From an optimization exercise on the open Yosys and OpenROAD flow, aimed at small area; shortcuts taken in it are not production practice.
At most, simulation tests tie the RTL to the original design; equivalence was not proved.
The series may have gaps, and a smaller design here may also do less where the tests do not look.
Function not checked in runs 2 to 4 and 6: the RTL went through the layout flow alone.
Power and IR drop assume default switching activity.

$ cat flow/design.v
`timescale 1ns / 1ps
module debouncer(
   clk,       
   btn_in,
   btn_out
   );
   input clk;       
   input btn_in;
   output btn_out;
   reg r1, r2, r3;
   always @(posedge clk) begin
       r1 <= btn_in;
       r2 <= r1;
       r3 <= r2;
   end
   assign btn_out = r3;
endmodule
`timescale 1ns / 1ps
module clk5Hz(
    CLK,											 
    RST,											 
    CLKOUT										 
    );
	input CLK;
	input RST;
	output CLKOUT;
	reg CLKOUT;
	parameter cntEndVal = 24'h989680;
	reg [23:0] clkCount;
	always @(posedge CLK) begin
			if(RST == 1'b1) begin
					CLKOUT <= 1'b0;
					clkCount <= 24'h000000;
			end
			else begin
					if(clkCount == cntEndVal) begin
							CLKOUT <= ~CLKOUT;
							clkCount <= 24'h000000;
					end
					else begin
							clkCount <= clkCount + 1'b1;
					end
			end
	end
endmodule
`timescale 1ns / 1ps
module clk66kHZ(
        CLK,											 
    RST,											 
    CLKOUT,										 
    RISE,										 
    FALL										 
    );
	input CLK;
	input RST;
	output CLKOUT;
	output RISE;
	output FALL;
	reg CLKOUT;
	parameter cntEndVal = 10'b1011101110;
	reg [9:0] clkCount;
	assign RISE = ~RST & (clkCount == cntEndVal) & ~CLKOUT;
	assign FALL = ~RST & (clkCount == cntEndVal) & CLKOUT;
	always @(posedge CLK) begin
			if(RST == 1'b1) begin
					CLKOUT <= 1'b0;
					clkCount <= 10'b0000000000;
			end
			else begin
					if(clkCount == cntEndVal) begin
							CLKOUT <= ~CLKOUT;
							clkCount <= 10'b0000000000;
					end
					else begin
							clkCount <= clkCount + 1'b1;
					end
			end
	end
endmodule
`timescale 1ns / 1ps
module spiCtrl(
        CLK,
        EN,
        RST,
        sndRec,
        BUSY,
        DIN,
        RxData,
        SS,
        getByte,
        sndData,
        DOUT
    );
			input CLK;						 
			input EN;						 
			input RST;						 
			input sndRec;					 
			input BUSY;						 
			input [7:0] DIN;				 
			input [7:0] RxData;			 
			output SS;						 
			output getByte;				 
			output [7:0] sndData;		 
			output [39:0] DOUT;			 
			reg SS;
			reg getByte;
			reg [7:0] sndData;
			reg [39:0] DOUT;
			parameter [2:0] Idle = 3'd0,
								 Init = 3'd1,
								 Wait = 3'd2,
								 Check = 3'd3,
								 Done = 3'd4;
			reg [2:0] pState;
			reg [2:0] byteCnt;					 
			parameter byteEndVal = 3'd5;				 
			reg [39:0] tmpSR;		 
	always @(posedge CLK) begin
			if(RST == 1'b1) begin
					SS <= 1'b1;
					getByte <= 1'b0;
					sndData <= 8'h00;
					tmpSR <= 40'h0000000000;
					DOUT <= 40'h0000000000;
					byteCnt <= 3'd0;
					pState <= Idle;
			end
			else if(EN == 1'b1) begin
					case(pState)
								Idle : begin
										SS <= 1'b1;								 
										getByte <= 1'b0;						 
										sndData <= 8'h00;						 
										tmpSR <= 40'h0000000000;			 
										DOUT <= DOUT;							 
										byteCnt <= 3'd0;						 
										if(sndRec == 1'b1) begin
											pState <= Init;
										end
										else begin
											pState <= Idle;
										end
								end
								Init : begin
										SS <= 1'b0;								 
										getByte <= 1'b1;						 
										sndData <= DIN;						 
										tmpSR <= tmpSR;						 
										DOUT <= DOUT;							 
										if(BUSY == 1'b1) begin
												pState <= Wait;
												byteCnt <= byteCnt + 1'b1;	 
										end
										else begin
												pState <= Init;
										end
								end
								Wait : begin
										SS <= 1'b0;								 
										getByte <= 1'b0;						 
										sndData <= sndData;					 
										tmpSR <= tmpSR;						 
										DOUT <= DOUT;							 
										byteCnt <= byteCnt;					 
										if(BUSY == 1'b0) begin
												pState <= Check;
										end
										else begin
												pState <= Wait;
										end
								end
								Check : begin
										SS <= 1'b0;								 
										getByte <= 1'b0;						 
										sndData <= sndData;					 
										tmpSR <= {tmpSR[31:0], RxData};	 
										DOUT <= DOUT;							 
										byteCnt <= byteCnt;					 
										if(byteCnt == 3'd5) begin
												pState <= Done;
										end
										else begin
												pState <= Init;
										end
								end
								Done : begin
										SS <= 1'b1;							 
										getByte <= 1'b0;					 
										sndData <= 8'h00;					 
										tmpSR <= tmpSR;					 
										DOUT[39:0] <= tmpSR[39:0];		 
										byteCnt <= byteCnt;				 
										if(sndRec == 1'b0) begin
												pState <= Idle;
										end
										else begin
												pState <= Done;
										end
								end
								default : pState <= Idle;
						endcase
			end
	end
endmodule
`timescale 1ns / 1ps
module SPImode0(
    CLK,
    SCLKIN,
    RISE,
    FALL,
    RST,
    sndRec,
    DIN,
    MISO,
    MOSI,
    SCLK,
    BUSY,
    DOUT
    );
        input CLK;                         
        input SCLKIN;                      
        input RISE;                        
        input FALL;                        
        input RST;                         
        input sndRec;                     
        input [7:0] DIN;                 
        input MISO;                         
        output MOSI;                     
        output SCLK;                     
        output BUSY;                     
        output [7:0] DOUT;             
        wire MOSI;
        wire SCLK;
        wire [7:0] DOUT;
        reg BUSY;
        parameter [1:0] Idle = 2'd0,
                             Init = 2'd1,
                             RxTx = 2'd2,
                             Done = 2'd3;
        reg [4:0] bitCount;                             
        reg [7:0] rSR;                         
        reg [7:0] wSR;                         
        reg [1:0] pState;                     
        reg CE;                                         
        assign SCLK = (CE == 1'b1) ? SCLKIN : 1'b0;
        assign MOSI = wSR[7];
        assign DOUT = rSR;
        always @(posedge CLK) begin
                if(RST == 1'b1) begin
                        wSR <= 8'h00;
                end
                else if(FALL == 1'b1) begin
                        case(pState)
                                Idle : begin
                                        wSR <= DIN;
                                end
                                Init : begin
                                        wSR <= wSR;
                                end
                                RxTx : begin
                                        if(CE == 1'b1) begin
                                                wSR <= {wSR[6:0], 1'b0};
                                        end
                                end
                                Done : begin
                                        wSR <= wSR;
                                end
                        endcase
                end
        end
        always @(posedge CLK) begin
                if(RST == 1'b1) begin
                        rSR <= 8'h00;
                end
                else if(RISE == 1'b1) begin
                        case(pState)
                                Idle : begin
                                        rSR <= rSR;
                                end
                                Init : begin
                                        rSR <= rSR;
                                end
                                RxTx : begin
                                        if(CE == 1'b1) begin
                                                rSR <= {rSR[6:0], MISO};
                                        end
                                end
                                Done : begin
                                        rSR <= rSR;
                                end
                        endcase
                end
        end
        always @(posedge CLK) begin
                if(RST == 1'b1) begin
                        CE <= 1'b0;                 
                        BUSY <= 1'b0;             
                        bitCount <= 4'h0;         
                        pState <= Idle;         
                end
                else if(FALL == 1'b1) begin
                        case (pState)
                            Idle : begin
                                    CE <= 1'b0;                 
                                    BUSY <= 1'b0;             
                                    bitCount <= 4'd0;         
                                    if(sndRec == 1'b1) begin
                                        pState <= Init;
                                    end
                                    else begin
                                        pState <= Idle;
                                    end
                            end
                            Init : begin
                                    BUSY <= 1'b1;             
                                    bitCount <= 4'h0;         
                                    CE <= 1'b0;                 
                                    pState <= RxTx;         
                            end
                            RxTx : begin
                                    BUSY <= 1'b1;                         
                                    bitCount <= bitCount + 1'b1;     
                                    if(bitCount >= 4'd8) begin
                                            CE <= 1'b0;
                                    end
                                    else begin
                                            CE <= 1'b1;
                                    end
                                    if(bitCount == 4'd8) begin
                                            pState <= Done;
                                    end
                                    else begin
                                            pState <= RxTx;
                                    end
                            end
                            Done : begin
                                    CE <= 1'b0;             
                                    BUSY <= 1'b1;         
                                    bitCount <= 4'd0;     
                                    pState <= Idle;
                            end
                            default : pState <= Idle;
                        endcase
                end
        end
endmodule
`timescale 1ns / 1ps
module PmodJSTK(
        CLK,
			RST,
			sndRec,
			DIN,
			MISO,
			SS,
			SCLK,
			MOSI,
			DOUT
    );
			input CLK;						 
			input RST;						 
			input sndRec;					 
			input [7:0] DIN;				 
			input MISO;						 
			output SS;						 
			output SCLK;					 
			output MOSI;					 
			output [39:0] DOUT;			 
			wire SS;
			wire SCLK;
			wire MOSI;
			wire [39:0] DOUT;
			wire getByte;									 
			wire [7:0] sndData;							 
			wire [7:0] RxData;							 
			wire BUSY;										 
			wire iSCLK_rise;								 
			wire iSCLK_fall;								 
			wire iSCLK;										 
			spiCtrl SPI_Ctrl(
					.CLK(CLK),
					.EN(iSCLK_fall),
					.RST(RST),
					.sndRec(sndRec),
					.BUSY(BUSY),
					.DIN(DIN),
					.RxData(RxData),
					.SS(SS),
					.getByte(getByte),
					.sndData(sndData),
					.DOUT(DOUT)
			);
			SPImode0 SPI_Int(
					.CLK(CLK),
					.SCLKIN(iSCLK),
					.RISE(iSCLK_rise),
					.FALL(iSCLK_fall),
					.RST(RST),
					.sndRec(getByte),
					.DIN(sndData),
					.MISO(MISO),
					.MOSI(MOSI),
					.SCLK(SCLK),
					.BUSY(BUSY),
					.DOUT(RxData)
			);
			clk66kHZ SerialClock(
					.CLK(CLK),
					.RST(RST),
					.CLKOUT(iSCLK),
					.RISE(iSCLK_rise),
					.FALL(iSCLK_fall)
			);
endmodule
`timescale 1ns / 1ps
module VGAdriver(
    input clk,    
    input reset,         
    output video_on,     
    output hsync,        
    output vsync,        
    output p_tick,       
    output [9:0] x,      
    output [9:0] y       
    );
    parameter HD = 640;              
    parameter HF = 48;               
    parameter HB = 16;               
    parameter HR = 96;               
    parameter HMAX = HD+HF+HB+HR-1;  
    parameter VD = 480;              
    parameter VF = 10;               
    parameter VB = 33;               
    parameter VR = 2;                
    parameter VMAX = VD+VF+VB+VR-1;  
	reg  [1:0] r_25MHz;
	wire w_25MHz;
	always @(posedge clk)
		if(reset)
		  r_25MHz <= 0;
		else
		  r_25MHz <= r_25MHz + 1;
	assign w_25MHz = (r_25MHz == 0) ? 1 : 0;  
    reg [9:0] h_count_reg, h_count_next;
    reg [9:0] v_count_reg, v_count_next;
    reg v_sync_reg, h_sync_reg;
    wire v_sync_next, h_sync_next;
    always @(posedge clk)
        if(reset) begin
            v_count_reg <= 0;
            h_count_reg <= 0;
            v_sync_reg  <= 1'b0;
            h_sync_reg  <= 1'b0;
        end
        else begin
            v_count_reg <= v_count_next;
            h_count_reg <= h_count_next;
            v_sync_reg  <= v_sync_next;
            h_sync_reg  <= h_sync_next;
        end
    always @(posedge clk)                            
        if(reset)
            h_count_next <= 0;
        else if(w_25MHz)
            if(h_count_reg == HMAX)                  
                h_count_next <= 0;
            else
                h_count_next <= h_count_reg + 1;         
    always @(posedge clk)
        if(reset)
            v_count_next <= 0;
        else if(w_25MHz)
            if(h_count_reg == HMAX)                  
                if((v_count_reg == VMAX))            
                    v_count_next <= 0;
                else
                    v_count_next <= v_count_reg + 1;
    assign h_sync_next = (h_count_reg >= (HD+HB) && h_count_reg <= (HD+HB+HR-1));
    assign v_sync_next = (v_count_reg >= (VD+VB) && v_count_reg <= (VD+VB+VR-1));
    assign video_on = (h_count_reg < HD) && (v_count_reg < VD);  
    assign hsync  = h_sync_reg;
    assign vsync  = v_sync_reg;
    assign x      = h_count_reg;
    assign y      = v_count_reg;
    assign p_tick = w_25MHz;
endmodule
`timescale 1ns / 1ps
`timescale 1ns / 1ps
module pixelGenerator(
    clk, reset, up, down, video_on, x, y, switch, posdata, score, pause,
    rgb
    );
    input clk;  
    input reset;    
    input up;
    input down;
    input video_on;
    input [9:0] x;
    input [9:0] y;
    input [9:0] posdata;
    input switch;
    input pause;
    output reg score;
    output reg [11:0] rgb;
        parameter X_MAX = 639;
        parameter Y_MAX = 479;
        wire refresh_tick;
        assign refresh_tick = ((y == 481) && (x == 0)) ? 1 : 0;  
        parameter X_WALL_L = 32;    
        parameter X_WALL_R = 39;     
        parameter X_PAD_L = 600;
        parameter X_PAD_R = 603;     
        wire [9:0] y_pad_t, y_pad_b;
        parameter PAD_HEIGHT = 72;   
        reg [9:0] y_pad_reg, y_pad_next;
        parameter PAD_VELOCITY = 3;      
        parameter BALL_SIZE = 8;
        wire [9:0] x_ball_l, x_ball_r;
        wire [9:0] y_ball_t, y_ball_b;
        reg [9:0] y_ball_reg, x_ball_reg;
        wire [9:0] y_ball_next, x_ball_next;
        reg [9:0] x_delta_reg, x_delta_next;
        reg [9:0] y_delta_reg, y_delta_next;
        parameter BALL_VELOCITY_POS = 2;
        parameter BALL_VELOCITY_NEG = -2;
        wire [2:0] rom_addr, rom_col;    
        reg [7:0] rom_data;              
        wire rom_bit;                    
        always @(posedge clk)
            if(reset) begin
                y_pad_reg <= 0;
                x_ball_reg <= 10'd320;           
                y_ball_reg <= 10'd240;
                x_delta_reg <= 10'h002;
                y_delta_reg <= 10'h002;
            end else if(pause) begin
                y_pad_reg <= y_pad_reg;
                x_ball_reg <= x_ball_reg;
                y_ball_reg <= y_ball_reg;
                x_delta_reg <= x_delta_reg;
                y_delta_reg <= y_delta_reg;
            end else begin
                y_pad_reg <= y_pad_next;
                x_ball_reg <= x_ball_next;
                y_ball_reg <= y_ball_next;
                x_delta_reg <= x_delta_next;
                y_delta_reg <= y_delta_next;
            end
        always @*
            case(rom_addr)
                3'b000 :    rom_data = 8'b00111100;  
                3'b001 :    rom_data = 8'b01111110;  
                3'b010 :    rom_data = 8'b11111111;  
                3'b011 :    rom_data = 8'b11111111;  
                3'b100 :    rom_data = 8'b11111111;  
                3'b101 :    rom_data = 8'b11111111;  
                3'b110 :    rom_data = 8'b01111110;  
                3'b111 :    rom_data = 8'b00111100;  
            endcase
        wire wall_on, pad_on, sq_ball_on, ball_on;
        wire [11:0] wall_rgb, pad_rgb, ball_rgb, bg_rgb;
        assign wall_on = ((X_WALL_L <= x) && (x <= X_WALL_R)) ? 1 : 0;
        assign wall_rgb = 12'hAAA;       
        assign pad_rgb = 12'hAAA;        
        assign ball_rgb = 12'hFFF;       
        assign bg_rgb = 12'h111;        
        assign y_pad_t = y_pad_reg;                              
        assign y_pad_b = y_pad_t + PAD_HEIGHT - 1;               
        assign pad_on = (X_PAD_L <= x) && (x <= X_PAD_R) &&      
                        (y_pad_t <= y) && (y <= y_pad_b);
                always @* begin
                    if(switch == 1) begin
                    y_pad_next = y_pad_reg;      
                    if(refresh_tick)
                        if(up & (y_pad_t > PAD_VELOCITY))
                            y_pad_next = y_pad_reg - PAD_VELOCITY;
                        else if(down & (y_pad_b < (Y_MAX - PAD_VELOCITY))) 
                           y_pad_next = y_pad_reg + PAD_VELOCITY;
                    end else begin
                        y_pad_next = y_pad_reg;      
                        if(refresh_tick)
                            if((posdata > 10'd530) & (y_pad_t > PAD_VELOCITY))
                                y_pad_next = y_pad_reg - PAD_VELOCITY; 
                            else if((posdata < 10'd500) & (y_pad_b < (Y_MAX - PAD_VELOCITY)))
                                y_pad_next = y_pad_reg + PAD_VELOCITY;
                    end
                end
                assign x_ball_l = x_ball_reg;
                assign y_ball_t = y_ball_reg;
                assign x_ball_r = x_ball_l + BALL_SIZE - 1;
                assign y_ball_b = y_ball_t + BALL_SIZE - 1;
                assign sq_ball_on = (x_ball_l <= x) && (x <= x_ball_r) &&
                                    (y_ball_t <= y) && (y <= y_ball_b);
                assign rom_addr = y[2:0] - y_ball_t[2:0];    
                assign rom_col = x[2:0] - x_ball_l[2:0];     
                assign rom_bit = rom_data[rom_col];          
                assign ball_on = sq_ball_on & rom_bit;       
                assign x_ball_next = (refresh_tick) ? x_ball_reg + x_delta_reg : x_ball_reg;
                assign y_ball_next = (refresh_tick) ? y_ball_reg + y_delta_reg : y_ball_reg;    
                always @* begin
                    score = 1'b0;
                    x_delta_next = x_delta_reg;
                    y_delta_next = y_delta_reg;
                    if(y_ball_t < 1)                                             
                        y_delta_next = BALL_VELOCITY_POS;                        
                    else if(y_ball_b > Y_MAX)                                    
                        y_delta_next = BALL_VELOCITY_NEG;                        
                    else if(x_ball_l <= X_WALL_R)                                
                        x_delta_next = BALL_VELOCITY_POS;                        
                    else if((X_PAD_L <= x_ball_r) && (x_ball_r <= X_PAD_R) &&
                            (y_pad_t <= y_ball_b) && (y_ball_t <= y_pad_b)) begin     
                        x_delta_next = BALL_VELOCITY_NEG;                        
                        score = 1'b1;
                        end
                end  
                always @*
                    if(~video_on)
                        rgb = 12'h000;       
                    else
                        if(wall_on)
                            rgb = wall_rgb;      
                        else if(pad_on)
                            rgb = pad_rgb;       
                        else if(ball_on)
                            rgb = ball_rgb;      
                        else
                            rgb = bg_rgb;        
            endmodule
`timescale 1ns / 1ps
module scorecounter(
   input clk,
   input reset,
   input d_inc, d_clr,
   output [3:0] dig0, dig1, dig2, dig3
   );
   reg [3:0] r_dig0, r_dig1, r_dig2, r_dig3;
   reg d_inc_q;      
   always @(posedge clk)
       if(reset)
           d_inc_q <= 1'b0;
       else
           d_inc_q <= d_inc;
   always @(posedge clk)
       if(reset) begin
           r_dig3 <= 0;
           r_dig2 <= 0;
           r_dig1 <= 0;
           r_dig0 <= 0;
       end else begin
            if(d_inc & ~d_inc_q) begin
                if (r_dig0 == 9 && r_dig1 == 9) begin
                            r_dig0 <= 0;
                            r_dig1 <= 0;
                            if (r_dig2 == 9 && r_dig3 == 9) begin
                                r_dig2 <= 4'b0;
                                r_dig3 <= 4'b0;
                            end
                            else if (r_dig2 == 9) begin
                                r_dig2 <= 4'b0;
                                r_dig3 <= r_dig3 + 4'b1;
                            end
                            else begin
                                r_dig2 <= r_dig2 + 4'b1;
                            end
                        end
                        else if (r_dig0 == 9) begin
                            r_dig0 <= 4'b0;
                            r_dig1 <= r_dig1 + 4'b1;
                        end
                        else begin
                            r_dig0 <= r_dig0 + 4'b1;
                        end
                    end 
            end
   assign dig0 = r_dig0;
   assign dig1 = r_dig1;
   assign dig2 = r_dig2;
   assign dig3 = r_dig3;
endmodule
`timescale 1ns / 1ps
module sevenSeg(
		CLK,
		RST,
		DIN1,
		DIN2,
		DIN3,
        DIN4,
		AN,
		SEG
   );
			input CLK;						 
			input RST;						 
			input [3:0] DIN1;				 
			input [3:0] DIN2;				 
			input [3:0] DIN3;				 
			input [3:0] DIN4;				 
			output [3:0] AN;				 
			output [6:0] SEG;				 
			reg [3:0] AN;
			reg [6:0] SEG;
			parameter cntEndVal = 16'hC350;
			reg [15:0] clkCount;
			reg DCLK;
			reg [1:0] CNT;
			wire [15:0] bcdData1;
			wire [15:0] bcdData2;
			reg [3:0] muxData;
			always @(*) begin
					if(RST == 1'b1) begin
							muxData = 4'b0000;
					end
					else begin
							case (CNT)
									2'b00 : muxData = DIN1;
									2'b01 : muxData = DIN2;
									2'b10 : muxData = DIN3;
									2'b11 : muxData = DIN4;
							endcase
					end
			end
			always @(posedge CLK) begin
					if(RST == 1'b1) begin
							SEG <= 7'b1000000;
					end
					else if(DCLK == 1'b1) begin
							case (muxData)
									4'h0 : SEG <= 7'b1000000;   
									4'h1 : SEG <= 7'b1111001;   
									4'h2 : SEG <= 7'b0100100;   
									4'h3 : SEG <= 7'b0110000;   
									4'h4 : SEG <= 7'b0011001;   
									4'h5 : SEG <= 7'b0010010;   
									4'h6 : SEG <= 7'b0000010;   
									4'h7 : SEG <= 7'b1111000;   
									4'h8 : SEG <= 7'b0000000;   
									4'h9 : SEG <= 7'b0010000;   
									default : SEG <= 7'b1111111;
							endcase
					end
			end
			always @(posedge CLK) begin
					if(RST == 1'b1) begin
							AN <= 4'b0000;
					end
					else if(DCLK == 1'b1) begin
							case (CNT)
									4'h0 : AN <= 4'b1110;   
									4'h1 : AN <= 4'b1101;   
									4'h2 : AN <= 4'b1011;   
									4'h3 : AN <= 4'b0111;   
									default : AN <= 4'b1111;
							endcase
					end
			end	
			always @(posedge CLK) begin
					if(RST == 1'b1)
							CNT <= 2'b00;
					else if(DCLK == 1'b1)
							CNT <= CNT + 1'b1;
			end
			always @(posedge CLK) begin
							if(RST == 1'b1) begin
									DCLK <= 1'b0;
									clkCount <= 16'h0000;
							end
							else if(clkCount == cntEndVal) begin
									DCLK <= 1'b1;
									clkCount <= 16'h0000;
							end
							else begin
									DCLK <= 1'b0;
									clkCount <= clkCount + 1'b1;
							end
			end
endmodule
`timescale 1ns / 1ps
module top(
        clk, reset, up, down, hsync, vsync, rgb, pmod_switch, pause_switch,
         MISO, SW, SS, MOSI, SCLK, LED, an, seg
    );
     input clk;
     input reset;
     input up;
     input down;
     input pmod_switch;
     input pause_switch;
     output hsync;
     output vsync;
     output [11:0] rgb;
     input MISO;					 
     input [2:0] SW;             
     output SS;                     
     output MOSI;                 
     output SCLK;                 
     output [2:0] LED;			 
     output [3:0] an;			 
     output [6:0] seg;             
     wire w_reset, w_up, w_down, w_vid_on, w_p_tick;
     wire [9:0] w_x, w_y;
     reg [11:0] rgb_reg;
     wire [11:0] rgb_next;
     wire SS;						 
     wire MOSI;                     
     wire SCLK;                     
     reg [2:0] LED;                 
     wire [3:0] an;                 
     wire [6:0] seg;             
     wire [7:0] sndData;
     wire sndRec;
     wire [39:0] jstkData;
     wire [9:0] posData;
     wire score;
     wire [3:0] dig0, dig1, dig2, dig3;
     reg d_inc, d_clr;
     PmodJSTK PmodJSTK_Int(
             .CLK(clk),
             .RST(reset),
             .sndRec(sndRec),
             .DIN(sndData),
             .MISO(MISO),
             .SS(SS),
             .SCLK(SCLK),
             .MOSI(MOSI),
             .DOUT(jstkData)
                 );
      clk5Hz genSndRec(
             .CLK(clk),
             .RST(reset),
             .CLKOUT(sndRec)
     );
      assign posData = {jstkData[25:24], jstkData[39:32]};
      assign sndData = {8'b100000, {SW[1], SW[2]}};
      always @(*) begin
              if(reset == 1'b1) begin
                      LED = 3'b000;
              end
              else begin
                      LED = {jstkData[1], {jstkData[2], jstkData[0]}};
              end
      end
     VGAdriver vga(.clk(clk), .reset(w_reset), .video_on(w_vid_on), .hsync(hsync), .vsync(vsync), .p_tick(w_p_tick), .x(w_x), .y(w_y));
     pixelGenerator pg(.clk(clk), .reset(w_reset), .up(w_up), .down(w_down),.video_on(w_vid_on), .x(w_x), .y(w_y), .switch(pmod_switch), .posdata(posData), .score(score), .pause(pause_switch), .rgb(rgb_next));
     debouncer btReset(.clk(clk), .btn_in(reset), .btn_out(w_reset));
     debouncer btnU(.clk(clk), .btn_in(up), .btn_out(w_up));
     debouncer btnD(.clk(clk), .btn_in(down), .btn_out(w_down));
     scorecounter gs(.clk(clk), .reset(reset), .d_inc(d_inc), .d_clr(d_clr), .dig0(dig0), .dig1(dig1), .dig2(dig2), .dig3(dig3));
     sevenSeg display(
                              .CLK(clk),
                              .RST(reset),
                              .DIN1(dig0),
                              .DIN2(dig1),
                              .DIN3(dig2),
                              .DIN4(dig3),
                              .AN(an),
                              .SEG(seg)
                      );
      always @(*) begin
            d_clr = 1'b0; 
            d_inc = 1'b0;
            if(score)
                d_inc = 1'b1;
      end                
     always @(posedge clk)
         if(w_p_tick)
             rgb_reg <= rgb_next;
     assign rgb = rgb_reg;
endmodule
$ cat flow/run.sh
#!/bin/bash
# synth_recipe.tcl (not shown) runs the flow's synth.tcl, then flattens the netlist and writes it again
# the make line also repeats each setting of config.mk as NAME=value (left out here)
make -C /OpenROAD-flow-scripts/flow DESIGN_CONFIG=/design/flow/config.mk WORK_HOME=/design/flow/orfs CLKGATE_MAP_FILE= SYNTH_SCRIPT=/design/flow/synth_recipe.tcl finish
$ cat flow/config.mk
export PLATFORM = sky130hd
export DESIGN_NAME = top
export DESIGN_NICKNAME = top
export VERILOG_FILES = /design/flow/design.v
export SDC_FILE = /design/flow/constraint.sdc
export NUM_CORES = 4
export LEC_CHECK = 0
export CAP_MARGIN = 20
export CORE_MARGIN = 2
export CORE_UTILIZATION = 40
export SLEW_MARGIN = 20
$ cat flow/constraint.sdc
create_clock -name core_clock -period 10.0 [get_ports {clk}]
set_input_delay 2.0000 -clock core_clock [delete_from_list [all_inputs] [get_ports {clk}]]
set_output_delay 2.0000 -clock core_clock [all_outputs]
set_load 0.01 [all_outputs]
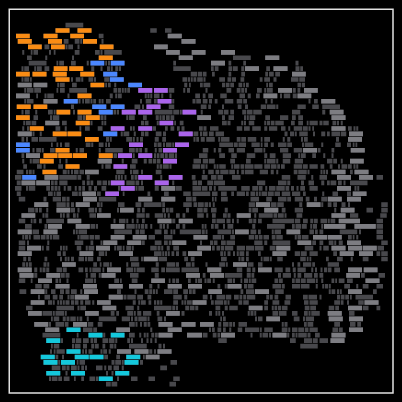
Figure 1: run 1, register map, names as in the netlist.
Drawn at 2 px/um. Other sequential cells in the stronger grey, the rest of the logic in the fainter grey.
[orange] `PmodJSTK_Int.SPI_Ctrl.tmpSR` | sequential cells: 40 | where: upper left
[blue] `PmodJSTK_Int.SPI_Ctrl.DOUT` | sequential cells: 13 | where: upper left
[purple] `genSndRec.clkCount` | sequential cells: 24
[cyan] `display.clkCount` | sequential cells: 16 | where: lower left
FF+latch area: 5196 sq um
Seq/total area: 33.26%
seq pwr: 0.00105 W
Final Core Density: 45.22%

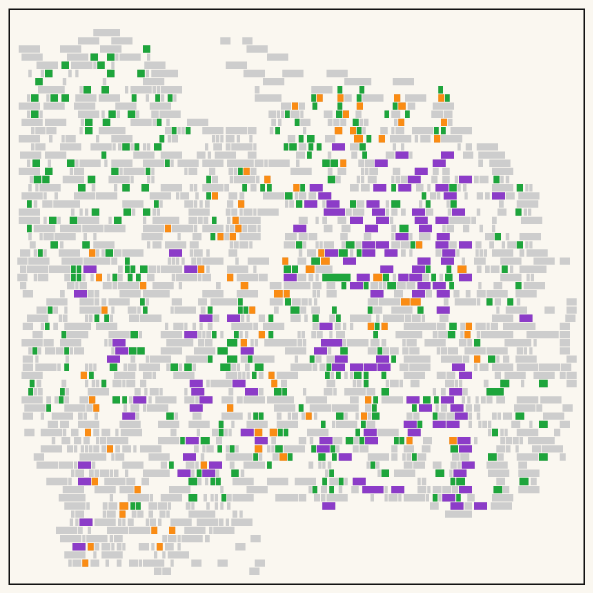
Figure 2: run 1, selected gate families.
Drawn at 3 px/um.
[purple] adder and majority cells | cells: 125 | most used: ha_1
[green] inverting AOI/OAI gates | cells: 283 | most used: a21oi_1
[orange] AND and OR gates | cells: 79 | most used: or3_1
commonest non-fill, non-tap cell in the layout: dfxtp_1
fraction of area in multi-input gates: 52.23%

==> results.py, run 1 <==
metrics = {
    "outcome": {
        "status": "no timing/DRC/antenna violations",
    },
    "final_layout": {
        "largest_register_ffs": 40,
        "multi_input_area_sq_um": 8159,
        "reg_top3": "PmodJSTK_Int.SPI_Ctrl.tmpSR x40, genSndRec.clkCount x24, display.clkCount x16",
        "area_growth_pct": 11.49,
    },
    "power": {
        "p_total_w": 0.002148,
        "p_switching_w": 0.0004816,
        "pwr-share-comb_pct": 2.3,
        "power.internal_w": 0.001667,
        "ir_worst_vdd_mv": 0.1179,
        "seq_power_share_pct": 48.7,
        "power_density_nw_per_um2": 137.5,
    },
    "logic_synthesis": {
        "synthArstFlopShare_pct": 0,
        "yosys-mux-area-fraction_pct": 1.750,
        "ys.flop_type": "dfxtp_1",
        "synthSimpleGateAreaFrac_pct": 22.29,
        "synth_edf_count": 3,
        "synth.top_cell.area_share_pct": 36.44,
        "post-synth-top-count-cell": "dfxtp_1",
        "synth_compound_area_share_pct": 15.64,
        "synth_top_family_by_area": "simple AND/OR/NAND/NOR gates",
        "syn_nets": 1796,
        "avgSynthCellArea_sq_um": 8.430,
    },
    "detailed_routing": {
        "wl_mm": 30.98,
        "ant_nets": 0,
        "drc": 0,
        "viasPerCell": 5.323,
        "drtIter0Drc": 504,
    },
    "clocking": {
        "cts_resized": 0,
        "clk_pin_slew_worst_paths_ns": 0.06,
        "cts_buffer_depth": 3,
        "cts-buffers-inserted": 29,
        "holdBufCountCts": 0,
        "cts.sinks": 258,
        "insertion_delay_ns": 0.58,
        "cts_setup_buffers": 0,
    },
    "setup_path": {
        "crit_chain": "buf_4 -> nor2b_1 -> clkdlybuf4s50_1",
        "required_ns": 8.00,
        "worst_path_largest_cell_delay_ns": 0.50,
        "start_kind": "primary input",
        "r2r_cells": 11,
        "cp_max_fo": 52,
    },
    "sta": {
        "period_needed_ns": 5.056,
        "final_max_slew_viol_count": 0,
        "rsz0062_at_grt": "no",
        "worst_slew_pin_slew_ns": 1.000,
        "hold_viol_final": 0,
        "fin_worst_skew_ns": 0.02320,
    },
    "floorplanning": {
        "die_area_sq_um": 36540,
        "core_sq_um": 34540,
        "die_w_um": 191.2,
        "start_util_pct": 40.56,
        "rows": 68,
        "ioPinCount": 41,
    },
    "hold_path": {
        "hold_start": "btnD.r1",
        "min_path_type": "reg -> reg",
        "holdPathEnd": "btnD.r2",
    },
    "place": {
        "post-place-ws_ns": 4.942,
        "place_congestion": 0.8278,
        "placed_cell_area_sq_um": 14670,
    },
    "global_routing": {
        "overflow": 0,
        "grt_pass1_vias": 10760,
    },
    "run": {
        "cap_violations": 0,
    },
}
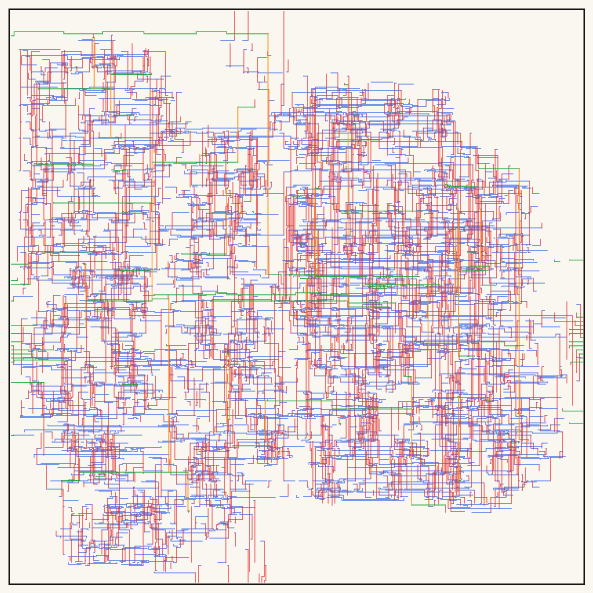
Figure 3: run 1, metal layers overlaid.
Drawn at 3 px/um.
[blue] met1 | wire length: 14800 um
[orange] met4 | wire length: 766 um
[green] met3 | wire length: 1120 um
[red] met2 | wire length: 14300 um
Tot GR Track Use: 16.99%
vias: 11370
Avg WL per Cell: 14.51 um

## run 1: area by class of cell
cell class,instances,area share (%)
Tap cell,455,3.644
Timing Repair Buffer,45,2.771
Clock buffer,38,5.054
Multi-Input combinational cell,1237,52.23
Inverter,86,2.066
Clock inverter,16,0.9692
Sequential cell,258,33.26
## run 1: cells by family (layout without fill, tap and decap cells)
family,count (synthesis),count (layout)
AOI/OAI and AO/OA,334,334
buffers and inverters,167,185
DFF,258,258
adders and majority gates,125,125
xor gates and xnor gates,114,114
and+or+nand+nor,640,640
muxes,24,24
## run 1: per-layer routing
| metal | global-route usage, % | vias up | wire length [um] |
|---|---|---|---|
| li1 | - | 5838 | - |
| met1 | 22.37 | 5286 | 14770 |
| met2 | 28.64 | 186 | 14330 |
| met3 | 2.735 | 55 | 1119 |
| met4 | 4.911 | 0 | 766 |
| met5 | 0 | - | 0 |
## run 1: power groups by stage
stage	Sequential [W]	Clock [W]	Combinational [W]
2_1_floorplan	0.00107	0	0.0000350
3_3_place_gp	0.00107	0	0.0000498
3_5_place_dp	0.00107	0	0.0000504
4_1_cts	0.00105	0.00108	0.0000507
5_1_grt	0.00105	0.00112	0.0000563
6_report	0.00105	0.00105	0.0000500
## run 1: layout by cell type, fill, tap and decap left out, drive strengths merged, types with 10 or more instances in the layout
| master | synthesis | routed |
|---|---|---|
| mux2i | 20 | 20 |
| and3 | 15 | 15 |
| nor4 | 19 | 19 |
| nor3 | 38 | 38 |
| a31oi | 12 | 12 |
| or3 | 26 | 26 |
| a21oi | 96 | 96 |
| a21o | 14 | 14 |
| nand4 | 29 | 29 |
| a22oi | 40 | 40 |
| nand2b | 17 | 17 |
| clkbuf | 64 | 38 |
| ha | 121 | 121 |
| xnor2 | 69 | 69 |
| a211oi | 16 | 16 |
| and2 | 12 | 12 |
| nand2 | 123 | 123 |
| nand3 | 65 | 65 |
| o22ai | 11 | 11 |
| clkdlybuf4s50 | 0 | 38 |
| dfxtp | 255 | 255 |
| o21a | 11 | 11 |
| o21ai | 62 | 62 |
| clkinv | 1 | 11 |
| xor2 | 45 | 45 |
| a211o | 10 | 10 |
| inv | 85 | 87 |
| nor2b | 34 | 34 |
| nor2 | 216 | 216 |
## run 1: critical path, delay by kind of cell
kind,cells,cell delay [ns]
simple gates,1,0.10
buf+inv,2,0.91
## Run 2: files that changed since run 1, shown whole
==> flow/design.v <==
`timescale 1ns / 1ps
module debouncer(
   input  clk,
   input  btn_in,
   output btn_out
   );
   reg r1, r2, r3;
   always @(posedge clk) begin
       r1 <= btn_in;
       r2 <= r1;
       r3 <= r2;
   end
   assign btn_out = r3;
endmodule
`timescale 1ns / 1ps
module clk5Hz(
    input  CLK,
    input  RST,
    output reg CLKOUT,
    output RISEP
    );
    localparam [23:0] END     = 24'ha691e4;
    localparam [23:0] ENDMASK = 24'hffff9f;
    reg [23:0] c;
    wire hit = ((c ^ END) & ENDMASK) == 24'd0;
    assign RISEP = hit & ~CLKOUT;
    always @(posedge CLK) begin
        if (RST | hit) c <= 24'd0;
        else           c <= {c[22:0], ~(c[23] ^ c[18])};
        if (RST)       CLKOUT <= 1'b0;
        else if (hit)  CLKOUT <= ~CLKOUT;
    end
endmodule
`timescale 1ns / 1ps
module clk66kHZ(
    input  CLK,
    input  RST,
    output reg CLKOUT,
    output RISE,
    output FALL
    );
    localparam [9:0] END     = 10'h2e7;
    localparam [9:0] ENDMASK = 10'h3fb;
    reg [9:0] c;
    wire hit = ((c ^ END) & ENDMASK) == 10'd0;
    assign RISE = hit & ~CLKOUT;
    assign FALL = hit & CLKOUT;
    always @(posedge CLK) begin
        if (RST | hit) c <= 10'd0;
        else           c <= {c[8:0], ~(c[9] ^ c[6])};
        if (RST)       CLKOUT <= 1'b0;
        else if (hit)  CLKOUT <= ~CLKOUT;
    end
endmodule
`timescale 1ns / 1ps
module PmodJSTK(
    input        CLK,
    input        RST,
    input  [1:0] SWD,       
    input        MISO,
    output       SS,
    output       SCLK,
    output       MOSI,
    output reg [2:0] B5,    
    output reg   JUP,       
    output reg   JDN        
    );
    localparam [6:0] IDLE = 7'h7e;
    localparam [6:0] PEND = 7'h7f;
    wire iSCLK, RISE, FALL, RISEP;
    clk66kHZ SerialClock(.CLK(CLK), .RST(RST), .CLKOUT(iSCLK), .RISE(RISE), .FALL(FALL));
    clk5Hz   genSndRec  (.CLK(CLK), .RST(RST), .CLKOUT(), .RISEP(RISEP));
    function [6:0] inc7;
        input [6:0] a;
        integer i;
        reg c;
        begin
            c = 1'b1;
            for (i = 0; i < 7; i = i + 1) begin
                inc7[i] = a[i] ^ c;
                c = c & a[i];
            end
        end
    endfunction
    reg  [6:0] s;
    reg  [1:0] w;           
    reg  [4:0] sr;          
    reg  [1:0] gl;          
    wire [3:0] p   = s[3:0];
    wire [2:0] n   = s[6:4];
    wire       act = ~(s[6] & s[5]);
    wire       CE  = act & (p[3] ^ p[2]);
    assign SS   = ~act | (s == 7'd0) | (s == 7'd81);
    assign SCLK = CE & iSCLK;
    assign MOSI = act & ((p == 4'd2) | (p == 4'd3) | (p == 4'd4) | (p == 4'd14) | (p == 4'd15) |
                         ((p == 4'd0 || p == 4'd1) && n != 3'd0) |
                         ((p == 4'd10) & w[1]) | ((p == 4'd11) & w[0]));
    wire [1:0] b2 = sr[1:0];
    wire       b1 = (n == 3'd0);
    always @(posedge CLK) begin
        if (RST) begin
            s  <= IDLE;
            B5 <= 3'b000;
            JUP <= 1'b0;
            JDN <= 1'b1;
        end else begin
            if (FALL & (s != IDLE))
                s <= (s == 7'd81) ? IDLE : inc7(s);
            else if (RISEP)
                s <= PEND;
            if (FALL & (s == 7'd80)) begin
                JUP <= gl[1];
                JDN <= gl[0];
                B5  <= sr[2:0];
            end
        end
    end
    always @(posedge CLK) begin
        if (FALL & act & (p == 4'd0))
            w <= SWD;
        if (RISE & CE)
            sr <= {sr[3:0], MISO};
        if (RISE & b1 & (p == 4'd4))
            gl <= {MISO, MISO};
        else if (RISE & b1 & ((p == 4'd5) | (p == 4'd6)))
            gl <= {gl[1] | MISO, gl[0] & MISO};
        else if (FALL & b1 & (p == 4'd12))
            gl <= {gl[1] | (sr[4] & (sr[3] | sr[2] | (sr[1] & sr[0]))),
                   ~(gl[0] & sr[4] & (sr[3] | sr[2]))};
        else if (FALL & (s == 7'd28))
            gl <= {(b2 == 2'd3) | ((b2 == 2'd2) & gl[1]),
                   (b2 == 2'd0) | ((b2 == 2'd1) & gl[0])};
    end
endmodule
`timescale 1ns / 1ps
module VGAdriver(
    input        clk,
    input        reset,
    output       video_on,
    output reg   hsync,
    output reg   vsync,
    output       p_tick,
    output reg [9:0] x,
    output reg [9:0] y
    );
    function [9:0] inc10;
        input [9:0] a;
        input       ci;
        integer i;
        reg c;
        begin
            c = ci;
            for (i = 0; i < 10; i = i + 1) begin
                inc10[i] = a[i] ^ c;
                c = c & a[i];
            end
        end
    endfunction
    function ge10;
        input [9:0] a;
        input [9:0] k;
        integer i;
        reg r;
        begin
            r = 1'b1;
            for (i = 0; i < 10; i = i + 1)
                r = k[i] ? (a[i] & r) : (a[i] | r);
            ge10 = r;
        end
    endfunction
    reg [1:0] r;
    wire xc = ~r[1] & r[0];                  
    wire hend = (x == 10'd799);
    wire yc = xc & hend;
    wire vend = (y == 10'd524);
    always @(posedge clk) begin
        if (reset) begin
            r <= 2'd0;
            hsync <= 1'b0;
            vsync <= 1'b0;
        end else begin
            r <= {r[1] ^ r[0], ~r[0]};
            hsync <= ge10(x, 10'd656) & ~ge10(x, 10'd752);
            vsync <= ge10(y, 10'd513) & ~ge10(y, 10'd515);
        end
        x <= (reset | yc) ? 10'd0 : inc10(x, xc);
        y <= (reset | (yc & vend)) ? 10'd0 : inc10(y, yc);
    end
    assign video_on = ~ge10(x, 10'd640) & ~ge10(y, 10'd480);
    assign p_tick   = (r == 2'd0);
endmodule
`timescale 1ns / 1ps
module pixelGenerator(
    input        clk,
    input        reset,
    input        up,
    input        down,
    input        video_on,
    input  [9:0] x,
    input  [9:0] y,
    input        switch,
    input        jup,
    input        jdn,
    input        pause,
    output       score,
    output [1:0] pq
    );
    function ge9;
        input [8:0] a;
        input [8:0] k;
        integer i;
        reg r;
        begin
            r = 1'b1;
            for (i = 0; i < 9; i = i + 1)
                r = k[i] ? (a[i] & r) : (a[i] | r);
            ge9 = r;
        end
    endfunction
    function [9:0] add10;
        input [9:0] a;
        input [9:0] b;
        input       ci;
        integer i;
        reg c;
        begin
            c = ci;
            for (i = 0; i < 10; i = i + 1) begin
                add10[i] = a[i] ^ b[i] ^ c;
                c = (a[i] & b[i]) | (c & (a[i] ^ b[i]));
            end
        end
    endfunction
    function [8:0] step9;
        input [8:0] a;
        input       up;
        input       ci;
        integer i;
        reg c;
        begin
            c = ci;
            for (i = 0; i < 9; i = i + 1) begin
                step9[i] = a[i] ^ c;
                c = c & ~(a[i] ^ up);
            end
        end
    endfunction
    reg  [8:0] nxb, nyb;
    reg        dxn, dyn;    
    reg  [8:0] nyp;
    reg        pady_q;      
    wire refresh_tick = (y == 10'd481) && (x == 10'd0);
    wire top    = (nyb == 9'd511);                           
    wire bottom = ge9(nyb, 9'd3) & ~ge9(nyb, 9'd275);         
    wire wall   = ge9(nxb, 9'd492);                          
    wire padx   = (nxb == 9'd214) | (nxb == 9'd213);          
    wire line481 = (y == 10'd481);
    wire [9:0] din = line481 ? ~{nyb, 1'b1} : y;
    wire [9:0] d = add10(din, {1'b1, nyp}, 1'b1);
    wire in72 = (d[9:6] == 4'd0) | ((d[9:6] == 4'd1) & (d[5:3] == 3'd0));    
    wire pady_c = (in72 | ((d[9:3] == 7'h7f) & (d[2:0] != 3'd0))) &      
                  (nyb[8:2] != 7'd0);                                    
    wire pady   = line481 ? pady_c : pady_q;
    wire hit_pad = ~top & ~bottom & ~wall & padx & pady;
    assign score = hit_pad;
    wire mv_up = switch ? up   : jup;
    wire mv_dn = switch ? down : jdn;
    wire pad_up = mv_up & ~ge9(nyp, 9'd508);                   
    wire pad_dn = mv_dn & ge9(nyp, 9'd107) & ~pad_up;          
    wire mv  = refresh_tick & ~pause;
    wire mup = mv & pad_up;
    wire mdn = mv & pad_dn;
    always @(posedge clk)
        if (reset) begin
            nyp <= 9'd511;
            nxb <= 9'd351;
            nyb <= 9'd391;
            dxn <= 1'b0;
            dyn <= 1'b0;
            pady_q <= 1'b0;
        end else begin
            if (line481)
                pady_q <= pady_c;
            if (!pause) begin
                if (top)          dyn <= 1'b0;
                else if (bottom)  dyn <= 1'b1;
                else if (wall)    dxn <= 1'b0;
                else if (hit_pad) dxn <= 1'b1;
            end
            nxb <= step9(nxb, dxn, mv);
            nyb <= step9(nyb, dyn, mv);
            nyp <= add10({1'b0, nyp}, {{8{mdn}}, mup, mup | mdn}, 1'b0);
        end
    wire wall_on = (x[9:3] == 7'd4);
    wire pad_on  = (x[9:2] == 8'd150) & in72;
    wire [9:0] bdx = add10({1'b0, x[9:1]}, {1'b0, nxb}, 1'b1);
    wire [9:0] bdy = add10({1'b0, y[9:1]}, {1'b0, nyb}, 1'b1);
    wire sq_ball_on = (bdx[8:2] == 7'd0) & (nxb[8:2] != 7'd0) & (bdy[8:2] == 7'd0) & (nyb[8:2] != 7'd0);
    wire [2:0] rom_addr = {bdy[1:0], y[0]};
    wire [2:0] rom_col  = {bdx[1:0], x[0]};
    wire edge_r = (rom_addr == 3'd0) | (rom_addr == 3'd7);
    wire near_r = (rom_addr == 3'd1) | (rom_addr == 3'd6);
    wire edge_c = (rom_col == 3'd0) | (rom_col == 3'd7);
    wire near_c = (rom_col == 3'd1) | (rom_col == 3'd6);
    wire rom_bit = ~(edge_c & (edge_r | near_r)) & ~(near_c & edge_r);
    wire ball_on = sq_ball_on & rom_bit;
    assign pq[1] = video_on & (wall_on | pad_on | ball_on);
    assign pq[0] = video_on & ~wall_on & ~pad_on;
endmodule
`timescale 1ns / 1ps
module scorecounter(
   input clk,
   input reset,
   input d_inc,
   output reg [3:0] dig0, dig1, dig2, dig3
   );
   function [3:0] bcdt;
       input [3:0] d;
       input       en;
       begin
           bcdt = {en & d[0] & (d[3] | (d[2] & d[1])),
                   en & d[1] & d[0],
                   en & d[0] & ~d[3],
                   en};
       end
   endfunction
   reg d_inc_q;
   always @(posedge clk)
       if (reset)
           d_inc_q <= 1'b0;
       else
           d_inc_q <= d_inc;
   wire en0 = d_inc & ~d_inc_q;
   wire en1 = en0 & dig0[3] & dig0[0];
   wire en2 = en1 & dig1[3] & dig1[0];
   wire en3 = en2 & dig2[3] & dig2[0];
   always @(posedge clk) begin
       dig0 <= reset ? 4'd0 : dig0 ^ bcdt(dig0, en0);
       dig1 <= reset ? 4'd0 : dig1 ^ bcdt(dig1, en1);
       dig2 <= reset ? 4'd0 : dig2 ^ bcdt(dig2, en2);
       dig3 <= reset ? 4'd0 : dig3 ^ bcdt(dig3, en3);
   end
endmodule
`timescale 1ns / 1ps
module sevenSeg(
    input        CLK,
    input        RST,
    input  [3:0] DIN1,
    input  [3:0] DIN2,
    input  [3:0] DIN3,
    input  [3:0] DIN4,
    output [3:0] AN,
    output [6:0] SEG
    );
    localparam [15:0] END     = 16'hc717;
    localparam [15:0] ENDMASK = 16'hf3ff;
    reg [15:0] c;
    reg        DCLK;
    reg [1:0]  a;
    reg        started;
    reg [3:0]  dig;
    wire hit = ((c ^ END) & ENDMASK) == 16'd0;
    wire [1:0] cnt = {a[1] ^ a[0], ~a[0]};
    wire [3:0] muxData = cnt[1] ? (cnt[0] ? DIN4 : DIN3) : (cnt[0] ? DIN2 : DIN1);
    always @(posedge CLK) begin
        if (RST | hit) c <= 16'd0;
        else           c <= {c[14:0], ~(c[15] ^ c[12])};
        if (RST) begin
            DCLK <= 1'b0;
            a <= 2'd3;
            started <= 1'b0;
            dig <= 4'd0;
        end else begin
            DCLK <= hit;
            if (DCLK) begin
                a <= cnt;
                started <= 1'b1;
                dig <= muxData;
            end
        end
    end
    assign AN = {~(started & a[1] & a[0]), ~(started & a[1] & ~a[0]),
                 ~(started & ~a[1] & a[0]), ~(started & ~a[1] & ~a[0])} & {4{started}};
    wire d3 = dig[3], d2 = dig[2], d1 = dig[1], d0 = dig[0];
    assign SEG[0] = ~d3 & ~d1 & (d2 ^ d0);                  
    assign SEG[1] = d2 & (d1 ^ d0);                         
    assign SEG[2] = ~d2 & d1 & ~d0;                         
    assign SEG[3] = ~d3 & ((~d1 & (d2 ^ d0)) | (d2 & d1 & d0));  
    assign SEG[4] = d0 | (d2 & ~d1);                        
    assign SEG[5] = ~d3 & ((~d2 & (d1 | d0)) | (d1 & d0));  
    assign SEG[6] = ~d3 & ((~d2 & ~d1) | (d2 & d1 & d0));   
endmodule
`timescale 1ns / 1ps
module top(
        clk, reset, up, down, hsync, vsync, rgb, pmod_switch, pause_switch,
        MISO, SW, SS, MOSI, SCLK, LED, an, seg
    );
    input clk;
    input reset;
    input up;
    input down;
    input pmod_switch;
    input pause_switch;
    output hsync;
    output vsync;
    output [11:0] rgb;
    input MISO;
    input [2:0] SW;
    output SS;
    output MOSI;
    output SCLK;
    output [2:0] LED;
    output [3:0] an;
    output [6:0] seg;
    wire w_reset, w_up, w_down, w_vid_on, w_p_tick;
    wire [9:0] w_x, w_y;
    wire [2:0] b5;
    wire jup, jdn, score;
    wire [1:0] pq_next;
    reg  [1:0] pq;
    wire [3:0] dig0, dig1, dig2, dig3;
    PmodJSTK PmodJSTK_Int(.CLK(clk), .RST(reset), .SWD({SW[1], SW[2]}), .MISO(MISO),
                          .SS(SS), .SCLK(SCLK), .MOSI(MOSI), .B5(b5), .JUP(jup), .JDN(jdn));
    assign LED = reset ? 3'b000 : {b5[1], b5[2], b5[0]};
    VGAdriver vga(.clk(clk), .reset(w_reset), .video_on(w_vid_on), .hsync(hsync), .vsync(vsync),
                  .p_tick(w_p_tick), .x(w_x), .y(w_y));
    pixelGenerator pg(.clk(clk), .reset(w_reset), .up(w_up), .down(w_down), .video_on(w_vid_on),
                      .x(w_x), .y(w_y), .switch(pmod_switch), .jup(jup), .jdn(jdn),
                      .pause(pause_switch), .score(score), .pq(pq_next));
    debouncer btReset(.clk(clk), .btn_in(reset), .btn_out(w_reset));
    debouncer btnU(.clk(clk), .btn_in(up), .btn_out(w_up));
    debouncer btnD(.clk(clk), .btn_in(down), .btn_out(w_down));
    scorecounter gs(.clk(clk), .reset(reset), .d_inc(score), .dig0(dig0), .dig1(dig1), .dig2(dig2), .dig3(dig3));
    sevenSeg display(.CLK(clk), .RST(reset), .DIN1(dig0), .DIN2(dig1), .DIN3(dig2), .DIN4(dig3),
                     .AN(an), .SEG(seg));
    always @(posedge clk)
        if (w_p_tick)
            pq <= pq_next;
    wire [3:0] nib = {pq[1], pq[1] & pq[0], pq[1], pq[0]};
    assign rgb = {nib, nib, nib};
endmodule
==> flow/config.mk <==
export PLATFORM = sky130hd
export DESIGN_NAME = top
export DESIGN_NICKNAME = top
export VERILOG_FILES = /design/flow/design.v
export SDC_FILE = /design/flow/constraint.sdc
export NUM_CORES = 4
export LEC_CHECK = 0
export CAP_MARGIN = 20
export CORE_MARGIN = 2
export CORE_UTILIZATION = 40
export CTS_BUF_LIST = sky130_fd_sc_hd__clkbuf_8
export SLEW_MARGIN = 20
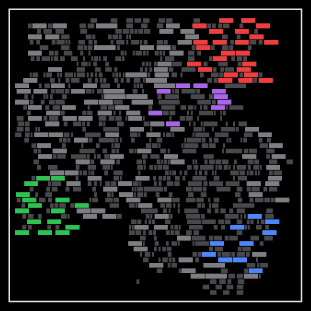
Figure 4: run 2, register map, names as in the netlist.
Drawn at 2 px/um. Other sequential cells in the stronger grey, the rest of the logic in the fainter grey.
[purple] `pg.nyp` | sequential cells: 9
[red] `PmodJSTK_Int.genSndRec.c` | sequential cells: 24 | where: upper right
[blue] `vga.x` | sequential cells: 10 | where: lower right
[green] `display.c` | sequential cells: 16
not coloured: 104
FF+latch area: 3373 sq um
Final Core Density: 45.79%
Seq/total area: 37.73%
seq pwr: 0.000665 W

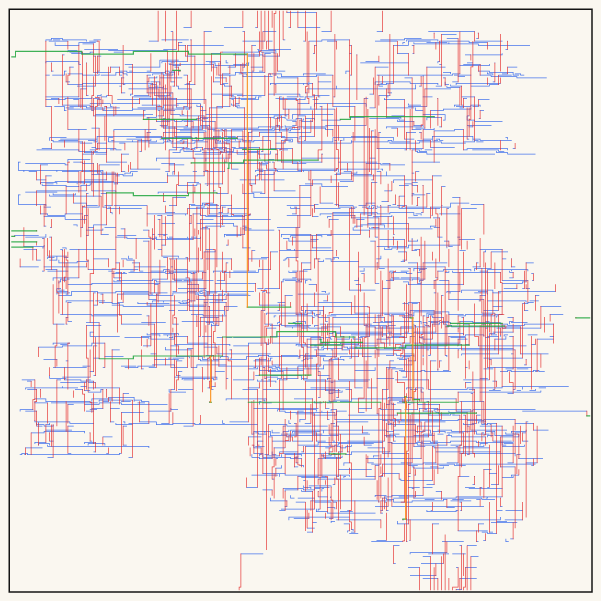
Figure 5: run 2, metal layers overlaid.
Drawn at 4 px/um.
[orange] met4 | wire length: 126 um
[blue] met1 | wire length: 7550 um
[green] met3 | wire length: 458 um
[red] met2 | wire length: 7010 um
final WL: 15.14 mm
Avg WL per Cell: 13.80 um
Tot GR Track Use: 15.05%
vias: 5411

==> run 2 against run 1 <==
  * Still clean
  * Utilization increased by 0.57 points
  * Wire length decreased by 51%
  * Count of clock-buffer cells in the layout decreased by 21
  * Synthesized area decreased by 43%
  * Critical path depth increased by 23
  * Clock power decreased by 51%
  * Via count decreased by 52%
  * Power decreased by 43%
  * Flip-flop and latch count decreased by 95
==> results.py, run 2 <==
metrics = {
    "sta": {
        "period_needed_ns": 6.385,
        "worst_slew_pin_slew_ns": 0.9014,
        "final_max_slew_viol_count": 0,
        "fin_worst_skew_ns": 0.01705,
        "rsz0062_at_grt": "no",
        "hold_viol_final": 0,
    },
    "power": {
        "p_clk_share_pct": 42.7,
        "seq_power_share_pct": 54.7,
        "swShare_pct": 23.53,
        "powerClk_w": 0.000519,
        "p_switching_w": 0.0002861,
        "power_leader": "sequential cells",
        "p_total_w": 0.001216,
        "power.internal_w": 0.0009298,
        "power_density_nw_per_um2": 136.0,
        "leakage_nw": 3.631,
        "powerComb_w": 0.0000320,
        "ir_worst_vdd_mv": 0.08959,
        "pwr-share-comb_pct": 2.6,
    },
    "logic_synthesis": {
        "synthSimpleGateAreaFrac_pct": 23.96,
        "yosys-mux-area-fraction_pct": 2.756,
        "synth.top_cell.area_share_pct": 38.09,
        "synth_edf_count": 11,
        "synthArstFlopShare_pct": 0,
        "ys.flop_type": "dfxtp_1",
        "synth_compound_area_share_pct": 7.204,
        "avgSynthCellArea_sq_um": 9.961,
        "post-synth-top-count-cell": "dfxtp_1",
        "synth_top_family_by_area": "simple AND/OR/NAND/NOR gates",
        "ys_types": 65,
        "syn_nets": 883,
    },
    "detailed_routing": {
        "viasPerCell": 4.933,
        "drtIter0Drc": 243,
        "dr.pass1.iters": 5,
        "drc": 0,
        "ant_nets": 0,
    },
    "final_layout": {
        "final_common_cell": "dfxtp_1",
        "largest_register_ffs": 24,
        "reg_top3": "PmodJSTK_Int.genSndRec.c x24, display.c x16",
        "num_antenna_cells": 0,
        "final_cell_mix": "152 x dfxtp_1, 60 x nor2_1, 58 x and2_1, 50 x nand2_1, 42 x ha_1",
        "area_growth_pct": 11.92,
    },
    "clocking": {
        "cts_resized": 0,
        "clk_pin_slew_worst_paths_ns": 0.10,
        "cts_setup_buffers": 0,
        "cts_buffer_depth": 2,
        "insertion_delay_ns": 0.45,
        "cts-buffers-inserted": 17,
        "cts.sinks": 163,
        "holdBufCountCts": 0,
    },
    "floorplanning": {
        "start_util_pct": 40.91,
        "rows": 51,
        "core_sq_um": 19530,
        "die_area_sq_um": 21120,
        "ioPinCount": 41,
        "die_w_um": 145.3,
    },
    "setup_path": {
        "worst_path_largest_cell_delay_ns": 0.48,
        "cp_max_fo": 6,
        "required_ns": 10.32,
        "start_kind": "flip-flop",
    },
    "run": {
        "cap_violations": 0,
    },
    "hold_path": {
        "hold_start": "btnU.r2",
        "min_path_type": "reg -> reg",
    },
    "outcome": {
        "status": "no timing/DRC/antenna violations",
    },
    "place": {
        "place_congestion": 0.8132,
    },
    "global_routing": {
        "overflow": 0,
        "grt_pass1_vias": 5241,
    },
}
run 2: cell count changes in the layout (fill, tap and decap cells not counted), moves of 33 or more:
cell / change
inv_1: -49
ha_1: -79
dfxtp_1: -102
nor2_1: -155
nand3_1: -41
and2_1: +46
a22oi_1: -40
xnor2_1: -33
nand2_1: -73
o21ai_0: -51
a21oi_1: -71
run 2: logic make-up (layout without fill, tap and decap cells):
kind of cell | Yosys count | after routing
and+or+nand+nor | 337 | 337
DFF | 163 | 163
AOI/OAI and AO/OA | 83 | 83
buffers and inverters | 81 | 111
adders and majority gates | 71 | 71
xor gates and xnor gates | 51 | 51
muxes | 16 | 16
run 2: metrics by stage:
stage	instance area [sq um]	setup slack [ns]	hold WS, ns
2_1_floorplan	7989	4.050	0.3096
3_3_place_gp	8518	3.158	0.3101
3_5_place_dp	8518	3.092	0.3121
4_1_cts	8941	3.568	0.3281
5_1_grt	8941	3.218	0.3374
6_report	8941	3.615	0.3259
run 2: layer usage:
layer  routed length (um)  GRT usage (%)  part of all wire (%)  up-vias
met5                    0              0                     0        -
met3                  458          3.585                   3.0        8
met4                  125          4.216                  0.83        0
met1                 7549          20.76                    50     2592
met2                 7006          23.70                    46       56
li1                     -              -                     -     2755
run 2: final cells by class:
| class | instances | area, sq um |
|---|---|---|
| Multi-Input combinational cell | 558 | 4263 |
| Inverter | 36 | 135.1 |
| Fill cell | 1896 | 10590 |
| Timing Repair Buffer | 43 | 415.4 |
| Clock inverter | 15 | 188.9 |
| Tap cell | 265 | 331.6 |
| Clock buffer | 17 | 234.0 |
| Sequential cell | 163 | 3373 |
run 2: worst paths after layout:
kind	endpoint	slack [ns]	cells past startpoint
max	gs.dig3[1]	3.62	26
max reg2reg	gs.dig3[1]	3.62	26
min	btnU.r3	0.33	0
min reg2reg	btnU.r3	0.33	0
run 2: worst max-delay path: cells and delay by family (launching register included):
family,cells,cell delay [ns]
buffers and inverters,5,0.34
flip-flops,1,0.48
AND/OR/NAND/NOR,8,1.65
multiplexers,1,0.32
AO/OA/AOI/OAI,2,0.38
adder cells (fa/ha/maj),9,2.95
XOR/XNOR,1,0.14
==> run 3, diff against run 2 <==
--- a/flow/design.v
+++ b/flow/design.v
@@ -18,4 +18,3 @@
     input  RST,
-    output reg CLKOUT,
-    output RISEP
+    output HIT
     );
@@ -24,10 +23,6 @@
     reg [23:0] c;
-    wire hit = ((c ^ END) & ENDMASK) == 24'd0;
-    assign RISEP = hit & ~CLKOUT;
-    always @(posedge CLK) begin
-        if (RST | hit) c <= 24'd0;
+    assign HIT = ((c ^ END) & ENDMASK) == 24'd0;
+    always @(posedge CLK)
+        if (RST | HIT) c <= 24'd0;
         else           c <= {c[22:0], ~(c[23] ^ c[18])};
-        if (RST)       CLKOUT <= 1'b0;
-        else if (hit)  CLKOUT <= ~CLKOUT;
-    end
 endmodule
@@ -67,7 +62,8 @@
     );
-    localparam [6:0] IDLE = 7'h7e;
-    localparam [6:0] PEND = 7'h7f;
-    wire iSCLK, RISE, FALL, RISEP;
+    localparam [6:0] IDLE_HI = 7'h7c;
+    localparam [6:0] IDLE_LO = 7'h7e;
+    localparam [6:0] PEND    = 7'h7f;
+    wire iSCLK, RISE, FALL, HIT;
     clk66kHZ SerialClock(.CLK(CLK), .RST(RST), .CLKOUT(iSCLK), .RISE(RISE), .FALL(FALL));
-    clk5Hz   genSndRec  (.CLK(CLK), .RST(RST), .CLKOUT(), .RISEP(RISEP));
+    clk5Hz   genSndRec  (.CLK(CLK), .RST(RST), .HIT(HIT));
     function [6:0] inc7;
@@ -101,3 +97,3 @@
         if (RST) begin
-            s  <= IDLE;
+            s  <= IDLE_LO;
             B5 <= 3'b000;
@@ -106,6 +102,8 @@
         end else begin
-            if (FALL & (s != IDLE))
-                s <= (s == 7'd81) ? IDLE : inc7(s);
-            else if (RISEP)
+            if (FALL & (act | (s == PEND)))
+                s <= (s == 7'd81) ? IDLE_HI : inc7(s);
+            else if (HIT & (s == IDLE_LO))
                 s <= PEND;
+            else if (HIT & (s == IDLE_HI))
+                s <= IDLE_LO;
             if (FALL & (s == 7'd80)) begin
@@ -252,4 +250,4 @@
     wire refresh_tick = (y == 10'd481) && (x == 10'd0);
-    wire top    = (nyb == 9'd511);                           
-    wire bottom = ge9(nyb, 9'd3) & ~ge9(nyb, 9'd275);         
+    wire top    = (nyb[7:0] == 8'hff);                       
+    wire bottom = nyb[8] & ~ge9({1'b0, nyb[7:0]}, 9'd19);     
     wire wall   = ge9(nxb, 9'd492);                          
@@ -257,7 +255,8 @@
     wire line481 = (y == 10'd481);
-    wire [9:0] din = line481 ? ~{nyb, 1'b1} : y;
-    wire [9:0] d = add10(din, {1'b1, nyp}, 1'b1);
-    wire in72 = (d[9:6] == 4'd0) | ((d[9:6] == 4'd1) & (d[5:3] == 3'd0));    
-    wire pady_c = (in72 | ((d[9:3] == 7'h7f) & (d[2:0] != 3'd0))) &      
-                  (nyb[8:2] != 7'd0);                                    
+    wire [8:0] din = line481 ? {~nyb[7:0], 1'b0} : y[8:0];
+    wire [9:0] d10 = add10({1'b0, din}, {1'b0, nyp}, 1'b1);
+    wire [8:0] d = d10[8:0];
+    wire in72 = (d[8:6] == 3'd0) | ((d[8:6] == 3'd1) & (d[5:3] == 3'd0));    
+    wire pady_c = (in72 | ((d[8:3] == 6'h3f) & (d[2:0] != 3'd0))) &      
+                  nyb[8];                                                
     wire pady   = line481 ? pady_c : pady_q;
@@ -296,4 +295,4 @@
     wire [9:0] bdx = add10({1'b0, x[9:1]}, {1'b0, nxb}, 1'b1);
-    wire [9:0] bdy = add10({1'b0, y[9:1]}, {1'b0, nyb}, 1'b1);
-    wire sq_ball_on = (bdx[8:2] == 7'd0) & (nxb[8:2] != 7'd0) & (bdy[8:2] == 7'd0) & (nyb[8:2] != 7'd0);
+    wire [9:0] bdy = add10({2'b0, y[8:1]}, {2'b0, nyb[7:0]}, 1'b1);    
+    wire sq_ball_on = (bdx[8:2] == 7'd0) & (nxb[8:2] != 7'd0) & (bdy[7:2] == 6'd0) & nyb[8];
     wire [2:0] rom_addr = {bdy[1:0], y[0]};
--- a/flow/config.mk
+++ b/flow/config.mk
@@ -10,3 +10,5 @@
 export CORE_UTILIZATION = 40
-export CTS_BUF_LIST = sky130_fd_sc_hd__clkbuf_8
+export CTS_BUF_LIST = sky130_fd_sc_hd__clkbuf_16
+export CTS_CLUSTER_DIAMETER = 100
+export CTS_CLUSTER_SIZE = 40
 export SLEW_MARGIN = 20
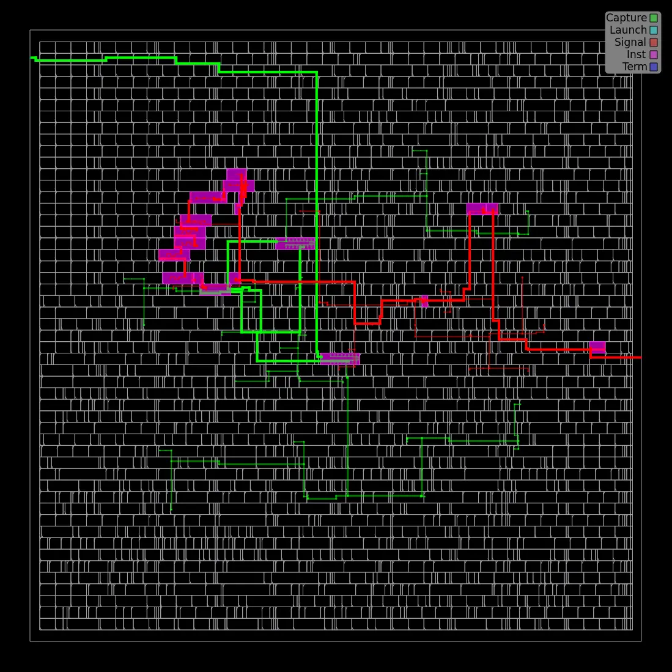
Figure 6: run 3, worst path highlighted.
Final Core Density: 46.27%
post-route minimum period: 6.884 ns
post-route worst setup slack: 3.116 ns

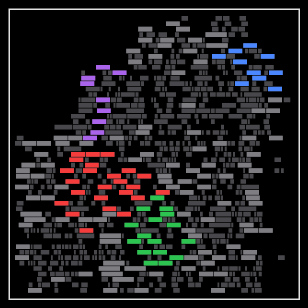
Figure 7: run 3, register map, names as in the netlist.
Drawn at 2 px/um. Other sequential cells in the stronger grey, the rest of the logic in the fainter grey.
[red] `PmodJSTK_Int.genSndRec.c` | sequential cells: 24
[purple] `pg.nyp` | sequential cells: 9
[green] `display.c` | sequential cells: 16 | where: bottom centre
[blue] `vga.x` | sequential cells: 10 | where: upper right
not coloured: 103
FF+latch area: 3353 sq um
Seq/total area: 37.36%
seq pwr: 0.000661 W

==> run 3 against run 2 <==
  * Still clean on timing, DRC and antenna
  * Via count fell by 2.0%
  * First-iteration DRC count rose by 3.3%
  * Non-clock buffer count down 1
  * Die area down 1.5%
  * Cell count fell by 1.1%
  * Sequential share of layout area is 0.37 points lower
  * Critical endpoint is now pg.nyp[7]
==> results.py, run 3 <==
metrics = {
    "logic_synthesis": {
        "syn_nets": 867,
        "ys_types": 65,
        "synth_edf_count": 11,
        "ys_ff_latch": 162,
        "synth_area_sq_um": 7866,
        "ys_warn_count": 9,
        "avgSynthCellArea_sq_um": 9.983,
        "yosysTopAreaCell": "dfxtp_1",
        "ys_seq_area_share_pct": 42.63,
        "synth.top_cell.area_share_pct": 38.43,
        "synth_area_leaders": "dfxtp_1 38%, fa_1 6.9%, ha_1 6.7%",
        "post-synth-top-count-cell": "dfxtp_1",
        "synthArstFlopShare_pct": 0,
        "synthCells": 788,
        "ys.flop_type": "dfxtp_1",
        "synth_common_cells": "151 x dfxtp_1, 67 x nor2_1, 55 x and2_1",
    },
    "clocking": {
        "cts_setup_buffers": 0,
        "cts_tree": "done",
        "clk_pin_slew_worst_paths_ns": 0.07,
        "holdBufCountCts": 0,
        "cts_resized": 0,
        "htree_num_levels": 4,
        "insertion_delay_ns": 0.43,
        "cts_root_buffer": "clkbuf_16",
        "cts.sinks": 162,
        "cts_buffer_depth": 2,
        "cts-buffers-inserted": 17,
    },
    "sta": {
        "hold_viol_final": 0,
        "fin_crit_sh_pct": 68.84,
        "rsz0062_at_grt": "no",
        "final_max_slew_viol_count": 0,
        "fmax_mhz": 145.3,
        "tns_ns": 0,
        "setup_viol": 0,
        "worst_slew_pin_slew_ns": 0.7174,
        "fin_worst_skew_ns": 0.01561,
        "max_slew_margin_pct": 51.80,
    },
    "global_routing": {
        "met2_usage_pct": 22.63,
        "grt.met3_usage_pct": 3.709,
        "grt_usage_pct": 15.31,
        "grt_pass1_vias": 5052,
        "antenna_found_initial": 0,
        "met1_usage_pct": 22.01,
        "overflow": 0,
        "grt_pass1_wl_mm": 25.30,
        "busiest_layer": "met2",
        "grt_max_degree": 65,
    },
    "floorplanning": {
        "core_sq_um": 19400,
        "rows": 51,
        "ioPinCount": 41,
        "die_area_sq_um": 20800,
        "start_util_pct": 40.55,
        "die_h_um": 144.2,
        "die_w_um": 144.2,
    },
    "detailed_routing": {
        "drtIter0Drc": 251,
        "viasPerCell": 4.888,
        "wl_mm": 14.66,
        "drc": 0,
        "vias": 5303,
        "dr.pass1.iters": 4,
        "ant_nets": 0,
        "routedWlPerCell_um": 13.51,
    },
    "setup_path": {
        "slowest_stage": "or4_1",
        "worst_path_largest_cell_delay_ns": 0.75,
        "start_kind": "primary input",
        "endpoint_kind": "flip-flop",
        "required_ns": 10.32,
        "worst-setup-path-type": "in -> reg",
        "crit_chain": "clkdlybuf4s50_1 -> or4_1 -> nor4_2 -> nand2_1 -> or4_1 -> nand2_1 -> ha_1 -> inv_1 -> fa_1 -> inv_1 -> fa_1 -> fa_1 -> fa_1 -> fa_1 -> fa_1 -> fa_1 -> or2_2",
        "path_common_cell": "fa_1",
        "cp.arrival_ns": 7.21,
        "cp_max_fo": 14,
    },
    "outcome": {
        "status": "no timing/DRC/antenna violations",
    },
    "place": {
        "place_congestion": 0.7652,
        "io_buffer_count": 39,
        "hpwl_mm": 10.05,
        "post-place-ws_ns": 2.560,
    },
    "final_layout": {
        "final_cell_mix": "151 x dfxtp_1, 67 x nor2_1, 55 x and2_1, 42 x ha_1, 38 x clkdlybuf4s50_1",
        "final_common_cell": "dfxtp_1",
        "area_growth_pct": 14.11,
        "regMostFlops": "PmodJSTK_Int.genSndRec.c",
        "drive_gt1_share_pct": 7.561,
        "num_antenna_cells": 0,
        "reg_top3": "PmodJSTK_Int.genSndRec.c x24, display.c x16",
        "fin_nets": 886,
        "largest_register_ffs": 24,
    },
    "power": {
        "p_total_w": 0.001330,
        "leakage_nw": 3.630,
        "ir_worst_vdd_mv": 0.1167,
        "power_density_nw_per_um2": 148.2,
    },
    "run": {
        "cap_violations": 0,
    },
    "hold_path": {
        "min_path_type": "reg -> reg",
    },
}
run 3: changes by cell type after synthesis, moves of 4 or more:
cell / previous run / this run
and3_1: 13 / 9
mux2i_1: 7 / 12
mux2_2: 4 / 0
nand3_1: 24 / 13
nor3_1: 23 / 28
o22ai_1: 6 / 1
xnor2_1: 35 / 29
nand2_1: 50 / 33
inv_1: 36 / 32
nand2b_1: 11 / 21
o21ai_0: 8 / 14
nor2_1: 60 / 67
or4_1: 3 / 11
run 3: layer usage:
metal	vias up	share of wire, %
met1	2517	52
met3	6	2.5
met2	49	45
li1	2731	-
met5	-	0
met4	0	0.73
run 3: cell type report:
| class | instances | area, sq um |
|---|---|---|
| Clock buffer | 17 | 425.4 |
| Clock inverter | 15 | 146.4 |
| Fill cell | 1865 | 10420 |
| Inverter | 32 | 120.1 |
| Multi-Input combinational cell | 552 | 4192 |
| Sequential cell | 162 | 3353 |
| Tap cell | 265 | 331.6 |
| Timing Repair Buffer | 42 | 407.9 |
run 3: critical path: cells and delay by family:
family                     cells  cell delay (ns)
adders and majority gates      8             1.84
and+or+nand+nor                6             2.71
buffers and inverters          3             0.65
run 3: kinds of logic after synthesis:
logic type / synth area share (%)
adders and majority gates: 13.55
and+or+nand+nor: 24.34
muxes: 2.863
DFF: 42.63
AOI/OAI and AO/OA: 7.126
xor gates and xnor gates: 5.344
buffers and inverters: 4.151
run 3: through the flow:
stage          area, sq um  hold WS [ns]  cells
3_5_place_dp          8399        0.3121   1053
6_report              8976        0.3269   1085
4_1_cts               8971        0.3268   1085
2_1_floorplan         7866        0.3096    788
5_1_grt               8976        0.3307   1085
3_3_place_gp          8399        0.3122   1053
run 3: worst paths after layout:
check	cells past startpoint	slack [ns]	start	to
setup / recovery	17	3.12	pause_switch	pg.nyp[7]
hold / removal	0	0.33	btnD.r2	btnD.r3
setup reg to reg	23	3.20	vga.y[0]	gs.dig3[1]
hold reg to reg	0	0.33	btnD.r2	btnD.r3
run 3: report_power, final:
group / switching, W / total, W / leakage, nW / internal (W)
Combinational: 0.0000163 / 0.0000307 / 2.03 / 0.0000144
Clock: 0.000288 / 0.000638 / 0.277 / 0.000351
Sequential: 0.00000333 / 0.000661 / 1.32 / 0.000658
==> run 4, diff against run 3 <==
--- a/flow/config.mk
+++ b/flow/config.mk
@@ -10,5 +10,5 @@
 export CORE_UTILIZATION = 40
-export CTS_BUF_LIST = sky130_fd_sc_hd__clkbuf_16
-export CTS_CLUSTER_DIAMETER = 100
-export CTS_CLUSTER_SIZE = 40
+export CTS_BUF_LIST = sky130_fd_sc_hd__clkbuf_8
+export CTS_CLUSTER_DIAMETER = 60
+export CTS_CLUSTER_SIZE = 25
 export SLEW_MARGIN = 20
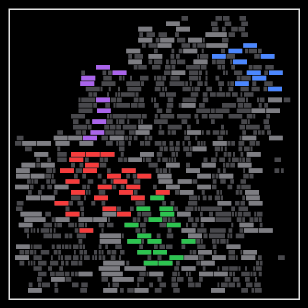
Figure 8: run 4, register map, names as in the netlist.
Drawn at 2 px/um. Other sequential cells in the stronger grey, the rest of the logic in the fainter grey.
[green] `display.c` | sequential cells: 16 | where: bottom centre
[blue] `vga.x` | sequential cells: 10 | where: upper right
[red] `PmodJSTK_Int.genSndRec.c` | sequential cells: 24
[purple] `pg.nyp` | sequential cells: 9
Final Core Density: 45.29%
Seq/total area: 38.17%

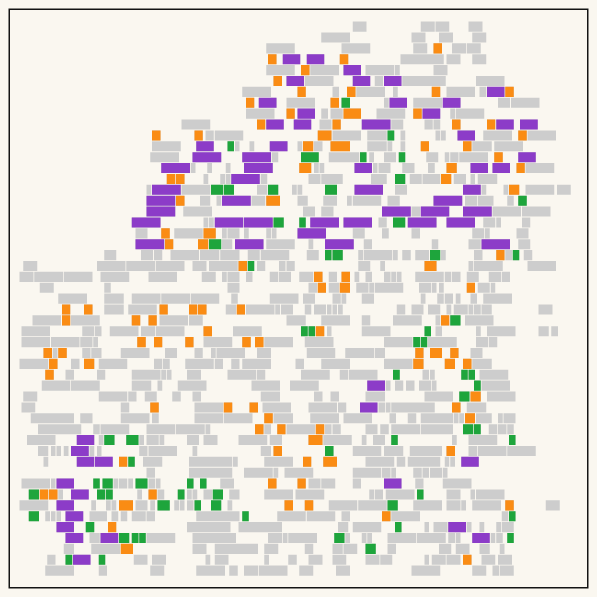
Figure 9: run 4, selected gate families.
Drawn at 4 px/um.
[green] inverting AOI/OAI gates | cells: 68 | most used: a21oi_1 | where: widely spread
[orange] AND and OR gates | cells: 105 | most used: and2_1 | where: widely spread
[purple] adder and majority cells | cells: 69 | most used: ha_1 | where: widely spread
fraction of area in multi-input gates: 47.71%
Layout Cells excl Fill: 1085

==> run 4 against run 3 <==
  * Still clean on timing, DRC and antenna
  * Sequential share of layout area is 0.81 points higher
  * Utilization is 0.99 points lower
  * Wire length is 1.2% lower
  * Via count is 0.11% lower
  * Synthesized cell count stayed put
  * Power is 13% lower
  * Synthesized area stayed put
  * Clock skew hardly changed
  * Critical path depth stayed put
  * Global-route usage is 0.21 points lower
  * Critical endpoint unchanged
  * Largest power group unchanged
==> results.py, run 4 <==
metrics = {
    "outcome": {
        "status": "no timing/DRC/antenna violations",
    },
    "setup_path": {
        "reg2reg_slack_ns": 3.21,
        "endpoint_kind": "flip-flop",
        "slowest_stage": "or4_1",
        "reg2reg_to": "gs.dig3[3]",
        "required_ns": 10.34,
        "worst_path_largest_cell_delay_ns": 0.75,
        "r2r_cells": 23,
        "crit_chain": "clkdlybuf4s50_1 -> or4_1 -> nor4_2 -> nand2_1 -> or4_1 -> nand2_1 -> ha_1 -> inv_1 -> fa_1 -> inv_1 -> fa_1 -> fa_1 -> fa_1 -> fa_1 -> fa_1 -> fa_1 -> or2_2",
        "r2r_start": "vga.y[0]",
        "cp_max_fo": 14,
    },
    "logic_synthesis": {
        "ys_warn_count": 9,
        "post-synth-top-count-cell": "dfxtp_1",
        "synth_common_cells": "151 x dfxtp_1, 67 x nor2_1, 55 x and2_1",
        "ys_types": 65,
        "synth_area_leaders": "dfxtp_1 38%, fa_1 6.9%, ha_1 6.7%",
        "synth.top_cell.area_share_pct": 38.43,
        "synthCells": 788,
        "synthArstFlopShare_pct": 0,
        "ys.flop_type": "dfxtp_1",
        "synth_area_sq_um": 7866,
        "ys_ff_latch": 162,
        "synth_edf_count": 11,
    },
    "place": {
        "io_buffer_count": 39,
        "dpl.cell_count": 1053,
        "post-place-ws_ns": 2.560,
        "hpwl_mm": 10.05,
    },
    "clocking": {
        "holdBufCountCts": 0,
        "cts.sinks": 162,
        "insertion_delay_ns": 0.46,
        "clk_pin_slew_worst_paths_ns": 0.09,
        "htree_num_levels": 4,
        "cts_buffer_depth": 2,
        "cts_tree": "done",
    },
    "floorplanning": {
        "die_h_um": 144.2,
        "die_area_sq_um": 20800,
        "ioPinCount": 41,
        "start_util_pct": 40.55,
    },
    "global_routing": {
        "grt_pass1_wl_mm": 25.06,
        "grt_usage_pct": 15.10,
        "grt_max_degree": 65,
        "overflow": 0,
    },
    "sta": {
        "hold_viol_final": 0,
        "fin_crit_sh_pct": 68.54,
        "tns_ns": 0,
        "rsz0062_at_grt": "no",
        "fin_worst_skew_ns": 0.01600,
        "final_max_slew_viol_count": 0,
        "setup_viol": 0,
    },
    "hold_path": {
        "holdPathEnd": "btnD.r3",
        "min_path_type": "reg -> reg",
        "hold_start": "btnD.r2",
    },
    "final_layout": {
        "num_antenna_cells": 0,
        "final_common_cell": "dfxtp_1",
        "reg_top3": "PmodJSTK_Int.genSndRec.c x24, display.c x16",
        "area_growth_pct": 11.67,
        "fin_nets": 886,
        "largest_register_ffs": 24,
    },
    "detailed_routing": {
        "drc": 0,
        "drtIter0Drc": 235,
        "ant_nets": 0,
        "viasPerCell": 4.882,
    },
    "power": {
        "leakage_nw": 3.542,
        "ir_worst_vdd_mv": 0.08484,
        "power_density_nw_per_um2": 132.0,
    },
}
-- run 4: cell types whose count changed in the layout (fill, tap and decap cells not counted) --
| cell | before | now |
|---|---|---|
| clkbuf_16 | 17 | 0 |
| clkbuf_8 | 0 | 17 |
-- run 4: through the flow --
step                      hold WS (ns)  instance area [sq um]
after global routing            0.3386                   8785
after CTS                       0.3329                   8780
after detailed placement        0.3121                   8399
after floorplan                 0.3096                   7866
after global placement          0.3122                   8399
final                           0.3322                   8785
-- run 4: routing by layer --
layer	up-vias	global-route usage [%]	part of all wire [%]
met5	-	0	0
met4	0	5.416	1.4
met3	15	2.914	2.1
met2	46	22.36	45
met1	2504	21.94	52
li1	2732	-	-
-- run 4: cell type report --
class / instances / area [sq um] / area share, %
clock buffer: 17 / 234.0 / 2.663
clock inverter: 15 / 146.4 / 1.666
inverter: 32 / 120.1 / 1.367
multi-input combinational: 552 / 4192 / 47.71
sequential: 162 / 3353 / 38.17
tap: 265 / 331.6 / 3.774
timing repair buffer: 42 / 407.9 / 4.643
-- run 4: logic make-up (layout without fill, tap and decap cells) --
| group | after synthesis | count (layout) | share of synthesized area [%] |
|---|---|---|---|
| and+or+nand+nor | 334 | 334 | 24.34 |
| AOI/OAI and AO/OA | 84 | 84 | 7.126 |
| muxes | 17 | 17 | 2.863 |
| buffers and inverters | 74 | 106 | 4.151 |
| DFF | 162 | 162 | 42.63 |
| xor gates and xnor gates | 48 | 48 | 5.344 |
| adders and majority gates | 69 | 69 | 13.55 |
-- run 4: worst max-delay path by stage --
stage / from / cells past startpoint / end / slack (ns)
after global routing: vga.y[0] / 23 / gs.dig3[1] / 2.85
after detailed placement: pause_switch / 17 / pg.nyp[7] / 2.56
final: pause_switch / 17 / pg.nyp[7] / 3.15
after floorplan: vga.y[0] / 25 / gs.dig3[1] / 4.03
after global placement: pause_switch / 17 / pg.nyp[7] / 2.57
after CTS: pause_switch / 17 / pg.nyp[7] / 3.04
-- run 4: power by group --
group | internal, W | switching (W)
clock network | 0.000205 | 0.000264
logic | 0.0000144 | 0.0000163
registers | 0.000657 | 0.00000329
==> run 5, diff against run 4 <==
--- a/flow/design.v
+++ b/flow/design.v
@@ -18,3 +18,4 @@
     input  RST,
-    output HIT
+    output reg CLKOUT,
+    output RISEP
     );
@@ -23,6 +24,10 @@
     reg [23:0] c;
-    assign HIT = ((c ^ END) & ENDMASK) == 24'd0;
-    always @(posedge CLK)
-        if (RST | HIT) c <= 24'd0;
+    wire hit = ((c ^ END) & ENDMASK) == 24'd0;
+    assign RISEP = hit & ~CLKOUT;
+    always @(posedge CLK) begin
+        if (RST | hit) c <= 24'd0;
         else           c <= {c[22:0], ~(c[23] ^ c[18])};
+        if (RST)       CLKOUT <= 1'b0;
+        else if (hit)  CLKOUT <= ~CLKOUT;
+    end
 endmodule
@@ -62,8 +67,7 @@
     );
-    localparam [6:0] IDLE_HI = 7'h7c;
-    localparam [6:0] IDLE_LO = 7'h7e;
-    localparam [6:0] PEND    = 7'h7f;
-    wire iSCLK, RISE, FALL, HIT;
+    localparam [6:0] IDLE = 7'h7e;
+    localparam [6:0] PEND = 7'h7f;
+    wire iSCLK, RISE, FALL, RISEP;
     clk66kHZ SerialClock(.CLK(CLK), .RST(RST), .CLKOUT(iSCLK), .RISE(RISE), .FALL(FALL));
-    clk5Hz   genSndRec  (.CLK(CLK), .RST(RST), .HIT(HIT));
+    clk5Hz   genSndRec  (.CLK(CLK), .RST(RST), .CLKOUT(), .RISEP(RISEP));
     function [6:0] inc7;
@@ -97,3 +101,3 @@
         if (RST) begin
-            s  <= IDLE_LO;
+            s  <= IDLE;
             B5 <= 3'b000;
@@ -102,8 +106,6 @@
         end else begin
-            if (FALL & (act | (s == PEND)))
-                s <= (s == 7'd81) ? IDLE_HI : inc7(s);
-            else if (HIT & (s == IDLE_LO))
+            if (FALL & (s != IDLE))
+                s <= (s == 7'd81) ? IDLE : inc7(s);
+            else if (RISEP)
                 s <= PEND;
-            else if (HIT & (s == IDLE_HI))
-                s <= IDLE_LO;
             if (FALL & (s == 7'd80)) begin
@@ -145,3 +147,2 @@
         input [9:0] a;
-        input       ci;
         integer i;
@@ -149,3 +150,3 @@
         begin
-            c = ci;
+            c = 1'b1;
             for (i = 0; i < 10; i = i + 1) begin
@@ -169,6 +170,3 @@
     reg [1:0] r;
-    wire xc = ~r[1] & r[0];                  
     wire hend = (x == 10'd799);
-    wire yc = xc & hend;
-    wire vend = (y == 10'd524);
     always @(posedge clk) begin
@@ -176,2 +174,4 @@
             r <= 2'd0;
+            x <= 10'd0;
+            y <= 10'd0;
             hsync <= 1'b0;
@@ -180,2 +180,7 @@
             r <= {r[1] ^ r[0], ~r[0]};
+            if (r == 2'd1) begin
+                x <= hend ? 10'd0 : inc10(x);
+                if (hend)
+                    y <= (y == 10'd524) ? 10'd0 : inc10(y);
+            end
             hsync <= ge10(x, 10'd656) & ~ge10(x, 10'd752);
@@ -183,4 +188,2 @@
         end
-        x <= (reset | yc) ? 10'd0 : inc10(x, xc);
-        y <= (reset | (yc & vend)) ? 10'd0 : inc10(y, yc);
     end
@@ -234,3 +237,2 @@
         input       up;
-        input       ci;
         integer i;
@@ -238,3 +240,3 @@
         begin
-            c = ci;
+            c = 1'b1;
             for (i = 0; i < 9; i = i + 1) begin
@@ -250,4 +252,4 @@
     wire refresh_tick = (y == 10'd481) && (x == 10'd0);
-    wire top    = (nyb[7:0] == 8'hff);                       
-    wire bottom = nyb[8] & ~ge9({1'b0, nyb[7:0]}, 9'd19);     
+    wire top    = (nyb == 9'd511);                           
+    wire bottom = ge9(nyb, 9'd3) & ~ge9(nyb, 9'd275);         
     wire wall   = ge9(nxb, 9'd492);                          
@@ -255,8 +257,7 @@
     wire line481 = (y == 10'd481);
-    wire [8:0] din = line481 ? {~nyb[7:0], 1'b0} : y[8:0];
-    wire [9:0] d10 = add10({1'b0, din}, {1'b0, nyp}, 1'b1);
-    wire [8:0] d = d10[8:0];
-    wire in72 = (d[8:6] == 3'd0) | ((d[8:6] == 3'd1) & (d[5:3] == 3'd0));    
-    wire pady_c = (in72 | ((d[8:3] == 6'h3f) & (d[2:0] != 3'd0))) &      
-                  nyb[8];                                                
+    wire [9:0] din = line481 ? ~{nyb, 1'b1} : y;
+    wire [9:0] d = add10(din, {1'b1, nyp}, 1'b1);
+    wire in72 = (d[9:6] == 4'd0) | ((d[9:6] == 4'd1) & (d[5:3] == 3'd0));    
+    wire pady_c = (in72 | ((d[9:3] == 7'h7f) & (d[2:0] != 3'd0))) &      
+                  (nyb[8:2] != 7'd0);                                    
     wire pady   = line481 ? pady_c : pady_q;
@@ -268,5 +269,2 @@
     wire pad_dn = mv_dn & ge9(nyp, 9'd107) & ~pad_up;          
-    wire mv  = refresh_tick & ~pause;
-    wire mup = mv & pad_up;
-    wire mdn = mv & pad_dn;
     always @(posedge clk)
@@ -287,6 +285,9 @@
                 else if (hit_pad) dxn <= 1'b1;
+                if (refresh_tick) begin
+                    nxb <= step9(nxb, dxn);
+                    nyb <= step9(nyb, dyn);
+                    if (pad_up | pad_dn)
+                        nyp <= add10({1'b0, nyp}, {{8{pad_dn}}, ~pad_dn, 1'b1}, 1'b0);
+                end
             end
-            nxb <= step9(nxb, dxn, mv);
-            nyb <= step9(nyb, dyn, mv);
-            nyp <= add10({1'b0, nyp}, {{8{mdn}}, mup, mup | mdn}, 1'b0);
         end
@@ -295,4 +296,4 @@
     wire [9:0] bdx = add10({1'b0, x[9:1]}, {1'b0, nxb}, 1'b1);
-    wire [9:0] bdy = add10({2'b0, y[8:1]}, {2'b0, nyb[7:0]}, 1'b1);    
-    wire sq_ball_on = (bdx[8:2] == 7'd0) & (nxb[8:2] != 7'd0) & (bdy[7:2] == 6'd0) & nyb[8];
+    wire [9:0] bdy = add10({1'b0, y[9:1]}, {1'b0, nyb}, 1'b1);
+    wire sq_ball_on = (bdx[8:2] == 7'd0) & (nxb[8:2] != 7'd0) & (bdy[8:2] == 7'd0) & (nyb[8:2] != 7'd0);
     wire [2:0] rom_addr = {bdy[1:0], y[0]};
@@ -315,10 +316,9 @@
    );
-   function [3:0] bcdt;
+   function [3:0] bcdinc;
        input [3:0] d;
-       input       en;
        begin
-           bcdt = {en & d[0] & (d[3] | (d[2] & d[1])),
-                   en & d[1] & d[0],
-                   en & d[0] & ~d[3],
-                   en};
+           bcdinc = {(d[3] & ~d[0]) | (d[2] & d[1] & d[0]),
+                     d[2] ^ (d[1] & d[0]),
+                     ~d[3] & (d[1] ^ d[0]),
+                     ~d[0]};
        end
@@ -335,8 +335,14 @@
    wire en3 = en2 & dig2[3] & dig2[0];
-   always @(posedge clk) begin
-       dig0 <= reset ? 4'd0 : dig0 ^ bcdt(dig0, en0);
-       dig1 <= reset ? 4'd0 : dig1 ^ bcdt(dig1, en1);
-       dig2 <= reset ? 4'd0 : dig2 ^ bcdt(dig2, en2);
-       dig3 <= reset ? 4'd0 : dig3 ^ bcdt(dig3, en3);
-   end
+   always @(posedge clk)
+       if (reset) begin
+           dig3 <= 4'd0;
+           dig2 <= 4'd0;
+           dig1 <= 4'd0;
+           dig0 <= 4'd0;
+       end else begin
+           if (en0) dig0 <= bcdinc(dig0);
+           if (en1) dig1 <= bcdinc(dig1);
+           if (en2) dig2 <= bcdinc(dig2);
+           if (en3) dig3 <= bcdinc(dig3);
+       end
 endmodule
--- a/flow/config.mk
+++ b/flow/config.mk
@@ -10,5 +10,2 @@
 export CORE_UTILIZATION = 40
-export CTS_BUF_LIST = sky130_fd_sc_hd__clkbuf_8
-export CTS_CLUSTER_DIAMETER = 60
-export CTS_CLUSTER_SIZE = 25
 export SLEW_MARGIN = 20
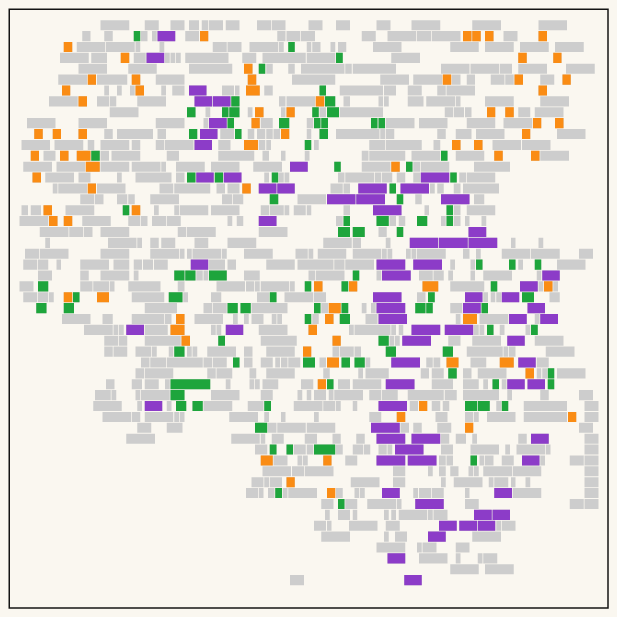
Figure 10: run 5, selected gate families.
Drawn at 4 px/um.
[orange] AND and OR gates | cells: 79 | most used: and2_1
[green] inverting AOI/OAI gates | cells: 100 | most used: a21oi_1
[purple] adder and majority cells | cells: 72 | most used: ha_1
fraction of area in multi-input gates: 48.84%
Layout Cells excl Fill: 1168

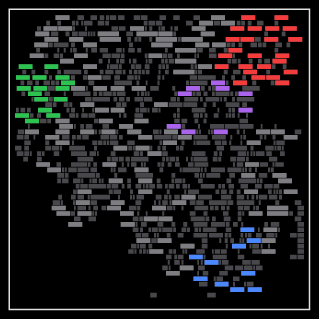
Figure 11: run 5, register map, names as in the netlist.
Drawn at 2 px/um. Other sequential cells in the stronger grey, the rest of the logic in the fainter grey.
[red] `PmodJSTK_Int.genSndRec.c` | sequential cells: 24 | where: upper right
[purple] `pg.nyp` | sequential cells: 9
[green] `display.c` | sequential cells: 16 | where: upper left
[blue] `vga.x` | sequential cells: 10 | where: lower right
not coloured: 104
Final Core Density: 45.40%
seq pwr: 0.000666 W
Seq/total area: 35.57%
FF+latch area: 3373 sq um

==> run 5 against run 4 <==
  * Die area is 7.2% higher
  * Sequential share of layout area is 2.6 points lower
  * Largest power group unchanged
  * Worst setup slack better by 0.43 ns
  * Global-route usage is 0.62 points higher
  * Utilization is 0.12 points higher
  * Clock power is 34% higher
  * Wire length is 13% higher
  * Critical path depth is 7 higher
  * Synthesized area is 7.4% higher
==> results.py, run 5 <==
metrics = {
    "clocking": {
        "insertion_delay_ns": 0.42,
        "cts_buffer_depth": 2,
        "cts.sinks": 163,
        "clk_pin_slew_worst_paths_ns": 0.07,
        "holdBufCountCts": 0,
        "cts_setup_buffers": 0,
        "htree_num_levels": 4,
        "cts_tree": "done",
    },
    "setup_path": {
        "worst_path_largest_cell_delay_ns": 0.52,
        "crit_chain": "ha_1 -> nor4b_4 -> nand3b_2 -> nor2_1 -> a21oi_1 -> fa_1 -> fa_1 -> fa_1 -> inv_1 -> fa_1 -> inv_1 -> fa_1 -> inv_1 -> fa_1 -> inv_1 -> fa_1 -> inv_1 -> fa_1 -> nand2b_1 -> a21oi_1 -> nand3_1 -> mux2_4 -> a2111oi_1 -> mux2_2",
        "r2r_cells": 24,
        "cp_max_fo": 15,
        "slowest_stage": "a2111oi_1",
        "endpoint_kind": "flip-flop",
        "r2r_start": "vga.y[0]",
        "reg2reg_slack_ns": 3.57,
        "reg2reg_to": "gs.dig3[2]",
        "required_ns": 10.31,
    },
    "power": {
        "leakage_nw": 3.657,
        "ir_worst_vdd_mv": 0.1152,
        "power_density_nw_per_um2": 140.9,
    },
    "logic_synthesis": {
        "ys_types": 76,
        "synth_area_leaders": "dfxtp_1 36%, fa_1 6.9%, ha_1 6.4%",
        "ys_seq_area_share_pct": 39.93,
        "synthArstFlopShare_pct": 0,
        "synthCells": 869,
        "synth_common_cells": "152 x dfxtp_1, 71 x nor2_1, 55 x nand2_1",
        "ys.flop_type": "dfxtp_1",
        "ys_warn_count": 9,
        "yosysTopAreaCell": "dfxtp_1",
        "synth_area_sq_um": 8448,
        "synth.top_cell.area_share_pct": 36.02,
        "post-synth-top-count-cell": "dfxtp_1",
    },
    "outcome": {
        "status": "no timing/DRC/antenna violations",
    },
    "global_routing": {
        "grt_pass1_vias": 5819,
        "grt_max_degree": 77,
        "grt_pass1_wl_mm": 28.52,
        "overflow": 0,
        "grt_usage_pct": 15.72,
        "antenna_found_initial": 0,
    },
    "sta": {
        "fin_crit_sh_pct": 64.25,
        "setup_viol": 0,
        "worst_slew_pin_slew_ns": 0.8525,
        "final_max_slew_viol_count": 0,
        "fin_worst_skew_ns": 0.009928,
        "hold_viol_final": 0,
        "tns_ns": 0,
        "max_slew_margin_pct": 41.70,
        "holdWs_ns": 0.3198,
        "rsz0062_at_grt": "no",
    },
    "place": {
        "hpwl_mm": 11.54,
    },
    "floorplanning": {
        "die_area_sq_um": 22300,
        "core_sq_um": 20890,
        "die_h_um": 149.3,
        "start_util_pct": 40.44,
        "ioPinCount": 41,
    },
    "hold_path": {
        "holdPathEnd": "btnD.r3",
        "min_path_type": "reg -> reg",
        "hold_start": "btnD.r2",
        "min_path_cells": 0,
    },
    "detailed_routing": {
        "viasPerCell": 5.125,
        "drc": 0,
        "drtIter0Drc": 271,
        "ant_nets": 0,
    },
    "final_layout": {
        "final_common_cell": "dfxtp_1",
        "fin_nets": 962,
        "largest_register_ffs": 24,
        "reg_top3": "PmodJSTK_Int.genSndRec.c x24, display.c x16",
        "num_antenna_cells": 0,
    },
}
## run 5: power by group
part	internal [W]	total [W]	switching (W)	leakage (nW)
Sequential	0.000662	0.000666	0.00000381	1.33
Clock	0.000332	0.000628	0.000296	0.276
Combinational	0.0000189	0.0000425	0.0000237	2.05
## run 5: cell type report
type	count	area, sq um
Fill cell	2011	11400
Multi-Input combinational cell	615	4632
Sequential cell	163	3373
Clock buffer	18	429.2
Timing Repair Buffer	43	415.4
Tap cell	275	344.1
Inverter	40	150.1
Clock inverter	14	140.1
## run 5: how the worst max path moves through the flow
stage	start	to	depth (start not counted)
3_3_place_gp	pmod_switch	pg.nyp[8]	14
2_1_floorplan	pmod_switch	pg.nyp[8]	13
6_report	vga.y[0]	gs.dig3[2]	24
4_1_cts	vga.y[0]	gs.dig3[2]	24
3_5_place_dp	pmod_switch	pg.nyp[8]	14
5_1_grt	vga.y[0]	gs.dig3[2]	24
## run 5: kinds of logic after synthesis
group                      after synthesis  synth area share [%]
and+or+nand+nor                        349                 22.82
xor gates and xnor gates                42                 4.354
adders and majority gates               72                 13.24
DFF                                    163                 39.93
muxes                                   36                 5.050
AOI/OAI and AO/OA                      116                 9.331
buffers and inverters                   91                 5.272
## run 5: metrics by stage
stage | power [W] | instance area [sq um] | std cells | setup slack [ns]
3_3_place_gp | 0.0007228 | 8912 | 1136 | 3.327
4_1_cts | 0.001357 | 9482 | 1168 | 3.508
2_1_floorplan | 0.0007100 | 8448 | 869 | 4.095
6_report | 0.001336 | 9484 | 1168 | 3.575
3_5_place_dp | 0.0007239 | 8912 | 1136 | 3.261
5_1_grt | 0.001387 | 9484 | 1168 | 3.170
## run 5: layer usage
| layer | vias up | track usage [%] | routed length [um] |
|---|---|---|---|
| met3 | 10 | 3.486 | 474 |
| met4 | 0 | 4.143 | 180 |
| met5 | - | 0 | 0 |
| li1 | 3028 | - | - |
| met1 | 2861 | 21.50 | 8127 |
| met2 | 87 | 25.18 | 7601 |
==> run 6: too many edits to list; what changed since run 5 <==
flow/design.v: 446 -> 440 lines; modules unchanged: 4
  clk5Hz: edited, 18 -> 13 lines
  PmodJSTK: edited, 79 -> 82 lines
  VGAdriver: edited, 57 -> 56 lines
  pixelGenerator: edited, 116 -> 118 lines
  scorecounter: edited, 38 -> 33 lines
==> module VGAdriver as of run 6 <==
module VGAdriver(
    input        clk,
    input        reset,
    output       video_on,
    output reg   hsync,
    output reg   vsync,
    output       p_tick,
    output reg [9:0] x,
    output reg [9:0] y
    );
    function [9:0] inc10;
        input [9:0] a;
        input       ci;
        integer i;
        reg c;
        begin
            c = ci;
            for (i = 0; i < 10; i = i + 1) begin
                inc10[i] = a[i] ^ c;
                c = c & a[i];
            end
        end
    endfunction
    function ge10;
        input [9:0] a;
        input [9:0] k;
        integer i;
        reg r;
        begin
            r = 1'b1;
            for (i = 0; i < 10; i = i + 1)
                r = k[i] ? (a[i] & r) : (a[i] | r);
            ge10 = r;
        end
    endfunction
    reg [1:0] r;
    wire xc = ~r[1] & r[0];                  
    wire hend = (x == 10'd799);
    wire yc = xc & hend;
    wire vend = (y == 10'd524);
    always @(posedge clk) begin
        if (reset) begin
            r <= 2'd0;
            hsync <= 1'b0;
            vsync <= 1'b0;
        end else begin
            r <= {r[1] ^ r[0], ~r[0]};
            hsync <= ge10(x, 10'd656) & ~ge10(x, 10'd752);
            vsync <= ge10(y, 10'd513) & ~ge10(y, 10'd515);
        end
        x <= (reset | yc) ? 10'd0 : inc10(x, xc);
        y <= (reset | (yc & vend)) ? 10'd0 : inc10(y, yc);
    end
    assign video_on = ~ge10(x, 10'd640) & ~ge10(y, 10'd480);
    assign p_tick   = (r == 2'd0);
endmodule
==> module PmodJSTK as of run 6 <==
module PmodJSTK(
    input        CLK,
    input        RST,
    input  [1:0] SWD,       
    input        MISO,
    output       SS,
    output       SCLK,
    output       MOSI,
    output reg [2:0] B5,    
    output reg   JUP,       
    output reg   JDN        
    );
    localparam [6:0] IDLE_HI = 7'h7c;
    localparam [6:0] IDLE_LO = 7'h7e;
    localparam [6:0] PEND    = 7'h7f;
    wire iSCLK, RISE, FALL, HIT;
    clk66kHZ SerialClock(.CLK(CLK), .RST(RST), .CLKOUT(iSCLK), .RISE(RISE), .FALL(FALL));
    clk5Hz   genSndRec  (.CLK(CLK), .RST(RST), .HIT(HIT));
    function [6:0] inc7;
        input [6:0] a;
        integer i;
        reg c;
        begin
            c = 1'b1;
            for (i = 0; i < 7; i = i + 1) begin
                inc7[i] = a[i] ^ c;
                c = c & a[i];
            end
        end
    endfunction
    reg  [6:0] s;
    reg  [1:0] w;           
    reg  [4:0] sr;          
    reg  [1:0] gl;          
    wire [3:0] p   = s[3:0];
    wire [2:0] n   = s[6:4];
    wire       act = ~(s[6] & s[5]);
    wire       CE  = act & (p[3] ^ p[2]);
    assign SS   = ~act | (s == 7'd0) | (s == 7'd81);
    assign SCLK = CE & iSCLK;
    assign MOSI = act & ((p == 4'd2) | (p == 4'd3) | (p == 4'd4) | (p == 4'd14) | (p == 4'd15) |
                         ((p == 4'd0 || p == 4'd1) && n != 3'd0) |
                         ((p == 4'd10) & w[1]) | ((p == 4'd11) & w[0]));
    wire [1:0] b2 = sr[1:0];
    wire       b1 = (n == 3'd0);
    always @(posedge CLK) begin
        if (RST) begin
            s  <= IDLE_LO;
            B5 <= 3'b000;
            JUP <= 1'b0;
            JDN <= 1'b1;
        end else begin
            if (FALL & (act | (s == PEND)))
                s <= (s == 7'd81) ? IDLE_HI : inc7(s);
            else if (HIT & (s == IDLE_LO))
                s <= PEND;
            else if (HIT & (s == IDLE_HI))
                s <= IDLE_LO;
            if (FALL & (s == 7'd80)) begin
                JUP <= gl[1];
                JDN <= gl[0];
                B5  <= sr[2:0];
            end
        end
    end
    always @(posedge CLK) begin
        if (FALL & act & (p == 4'd0))
            w <= SWD;
        if (RISE & CE)
            sr <= {sr[3:0], MISO};
        if (RISE & b1 & (p == 4'd4))
            gl <= {MISO, MISO};
        else if (RISE & b1 & ((p == 4'd5) | (p == 4'd6)))
            gl <= {gl[1] | MISO, gl[0] & MISO};
        else if (FALL & b1 & (p == 4'd12))
            gl <= {gl[1] | (sr[4] & (sr[3] | sr[2] | (sr[1] & sr[0]))),
                   ~(gl[0] & sr[4] & (sr[3] | sr[2]))};
        else if (FALL & (s == 7'd28))
            gl <= {(b2 == 2'd3) | ((b2 == 2'd2) & gl[1]),
                   (b2 == 2'd0) | ((b2 == 2'd1) & gl[0])};
    end
endmodule
==> module scorecounter as of run 6 <==
module scorecounter(
   input clk,
   input reset,
   input d_inc,
   output reg [3:0] dig0, dig1, dig2, dig3
   );
   function [3:0] bcdt;
       input [3:0] d;
       input       en;
       begin
           bcdt = {en & d[0] & (d[3] | (d[2] & d[1])),
                   en & d[1] & d[0],
                   en & d[0] & ~d[3],
                   en};
       end
   endfunction
   reg d_inc_q;
   always @(posedge clk)
       if (reset)
           d_inc_q <= 1'b0;
       else
           d_inc_q <= d_inc;
   wire en0 = d_inc & ~d_inc_q;
   wire en1 = en0 & dig0[3] & dig0[0];
   wire en2 = en1 & dig1[3] & dig1[0];
   wire en3 = en2 & dig2[3] & dig2[0];
   always @(posedge clk) begin
       dig0 <= reset ? 4'd0 : dig0 ^ bcdt(dig0, en0);
       dig1 <= reset ? 4'd0 : dig1 ^ bcdt(dig1, en1);
       dig2 <= reset ? 4'd0 : dig2 ^ bcdt(dig2, en2);
       dig3 <= reset ? 4'd0 : dig3 ^ bcdt(dig3, en3);
   end
endmodule
==> module clk5Hz as of run 6 <==
module clk5Hz(
    input  CLK,
    input  RST,
    output HIT
    );
    localparam [23:0] END     = 24'ha691e4;
    localparam [23:0] ENDMASK = 24'hffff9f;
    reg [23:0] c;
    assign HIT = ((c ^ END) & ENDMASK) == 24'd0;
    always @(posedge CLK)
        if (RST | HIT) c <= 24'd0;
        else           c <= {c[22:0], ~(c[23] ^ c[18])};
endmodule
==> flow/flow/run.sh (new file) <==
#!/bin/bash
# Layout flow: the standard flow (standard.sh), with two changes:
#  1. after the standard synthesis, its combinational logic is mapped again
#     by ABC for area; the registers (names, cell types) are kept as they are;
#  2. the port buffers are buf_1 cells and CTS adds no dummy clock loads.
# Each tool's output goes to a log_*.log file in this folder.
set -euo pipefail
W=$PWD
R=$W/orfs/results/$FLOW_PLATFORM/top/base
LIB=$FLOW_HOME/platforms/$FLOW_PLATFORM/lib/sky130_fd_sc_hd__tt_025C_1v80.lib
YOSYS=$(command -v yosys || echo "$FLOW_HOME/../tools/install/yosys/bin/yosys")

# 1. standard synthesis
bash standard.sh synth > "$W/log_1_standard_synth.log" 2>&1
cp "$R/1_2_yosys.v" "$W/std_1_2_yosys.v"

# 2. re-map the combinational logic
python3 flow/gen_models.py "$LIB" "$W/models_comb.v" "$W/models_seq.v" > "$W/log_2_models.log" 2>&1
sed -e "s#@LIB@#$LIB#g" -e "s#@W@#$W#g" flow/resyn.ys > "$W/resyn.ys"
sed -e "s#@LIB@#$LIB#g" -e "s#@W@#$W#g" flow/equiv.ys > "$W/equiv.ys"
# use the re-mapped netlist only if it has the same registers (names and cell
# types) as the standard synthesis and is proven equal to it
if "$YOSYS" -s "$W/resyn.ys" > "$W/log_3_resyn.log" 2>&1 &&
   grep -oE '^ *sky130_fd_sc_hd__[a-z0-9_]*df[a-z0-9_]* +[^ ]+' "$W/std_1_2_yosys.v" | sort > "$W/regs_std.txt" &&
   grep -oE '^ *sky130_fd_sc_hd__[a-z0-9_]*df[a-z0-9_]* +[^ ]+' "$W/resyn.v" | sort > "$W/regs_resyn.txt" &&
   cmp "$W/regs_std.txt" "$W/regs_resyn.txt" > "$W/log_4_regs.log" 2>&1 &&
   "$YOSYS" -s "$W/equiv.ys" > "$W/log_5_equiv.log" 2>&1; then
  cp "$W/resyn.v" "$R/1_2_yosys.v"
  echo "re-mapped netlist used" > "$W/resyn_used.txt"
else
  echo "re-mapped netlist NOT used" > "$W/resyn_used.txt"
fi

# 3. the rest of the standard flow
export BUFFER_PORTS_ARGS="-buffer_cell sky130_fd_sc_hd__buf_1"
export CTS_ARGS="-sink_clustering_enable -repair_clock_nets -dont_use_dummy_load -sink_clustering_buffer sky130_fd_sc_hd__clkbuf_4 -root_buf sky130_fd_sc_hd__clkbuf_8 -buf_list {sky130_fd_sc_hd__clkbuf_4 sky130_fd_sc_hd__clkbuf_8}"
bash standard.sh > "$W/log_6_standard_layout.log" 2>&1
==> flow/flow/abc_area.script (new file) <==
strash; &get -n; &deepsyn -I 10 -J 5 -T 2000; &put; dch -f; map -a; topo
==> flow/flow/equiv.ys (new file) <==
# Prove the re-mapped netlist equal to the standard synthesis's, register by register.
read_liberty -ignore_miss_func @LIB@
read_verilog @W@/std_1_2_yosys.v
rename top gold
read_verilog @W@/resyn.v
rename top gate
proc
flatten gold gate
opt_clean
equiv_make gold gate eq
hierarchy -top eq
equiv_simple -seq 2
equiv_induct -seq 2
equiv_status -assert
==> flow/flow/gen_models.py (new file) <==
# Writes Verilog models of the sky130hd cells: combinational cells as assigns
# (from the liberty "function"), sequential cells as blackboxes.
import re, sys
lib = open(sys.argv[1]).read()
out_c = open(sys.argv[2], 'w'); out_s = open(sys.argv[3], 'w')
i = 0
for m in re.finditer(r'\n\s*cell \("(sky130_fd_sc_hd__\w+)"\)\s*\{', lib):
    name = m.group(1); start = m.end()
    # find the cell body by brace matching
    depth = 1; j = start
    while depth:
        c = lib[j]
        if c == '{': depth += 1
        elif c == '}': depth -= 1
        j += 1
    body = lib[start:j]
    pins = []
    for pm in re.finditer(r'\n\s*pin \("(\w+)"\)\s*\{', body):
        ps = pm.end(); d = 1; k = ps
        while d:
            c = body[k]
            if c == '{': d += 1
            elif c == '}': d -= 1
            k += 1
        pb = body[ps:k]
        dm = re.search(r'direction\s*:\s*"?(\w+)"?', pb)
        fm = re.search(r'\bfunction\s*:\s*"([^"]*)"', pb)
        pins.append((pm.group(1), dm.group(1) if dm else None, fm.group(1) if fm else None))
    seen=set(); pins=[p for p in pins if not (p[0] in seen or seen.add(p[0]))]
    seq = re.search(r'\n\s*(ff|latch|statetable)\s*\(', body) is not None
    ins = [p for p in pins if p[1] == 'input']
    outs = [p for p in pins if p[1] == 'output']
    if not outs: continue
    ports = ', '.join(p[0] for p in ins + outs)
    if seq or any(o[2] is None for o in outs):
        out_s.write(f"(* blackbox *) module {name}({ports});\n")
        for p in ins: out_s.write(f"  input {p[0]};\n")
        for p in outs: out_s.write(f"  output {p[0]};\n")
        out_s.write("endmodule\n")
    else:
        out_c.write(f"module {name}({ports});\n")
        for p in ins: out_c.write(f"  input {p[0]};\n")
        for p in outs:
            f = p[2].replace('!', '~')
            out_c.write(f"  output {p[0]};\n  assign {p[0]} = {f};\n")
        out_c.write("endmodule\n")
==> flow/flow/resyn.ys (new file) <==
# Re-map the standard synthesis's combinational cells; registers stay as they are.
read_verilog -lib @W@/models_seq.v
read_verilog @W@/models_comb.v
read_verilog @W@/std_1_2_yosys.v
hierarchy -top top
setattr -set keep 1 t:sky130_fd_sc_hd__*df*
flatten
opt_clean -purge
opt -full
techmap
opt -fast
abc -script @W@/flow/abc_area.script -liberty @LIB@ -dont_use sky130_fd_sc_hd__lpflow_bleeder_1 -dont_use sky130_fd_sc_hd__lpflow_clkbufkapwr_1 -dont_use sky130_fd_sc_hd__lpflow_clkbufkapwr_16 -dont_use sky130_fd_sc_hd__lpflow_clkbufkapwr_2 -dont_use sky130_fd_sc_hd__lpflow_clkbufkapwr_4 -dont_use sky130_fd_sc_hd__lpflow_clkbufkapwr_8 -dont_use sky130_fd_sc_hd__lpflow_clkinvkapwr_1 -dont_use sky130_fd_sc_hd__lpflow_clkinvkapwr_16 -dont_use sky130_fd_sc_hd__lpflow_clkinvkapwr_2 -dont_use sky130_fd_sc_hd__lpflow_clkinvkapwr_4 -dont_use sky130_fd_sc_hd__lpflow_clkinvkapwr_8 -dont_use sky130_fd_sc_hd__lpflow_decapkapwr_12 -dont_use sky130_fd_sc_hd__lpflow_decapkapwr_3 -dont_use sky130_fd_sc_hd__lpflow_decapkapwr_4 -dont_use sky130_fd_sc_hd__lpflow_decapkapwr_6 -dont_use sky130_fd_sc_hd__lpflow_decapkapwr_8 -dont_use sky130_fd_sc_hd__lpflow_inputiso0n_1 -dont_use sky130_fd_sc_hd__lpflow_inputiso0p_1 -dont_use sky130_fd_sc_hd__lpflow_inputiso1n_1 -dont_use sky130_fd_sc_hd__lpflow_inputiso1p_1 -dont_use sky130_fd_sc_hd__lpflow_inputisolatch_1 -dont_use sky130_fd_sc_hd__lpflow_isobufsrc_1 -dont_use sky130_fd_sc_hd__lpflow_isobufsrc_16 -dont_use sky130_fd_sc_hd__lpflow_isobufsrc_2 -dont_use sky130_fd_sc_hd__lpflow_isobufsrc_4 -dont_use sky130_fd_sc_hd__lpflow_isobufsrc_8 -dont_use sky130_fd_sc_hd__lpflow_isobufsrckapwr_16 -dont_use sky130_fd_sc_hd__lpflow_lsbuf_lh_hl_isowell_tap_1 -dont_use sky130_fd_sc_hd__lpflow_lsbuf_lh_hl_isowell_tap_2 -dont_use sky130_fd_sc_hd__lpflow_lsbuf_lh_hl_isowell_tap_4 -dont_use sky130_fd_sc_hd__lpflow_lsbuf_lh_isowell_4 -dont_use sky130_fd_sc_hd__lpflow_lsbuf_lh_isowell_tap_1 -dont_use sky130_fd_sc_hd__lpflow_lsbuf_lh_isowell_tap_2 -dont_use sky130_fd_sc_hd__lpflow_lsbuf_lh_isowell_tap_4 -dont_use sky130_fd_sc_hd__probe_p_8 -dont_use sky130_fd_sc_hd__probec_p_8  -dont_use sky130_fd_sc_hd__ebufn_1 -dont_use sky130_fd_sc_hd__ebufn_2 -dont_use sky130_fd_sc_hd__ebufn_4 -dont_use sky130_fd_sc_hd__ebufn_8 -dont_use sky130_fd_sc_hd__einvn_0 -dont_use sky130_fd_sc_hd__einvn_1 -dont_use sky130_fd_sc_hd__einvn_2 -dont_use sky130_fd_sc_hd__einvn_4 -dont_use sky130_fd_sc_hd__einvn_8 -dont_use sky130_fd_sc_hd__einvp_1 -dont_use sky130_fd_sc_hd__einvp_2 -dont_use sky130_fd_sc_hd__einvp_4 -dont_use sky130_fd_sc_hd__einvp_8 -dont_use sky130_fd_sc_hd__fa_1 -dont_use sky130_fd_sc_hd__fa_2 -dont_use sky130_fd_sc_hd__fa_4 -dont_use sky130_fd_sc_hd__fah_1 -dont_use sky130_fd_sc_hd__fahcin_1 -dont_use sky130_fd_sc_hd__fahcon_1 -dont_use sky130_fd_sc_hd__ha_1 -dont_use sky130_fd_sc_hd__ha_2 -dont_use sky130_fd_sc_hd__ha_4
opt_clean -purge
setattr -unset keep t:sky130_fd_sc_hd__*df*
write_verilog -noattr -nohex -nodec @W@/resyn_abc.v
design -reset
read_liberty -lib @LIB@
read_verilog @W@/resyn_abc.v
hierarchy -check -top top
hilomap -singleton -hicell sky130_fd_sc_hd__conb_1 HI -locell sky130_fd_sc_hd__conb_1 LO
insbuf -buf sky130_fd_sc_hd__buf_4 A X
check -assert
write_verilog -noattr -nohex -nodec @W@/resyn.v
tee -o @W@/resyn_stat.txt stat -liberty @LIB@
==> flow/standard.sh (new file) <==
#!/bin/bash
# synth_recipe.tcl (not shown) runs the flow's synth.tcl, then flattens the netlist and writes it again
# the make line also repeats each setting of config.mk as NAME=value (left out here)
make -C /OpenROAD-flow-scripts/flow DESIGN_CONFIG=/design/flow/config.mk WORK_HOME=/design/flow/orfs CLKGATE_MAP_FILE= SYNTH_SCRIPT=/design/flow/synth_recipe.tcl "${@:-finish}"
removed: flow/run.sh
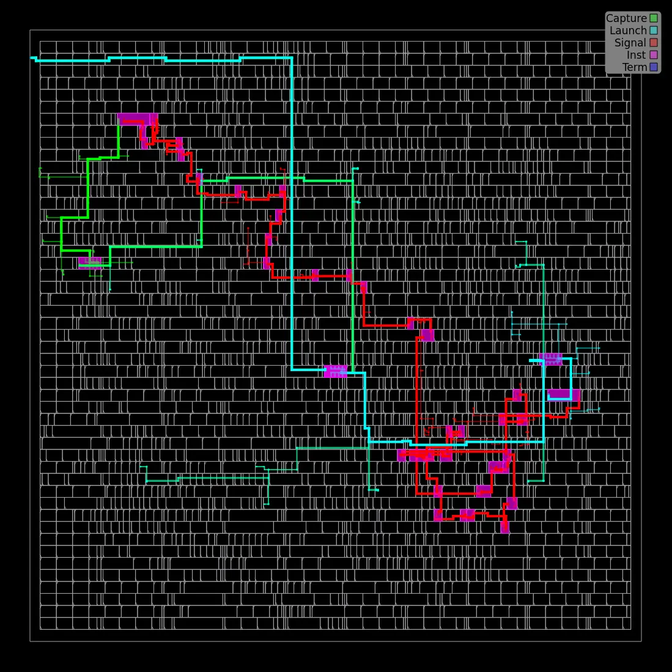
Figure 12: run 6, worst path highlighted.
post-route minimum period: 5.931 ns
post-route worst setup slack: 4.069 ns
Layout Cells excl Fill: 1280

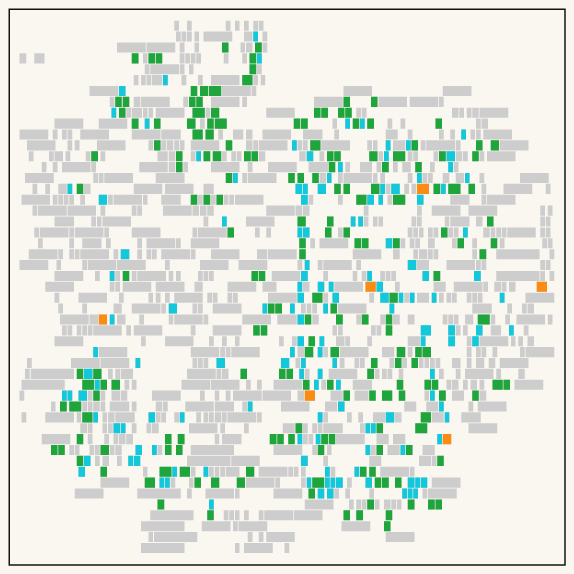
Figure 13: run 6, selected gate families.
Drawn at 4 px/um.
[orange] AND and OR gates | cells: 6
[cyan] NAND gates | cells: 140 | most used: nand2_1
[green] inverting AOI/OAI gates | cells: 188 | most used: o21ai_0
commonest non-fill, non-tap cell in the layout: nor2_1
fraction of area in multi-input gates: 39.17%

==> run 6 against run 5 <==
  * Flip-flop and latch count fell by 1
  * Synthesized area fell by 14%
  * Critical endpoint is now gs.dig3[2]
  * Critical path type unchanged
  * Register-to-register slack gained 0.49 ns
  * Combinational power fell by 38%
  * Critical path depth rose by 11
  * Sequential power shrank 0.9%
  * Synthesized cell count rose by 15%
  * Sequential share of layout area increased by 7.1 points
  * Still clean
  * Via count increased by 5.5%
==> results.py, run 6 <==
metrics = {
    "logic_synthesis": {
        "synthCells": 1003,
        "syn_nets": 1013,
        "synth_area_sq_um": 7243,
        "ys_warn_count": 9,
    },
    "global_routing": {
        "antenna_found_initial": 0,
        "overflow": 0,
        "grt_usage_pct": 16.76,
        "grt_pass1_wl_mm": 26.65,
        "grt_max_degree": 41,
        "grt_pass1_vias": 5726,
    },
    "sta": {
        "worst_slew_pin_slew_ns": 0.9811,
        "setup_viol": 0,
        "rsz0062_at_grt": "no",
        "fin_worst_skew_ns": 0.04140,
        "final_max_slew_viol_count": 0,
        "hold_viol_final": 0,
        "tns_ns": 0,
        "max_slew_margin_pct": 33.90,
        "fin_crit_sh_pct": 59.31,
    },
    "power": {
        "seq_power_share_pct": 63.3,
        "swShare_pct": 21.94,
        "p_clk_share_pct": 34.2,
        "p_switching_w": 0.0002290,
        "power_density_nw_per_um2": 132.9,
        "ir_worst_vdd_mv": 0.09931,
        "pwr-share-comb_pct": 2.5,
        "leakage_nw": 2.750,
    },
    "setup_path": {
        "r2r_start": "vga.y[5]",
        "cp_max_fo": 9,
        "r2r_cells": 35,
        "required_ns": 10.36,
        "reg2reg_to": "gs.dig3[2]",
        "worst_path_largest_cell_delay_ns": 0.47,
        "reg2reg_slack_ns": 4.07,
        "endpoint_kind": "flip-flop",
        "critPathBufInv": 4,
        "start_kind": "flip-flop",
        "slowest_stage": "nor4_1",
    },
    "clocking": {
        "holdBufCountCts": 0,
        "insertion_delay_ns": 0.48,
        "clk_pin_slew_worst_paths_ns": 0.08,
        "cts_setup_buffers": 0,
        "cts_tree": "done",
        "htree_num_levels": 4,
        "cts_buffer_depth": 2,
    },
    "outcome": {
        "status": "no timing/DRC/antenna violations",
    },
    "hold_path": {
        "min_path_type": "reg -> reg",
        "hold_start": "btReset.r1",
        "holdPathEnd": "btReset.r2",
        "min_path_cells": 0,
    },
    "final_layout": {
        "largest_register_ffs": 24,
        "fin_nets": 1063,
        "reg_top3": "PmodJSTK_Int.genSndRec.c x24, display.c x16",
        "postLayoutCellArea_sq_um": 7851,
        "area_growth_pct": 8.395,
        "num_antenna_cells": 0,
        "final_util_pct": 44.01,
    },
    "place": {
        "placed_cell_area_sq_um": 7617,
        "post-place-ws_ns": 4.126,
        "hpwl_mm": 11.31,
    },
    "detailed_routing": {
        "ant_nets": 0,
        "routedWlPerCell_um": 11.90,
        "viasPerCell": 4.934,
        "drtIter0Drc": 384,
    },
    "floorplanning": {
        "die_h_um": 138.6,
        "die_area_sq_um": 19200,
        "start_util_pct": 40.60,
        "core_sq_um": 17840,
        "ioPinCount": 41,
    },
    "run": {
        "cap_violations": 0,
    },
}
==> run 6: area by class of cell <==
type                    count  area [sq um]
fillers                  1818          9990
flip-flops and latches    162          3353
multi-input cells         635          3075
inverters                 195         732.0
well taps                 229         286.5
clock buffers              17         234.0
repair buffers             42         170.2
==> run 6: per-stage QoR <==
stage / instances / hold WS, ns / power [W]
6_report: 1280 / 0.3212 / 0.001044
5_1_grt: 1280 / 0.3241 / 0.001087
4_1_cts: 1280 / 0.3235 / 0.001061
3_5_place_dp: 1263 / 0.3138 / 0.0007021
3_3_place_gp: 1263 / 0.3097 / 0.0007020
2_1_floorplan: 1003 / 0.3096 / 0.0006932
==> run 6: routing by layer <==
layer  GRT usage, %  up-vias  share of wire, %
li1               -     3395                 -
met2          26.50      108                44
met3          3.591       21               3.6
met1          22.43     2791                50
met5              0        -                 0
met4          6.767        0               1.9
==> run 6: worst max path at each step <==
| stage | start | to | slack (ns) | cells past startpoint |
|---|---|---|---|---|
| final | vga.y[5] | gs.dig3[2] | 4.07 | 35 |
| after global routing | vga.y[5] | gs.dig3[2] | 3.23 | 35 |
| after CTS | vga.y[5] | gs.dig3[2] | 4.10 | 35 |
| after detailed placement | vga.y[5] | gs.dig3[2] | 4.13 | 35 |
| after global placement | vga.y[6] | gs.dig3[2] | 4.18 | 35 |
| after floorplan | vga.y[6] | gs.dig3[2] | 5.20 | 35 |
==> run 6: power by group through the flow <==
stage | sequential, W | combinational (W) | clock, W
floorplan | 0.000676 | 0.0000176 | 0
global placement | 0.000675 | 0.0000268 | 0
detailed placement | 0.000675 | 0.0000268 | 0
CTS | 0.000660 | 0.0000268 | 0.000374
global route | 0.000661 | 0.0000301 | 0.000395
finish | 0.000660 | 0.0000262 | 0.000357
==> run 7, diff against run 6 <==
--- a/flow/design.v
+++ b/flow/design.v
@@ -156,19 +156,7 @@
     endfunction
-    function ge10;
-        input [9:0] a;
-        input [9:0] k;
-        integer i;
-        reg r;
-        begin
-            r = 1'b1;
-            for (i = 0; i < 10; i = i + 1)
-                r = k[i] ? (a[i] & r) : (a[i] | r);
-            ge10 = r;
-        end
-    endfunction
     reg [1:0] r;
     wire xc = ~r[1] & r[0];                  
-    wire hend = (x == 10'd799);
+    wire hend = x[9] & x[8] & (&x[4:0]);                    
     wire yc = xc & hend;
-    wire vend = (y == 10'd524);
+    wire vend = y[9] & y[3] & y[2];                         
     always @(posedge clk) begin
@@ -180,4 +168,4 @@
             r <= {r[1] ^ r[0], ~r[0]};
-            hsync <= ge10(x, 10'd656) & ~ge10(x, 10'd752);
-            vsync <= ge10(y, 10'd513) & ~ge10(y, 10'd515);
+            hsync <= x[9] & x[7] & (x[6] | x[5] | x[4]) & ~(x[6] & x[5] & x[4]);
+            vsync <= y[9] & ~y[3] & ~y[2] & (y[1] ^ y[0]);
         end
@@ -186,3 +174,3 @@
     end
-    assign video_on = ~ge10(x, 10'd640) & ~ge10(y, 10'd480);
+    assign video_on = ~(x[9] & (x[8] | x[7])) & ~(y[9] | (y[8] & y[7] & y[6] & y[5]));
     assign p_tick   = (r == 2'd0);
@@ -249,3 +237,4 @@
     reg        pady_q;      
-    wire refresh_tick = (y == 10'd481) && (x == 10'd0);
+    wire line481 = (y[8:5] == 4'hf) & (y[4:0] == 5'd1);      
+    wire refresh_tick = line481 & (x == 10'd0);
     wire top    = (nyb[7:0] == 8'hff);                       
@@ -254,3 +243,2 @@
     wire padx   = (nxb == 9'd214) | (nxb == 9'd213);          
-    wire line481 = (y == 10'd481);
     wire [8:0] din = line481 ? {~nyb[7:0], 1'b0} : y[8:0];
@@ -293,3 +281,3 @@
     wire wall_on = (x[9:3] == 7'd4);
-    wire pad_on  = (x[9:2] == 8'd150) & in72;
+    wire pad_on  = x[9] & (x[7:2] == 6'b010110) & in72;       
     wire [9:0] bdx = add10({1'b0, x[9:1]}, {1'b0, nxb}, 1'b1);
@@ -357,3 +345,3 @@
     reg        DCLK;
-    reg [1:0]  a;
+    reg [1:0]  cnt;
     reg        started;
@@ -361,3 +349,2 @@
     wire hit = ((c ^ END) & ENDMASK) == 16'd0;
-    wire [1:0] cnt = {a[1] ^ a[0], ~a[0]};
     wire [3:0] muxData = cnt[1] ? (cnt[0] ? DIN4 : DIN3) : (cnt[0] ? DIN2 : DIN1);
@@ -368,3 +355,3 @@
             DCLK <= 1'b0;
-            a <= 2'd3;
+            cnt <= 2'd0;
             started <= 1'b0;
@@ -374,3 +361,3 @@
             if (DCLK) begin
-                a <= cnt;
+                cnt <= {cnt[1] ^ cnt[0], ~cnt[0]};
                 started <= 1'b1;
@@ -380,4 +367,4 @@
     end
-    assign AN = {~(started & a[1] & a[0]), ~(started & a[1] & ~a[0]),
-                 ~(started & ~a[1] & a[0]), ~(started & ~a[1] & ~a[0])} & {4{started}};
+    assign AN = {~(~cnt[1] & ~cnt[0]), ~(cnt[1] & cnt[0]),
+                 ~(cnt[1] & ~cnt[0]), ~(~cnt[1] & cnt[0])} & {4{started}};
     wire d3 = dig[3], d2 = dig[2], d1 = dig[1], d0 = dig[0];
==> flow/flow/abc_area.script (replaced) <==
strash; &get -n; &deepsyn -I 10 -J 5 -T 2000; &put; dch -f; amap; topo
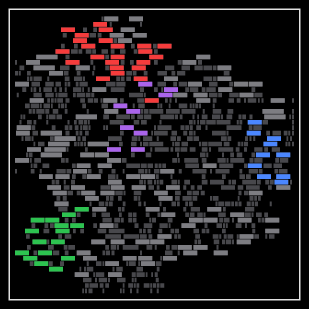
Figure 14: run 7, register map, names as in the netlist.
Drawn at 2 px/um. Other sequential cells in the stronger grey, the rest of the logic in the fainter grey.
[green] `display.c` | sequential cells: 16 | where: lower left
[blue] `vga.x` | sequential cells: 10 | where: middle right
[red] `PmodJSTK_Int.genSndRec.c` | sequential cells: 24
[purple] `pg.nyp` | sequential cells: 9
seq pwr: 0.000662 W
FF+latch area: 3353 sq um
Final Core Density: 43.64%
Seq/total area: 39.61%

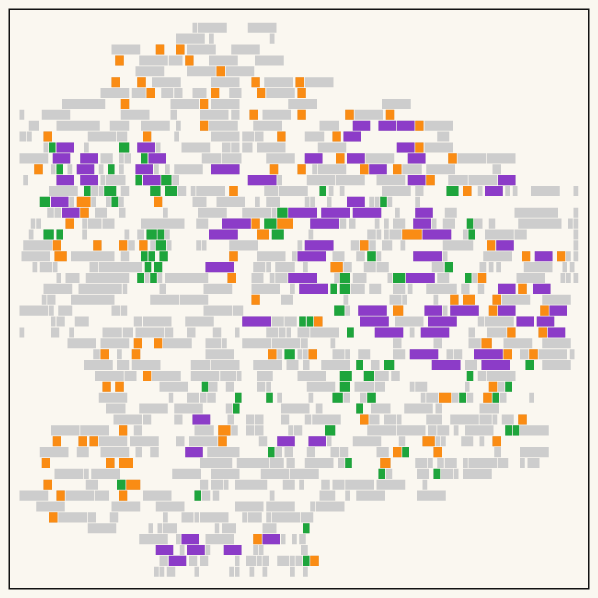
Figure 15: run 7, selected gate families.
Drawn at 4 px/um.
[orange] AND and OR gates | cells: 106 | most used: and2_1 | where: widely spread
[purple] adder and majority cells | cells: 74 | most used: ha_1
[green] inverting AOI/OAI gates | cells: 74 | most used: a21oi_1
Layout Cells excl Fill: 1081
commonest non-fill, non-tap cell in the layout: dfxtp_1
fraction of area in multi-input gates: 50.10%

==> run 7 against run 6 <==
  * Still clean
  * Cell count is 16% lower
  * Clock power is 1% lower
  * Worst hold slack better by 0.0088 ns
  * Critical endpoint is now gs.dig3[1]
  * Largest power group unchanged
==> results.py, run 7 <==
metrics = {
    "detailed_routing": {
        "wl_met3_um": 549,
        "routedWlPerCell_um": 13.62,
        "topRoutingLayerUsed": "met4",
        "drtIter0Drc": 235,
        "ant_nets": 0,
    },
    "power": {
        "power_leader": "sequential cells",
        "powerComb_w": 0.0000248,
        "seq_power_share_pct": 63.6,
    },
    "global_routing": {
        "grt_pass1_vias": 5126,
        "grt_max_degree": 64,
        "overflow": 0,
    },
    "setup_path": {
        "cp_max_fo": 8,
        "start_kind": "flip-flop",
        "critPathBufInv": 4,
        "required_ns": 10.32,
        "slowest_stage": "fa_1",
        "reg2reg_slack_ns": 3.44,
    },
    "clocking": {
        "holdBufCountCts": 0,
        "insertion_delay_ns": 0.46,
    },
    "place": {
        "hpwl_mm": 10.63,
    },
    "logic_synthesis": {
        "synthCells": 792,
        "syn_nets": 876,
    },
    "sta": {
        "period_needed_ns": 6.563,
        "worst_slew_pin_slew_ns": 0.9338,
        "setup_ws_ns": 3.437,
        "tns_ns": 0,
        "fin_worst_skew_ns": 0.02791,
        "rsz0062_at_grt": "no",
        "final_max_slew_viol_count": 0,
    },
    "final_layout": {
        "area_growth_pct": 7.176,
        "largest_register_ffs": 24,
        "fill_cells": 1909,
    },
    "outcome": {
        "status": "no timing/DRC/antenna violations",
    },
    "floorplanning": {
        "start_util_pct": 40.72,
        "die_h_um": 144.5,
        "core_sq_um": 19400,
    },
    "run": {
        "cap_violations": 0,
    },
}
[run 7: kinds of logic (layout without fill, tap and decap cells)]
logic type / after synthesis / count (layout) / synth area share, %
adder cells (fa/ha/maj): 74 / 74 / 14.29
XOR/XNOR: 47 / 47 / 5.212
flip-flops: 162 / 162 / 42.45
AND/OR/NAND/NOR: 328 / 328 / 23.65
buffers and inverters: 72 / 96 / 3.849
AO/OA/AOI/OAI: 87 / 87 / 7.049
multiplexers: 22 / 22 / 3.501
[run 7: cell type report]
| type | instances | area, sq um | area share (%) |
|---|---|---|---|
| Clock buffer | 17 | 234.0 | 2.764 |
| Inverter | 38 | 142.6 | 1.685 |
| Multi-Input combinational cell | 558 | 4242 | 50.10 |
| Sequential cell | 162 | 3353 | 39.61 |
| Tap cell | 265 | 331.6 | 3.917 |
| Timing Repair Buffer | 41 | 162.7 | 1.921 |
[run 7: stage by stage]
step                      hold WS (ns)  instances  total power, W  instance area, sq um
after floorplan                 0.3096        792       0.0006950                  7899
after global placement          0.3103       1064       0.0007017                  8232
after detailed placement        0.3121       1064       0.0007020                  8232
after CTS                       0.3331       1081        0.001056                  8466
after global routing            0.3486       1081        0.001084                  8466
final                           0.3300       1081        0.001040                  8466
[run 7: final timing paths]
check	to	cells after the start	start
worst min register to register	btReset.r3	0	btReset.r2
worst max-delay path	gs.dig3[1]	26	vga.y[0]
worst max register to register	gs.dig3[1]	26	vga.y[0]
worst min-delay path	btReset.r3	0	btReset.r2
[run 7: layer usage]
metal | global-route usage, % | vias to the layer above
met5 | 0 | -
met4 | 4.957 | 0
met3 | 3.642 | 17
met2 | 24.35 | 92
met1 | 20.50 | 2528
li1 | - | 2750

## Gallery

Metal layers overlaid.
Drawn at 4 px/um.
Plate I
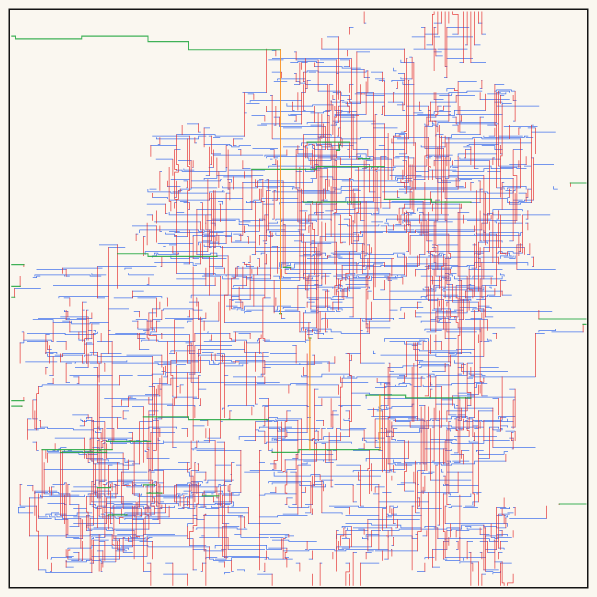
Plate II
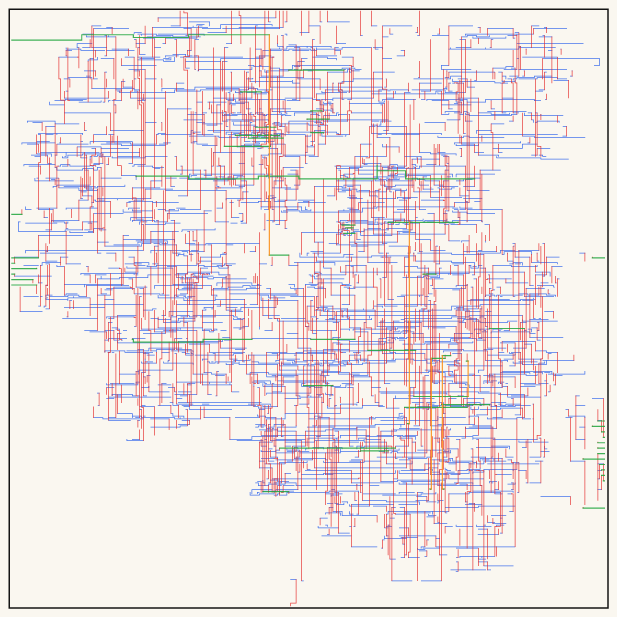
Plate III
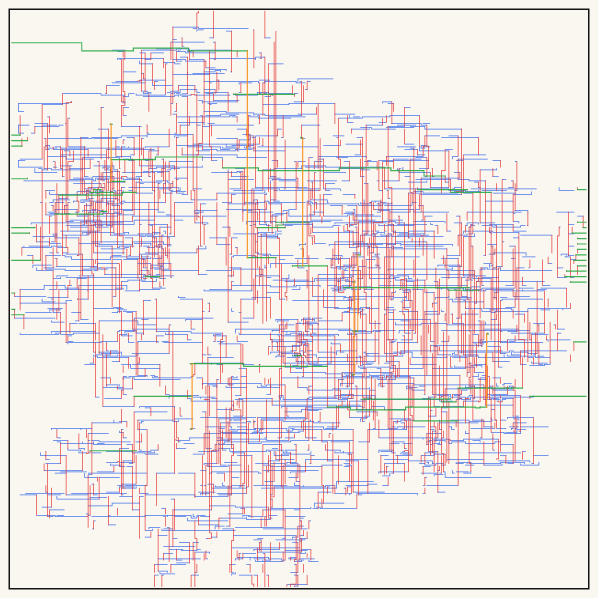
Plate IV
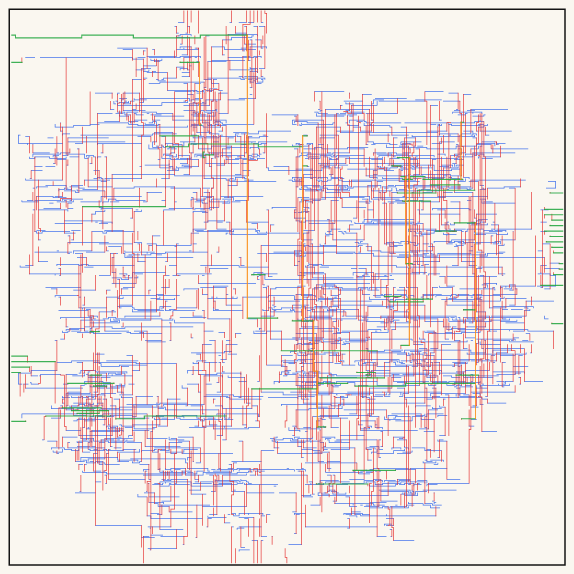
Plate III comes from run 7.
Plate II comes from run 5.
Plate I comes from run 3.
Plate IV comes from run 6.

-- static timing again, ports no longer ideal --
In the flow no input, the clock included, has a driving cell. The finished layouts below were timed again as built, in two steps.
Step 1 sets driving cells, clkbuf_16 on the clock port and buf_2 on the other inputs (assumed; they add their load-dependent delay and slew).
Step 2, shift: input delay + t, output delay - t, t = (earliest + latest rising clock arrival at the registers) / 2. This alone moves slack from input paths to output paths.
Slacks: ideal ports / drivers / drivers and shift; pairs: ideal ports / drivers.
| run | t (ns) | setup WS [ns] | hold slack, ns | latest minus earliest clock arrival (ns) | worst slew at a driven data input, ns |
|---|---|---|---|---|---|
| run 1 | 0.616 | 4.944 / 4.913 / 4.913 | 0.325 / 0.325 / 0.325 | 0.024 / 0.024 | 0.04 |
| run 2 | 0.486 | 3.615 / 3.615 / 3.145 | 0.326 / 0.326 / 0.326 | 0.021 / 0.020 | 0.03 |
| run 3 | 0.468 | 3.116 / 3.134 / 2.666 | 0.327 / 0.327 / 0.327 | 0.015 / 0.016 | 0.03 |
| run 4 | 0.486 | 3.146 / 3.159 / 2.672 | 0.332 / 0.332 / 0.332 | 0.017 / 0.017 | 0.03 |
| run 5 | 0.463 | 3.575 / 3.575 / 3.290 | 0.320 / 0.320 / 0.320 | 0.010 / 0.011 | 0.03 |
| run 6 | 0.495 | 4.069 / 4.069 / 4.069 | 0.321 / 0.321 / 0.321 | 0.041 / 0.042 | 0.03 |
| run 7 | 0.481 | 3.437 / 3.437 / 3.437 | 0.330 / 0.330 / 0.330 | 0.041 / 0.041 | 0.03 |
After both steps setup and hold are still met in every run listed. For run 4, which loses most, drivers alone change the setup slack by +0.013 ns; drivers and shift together by -0.474 ns.
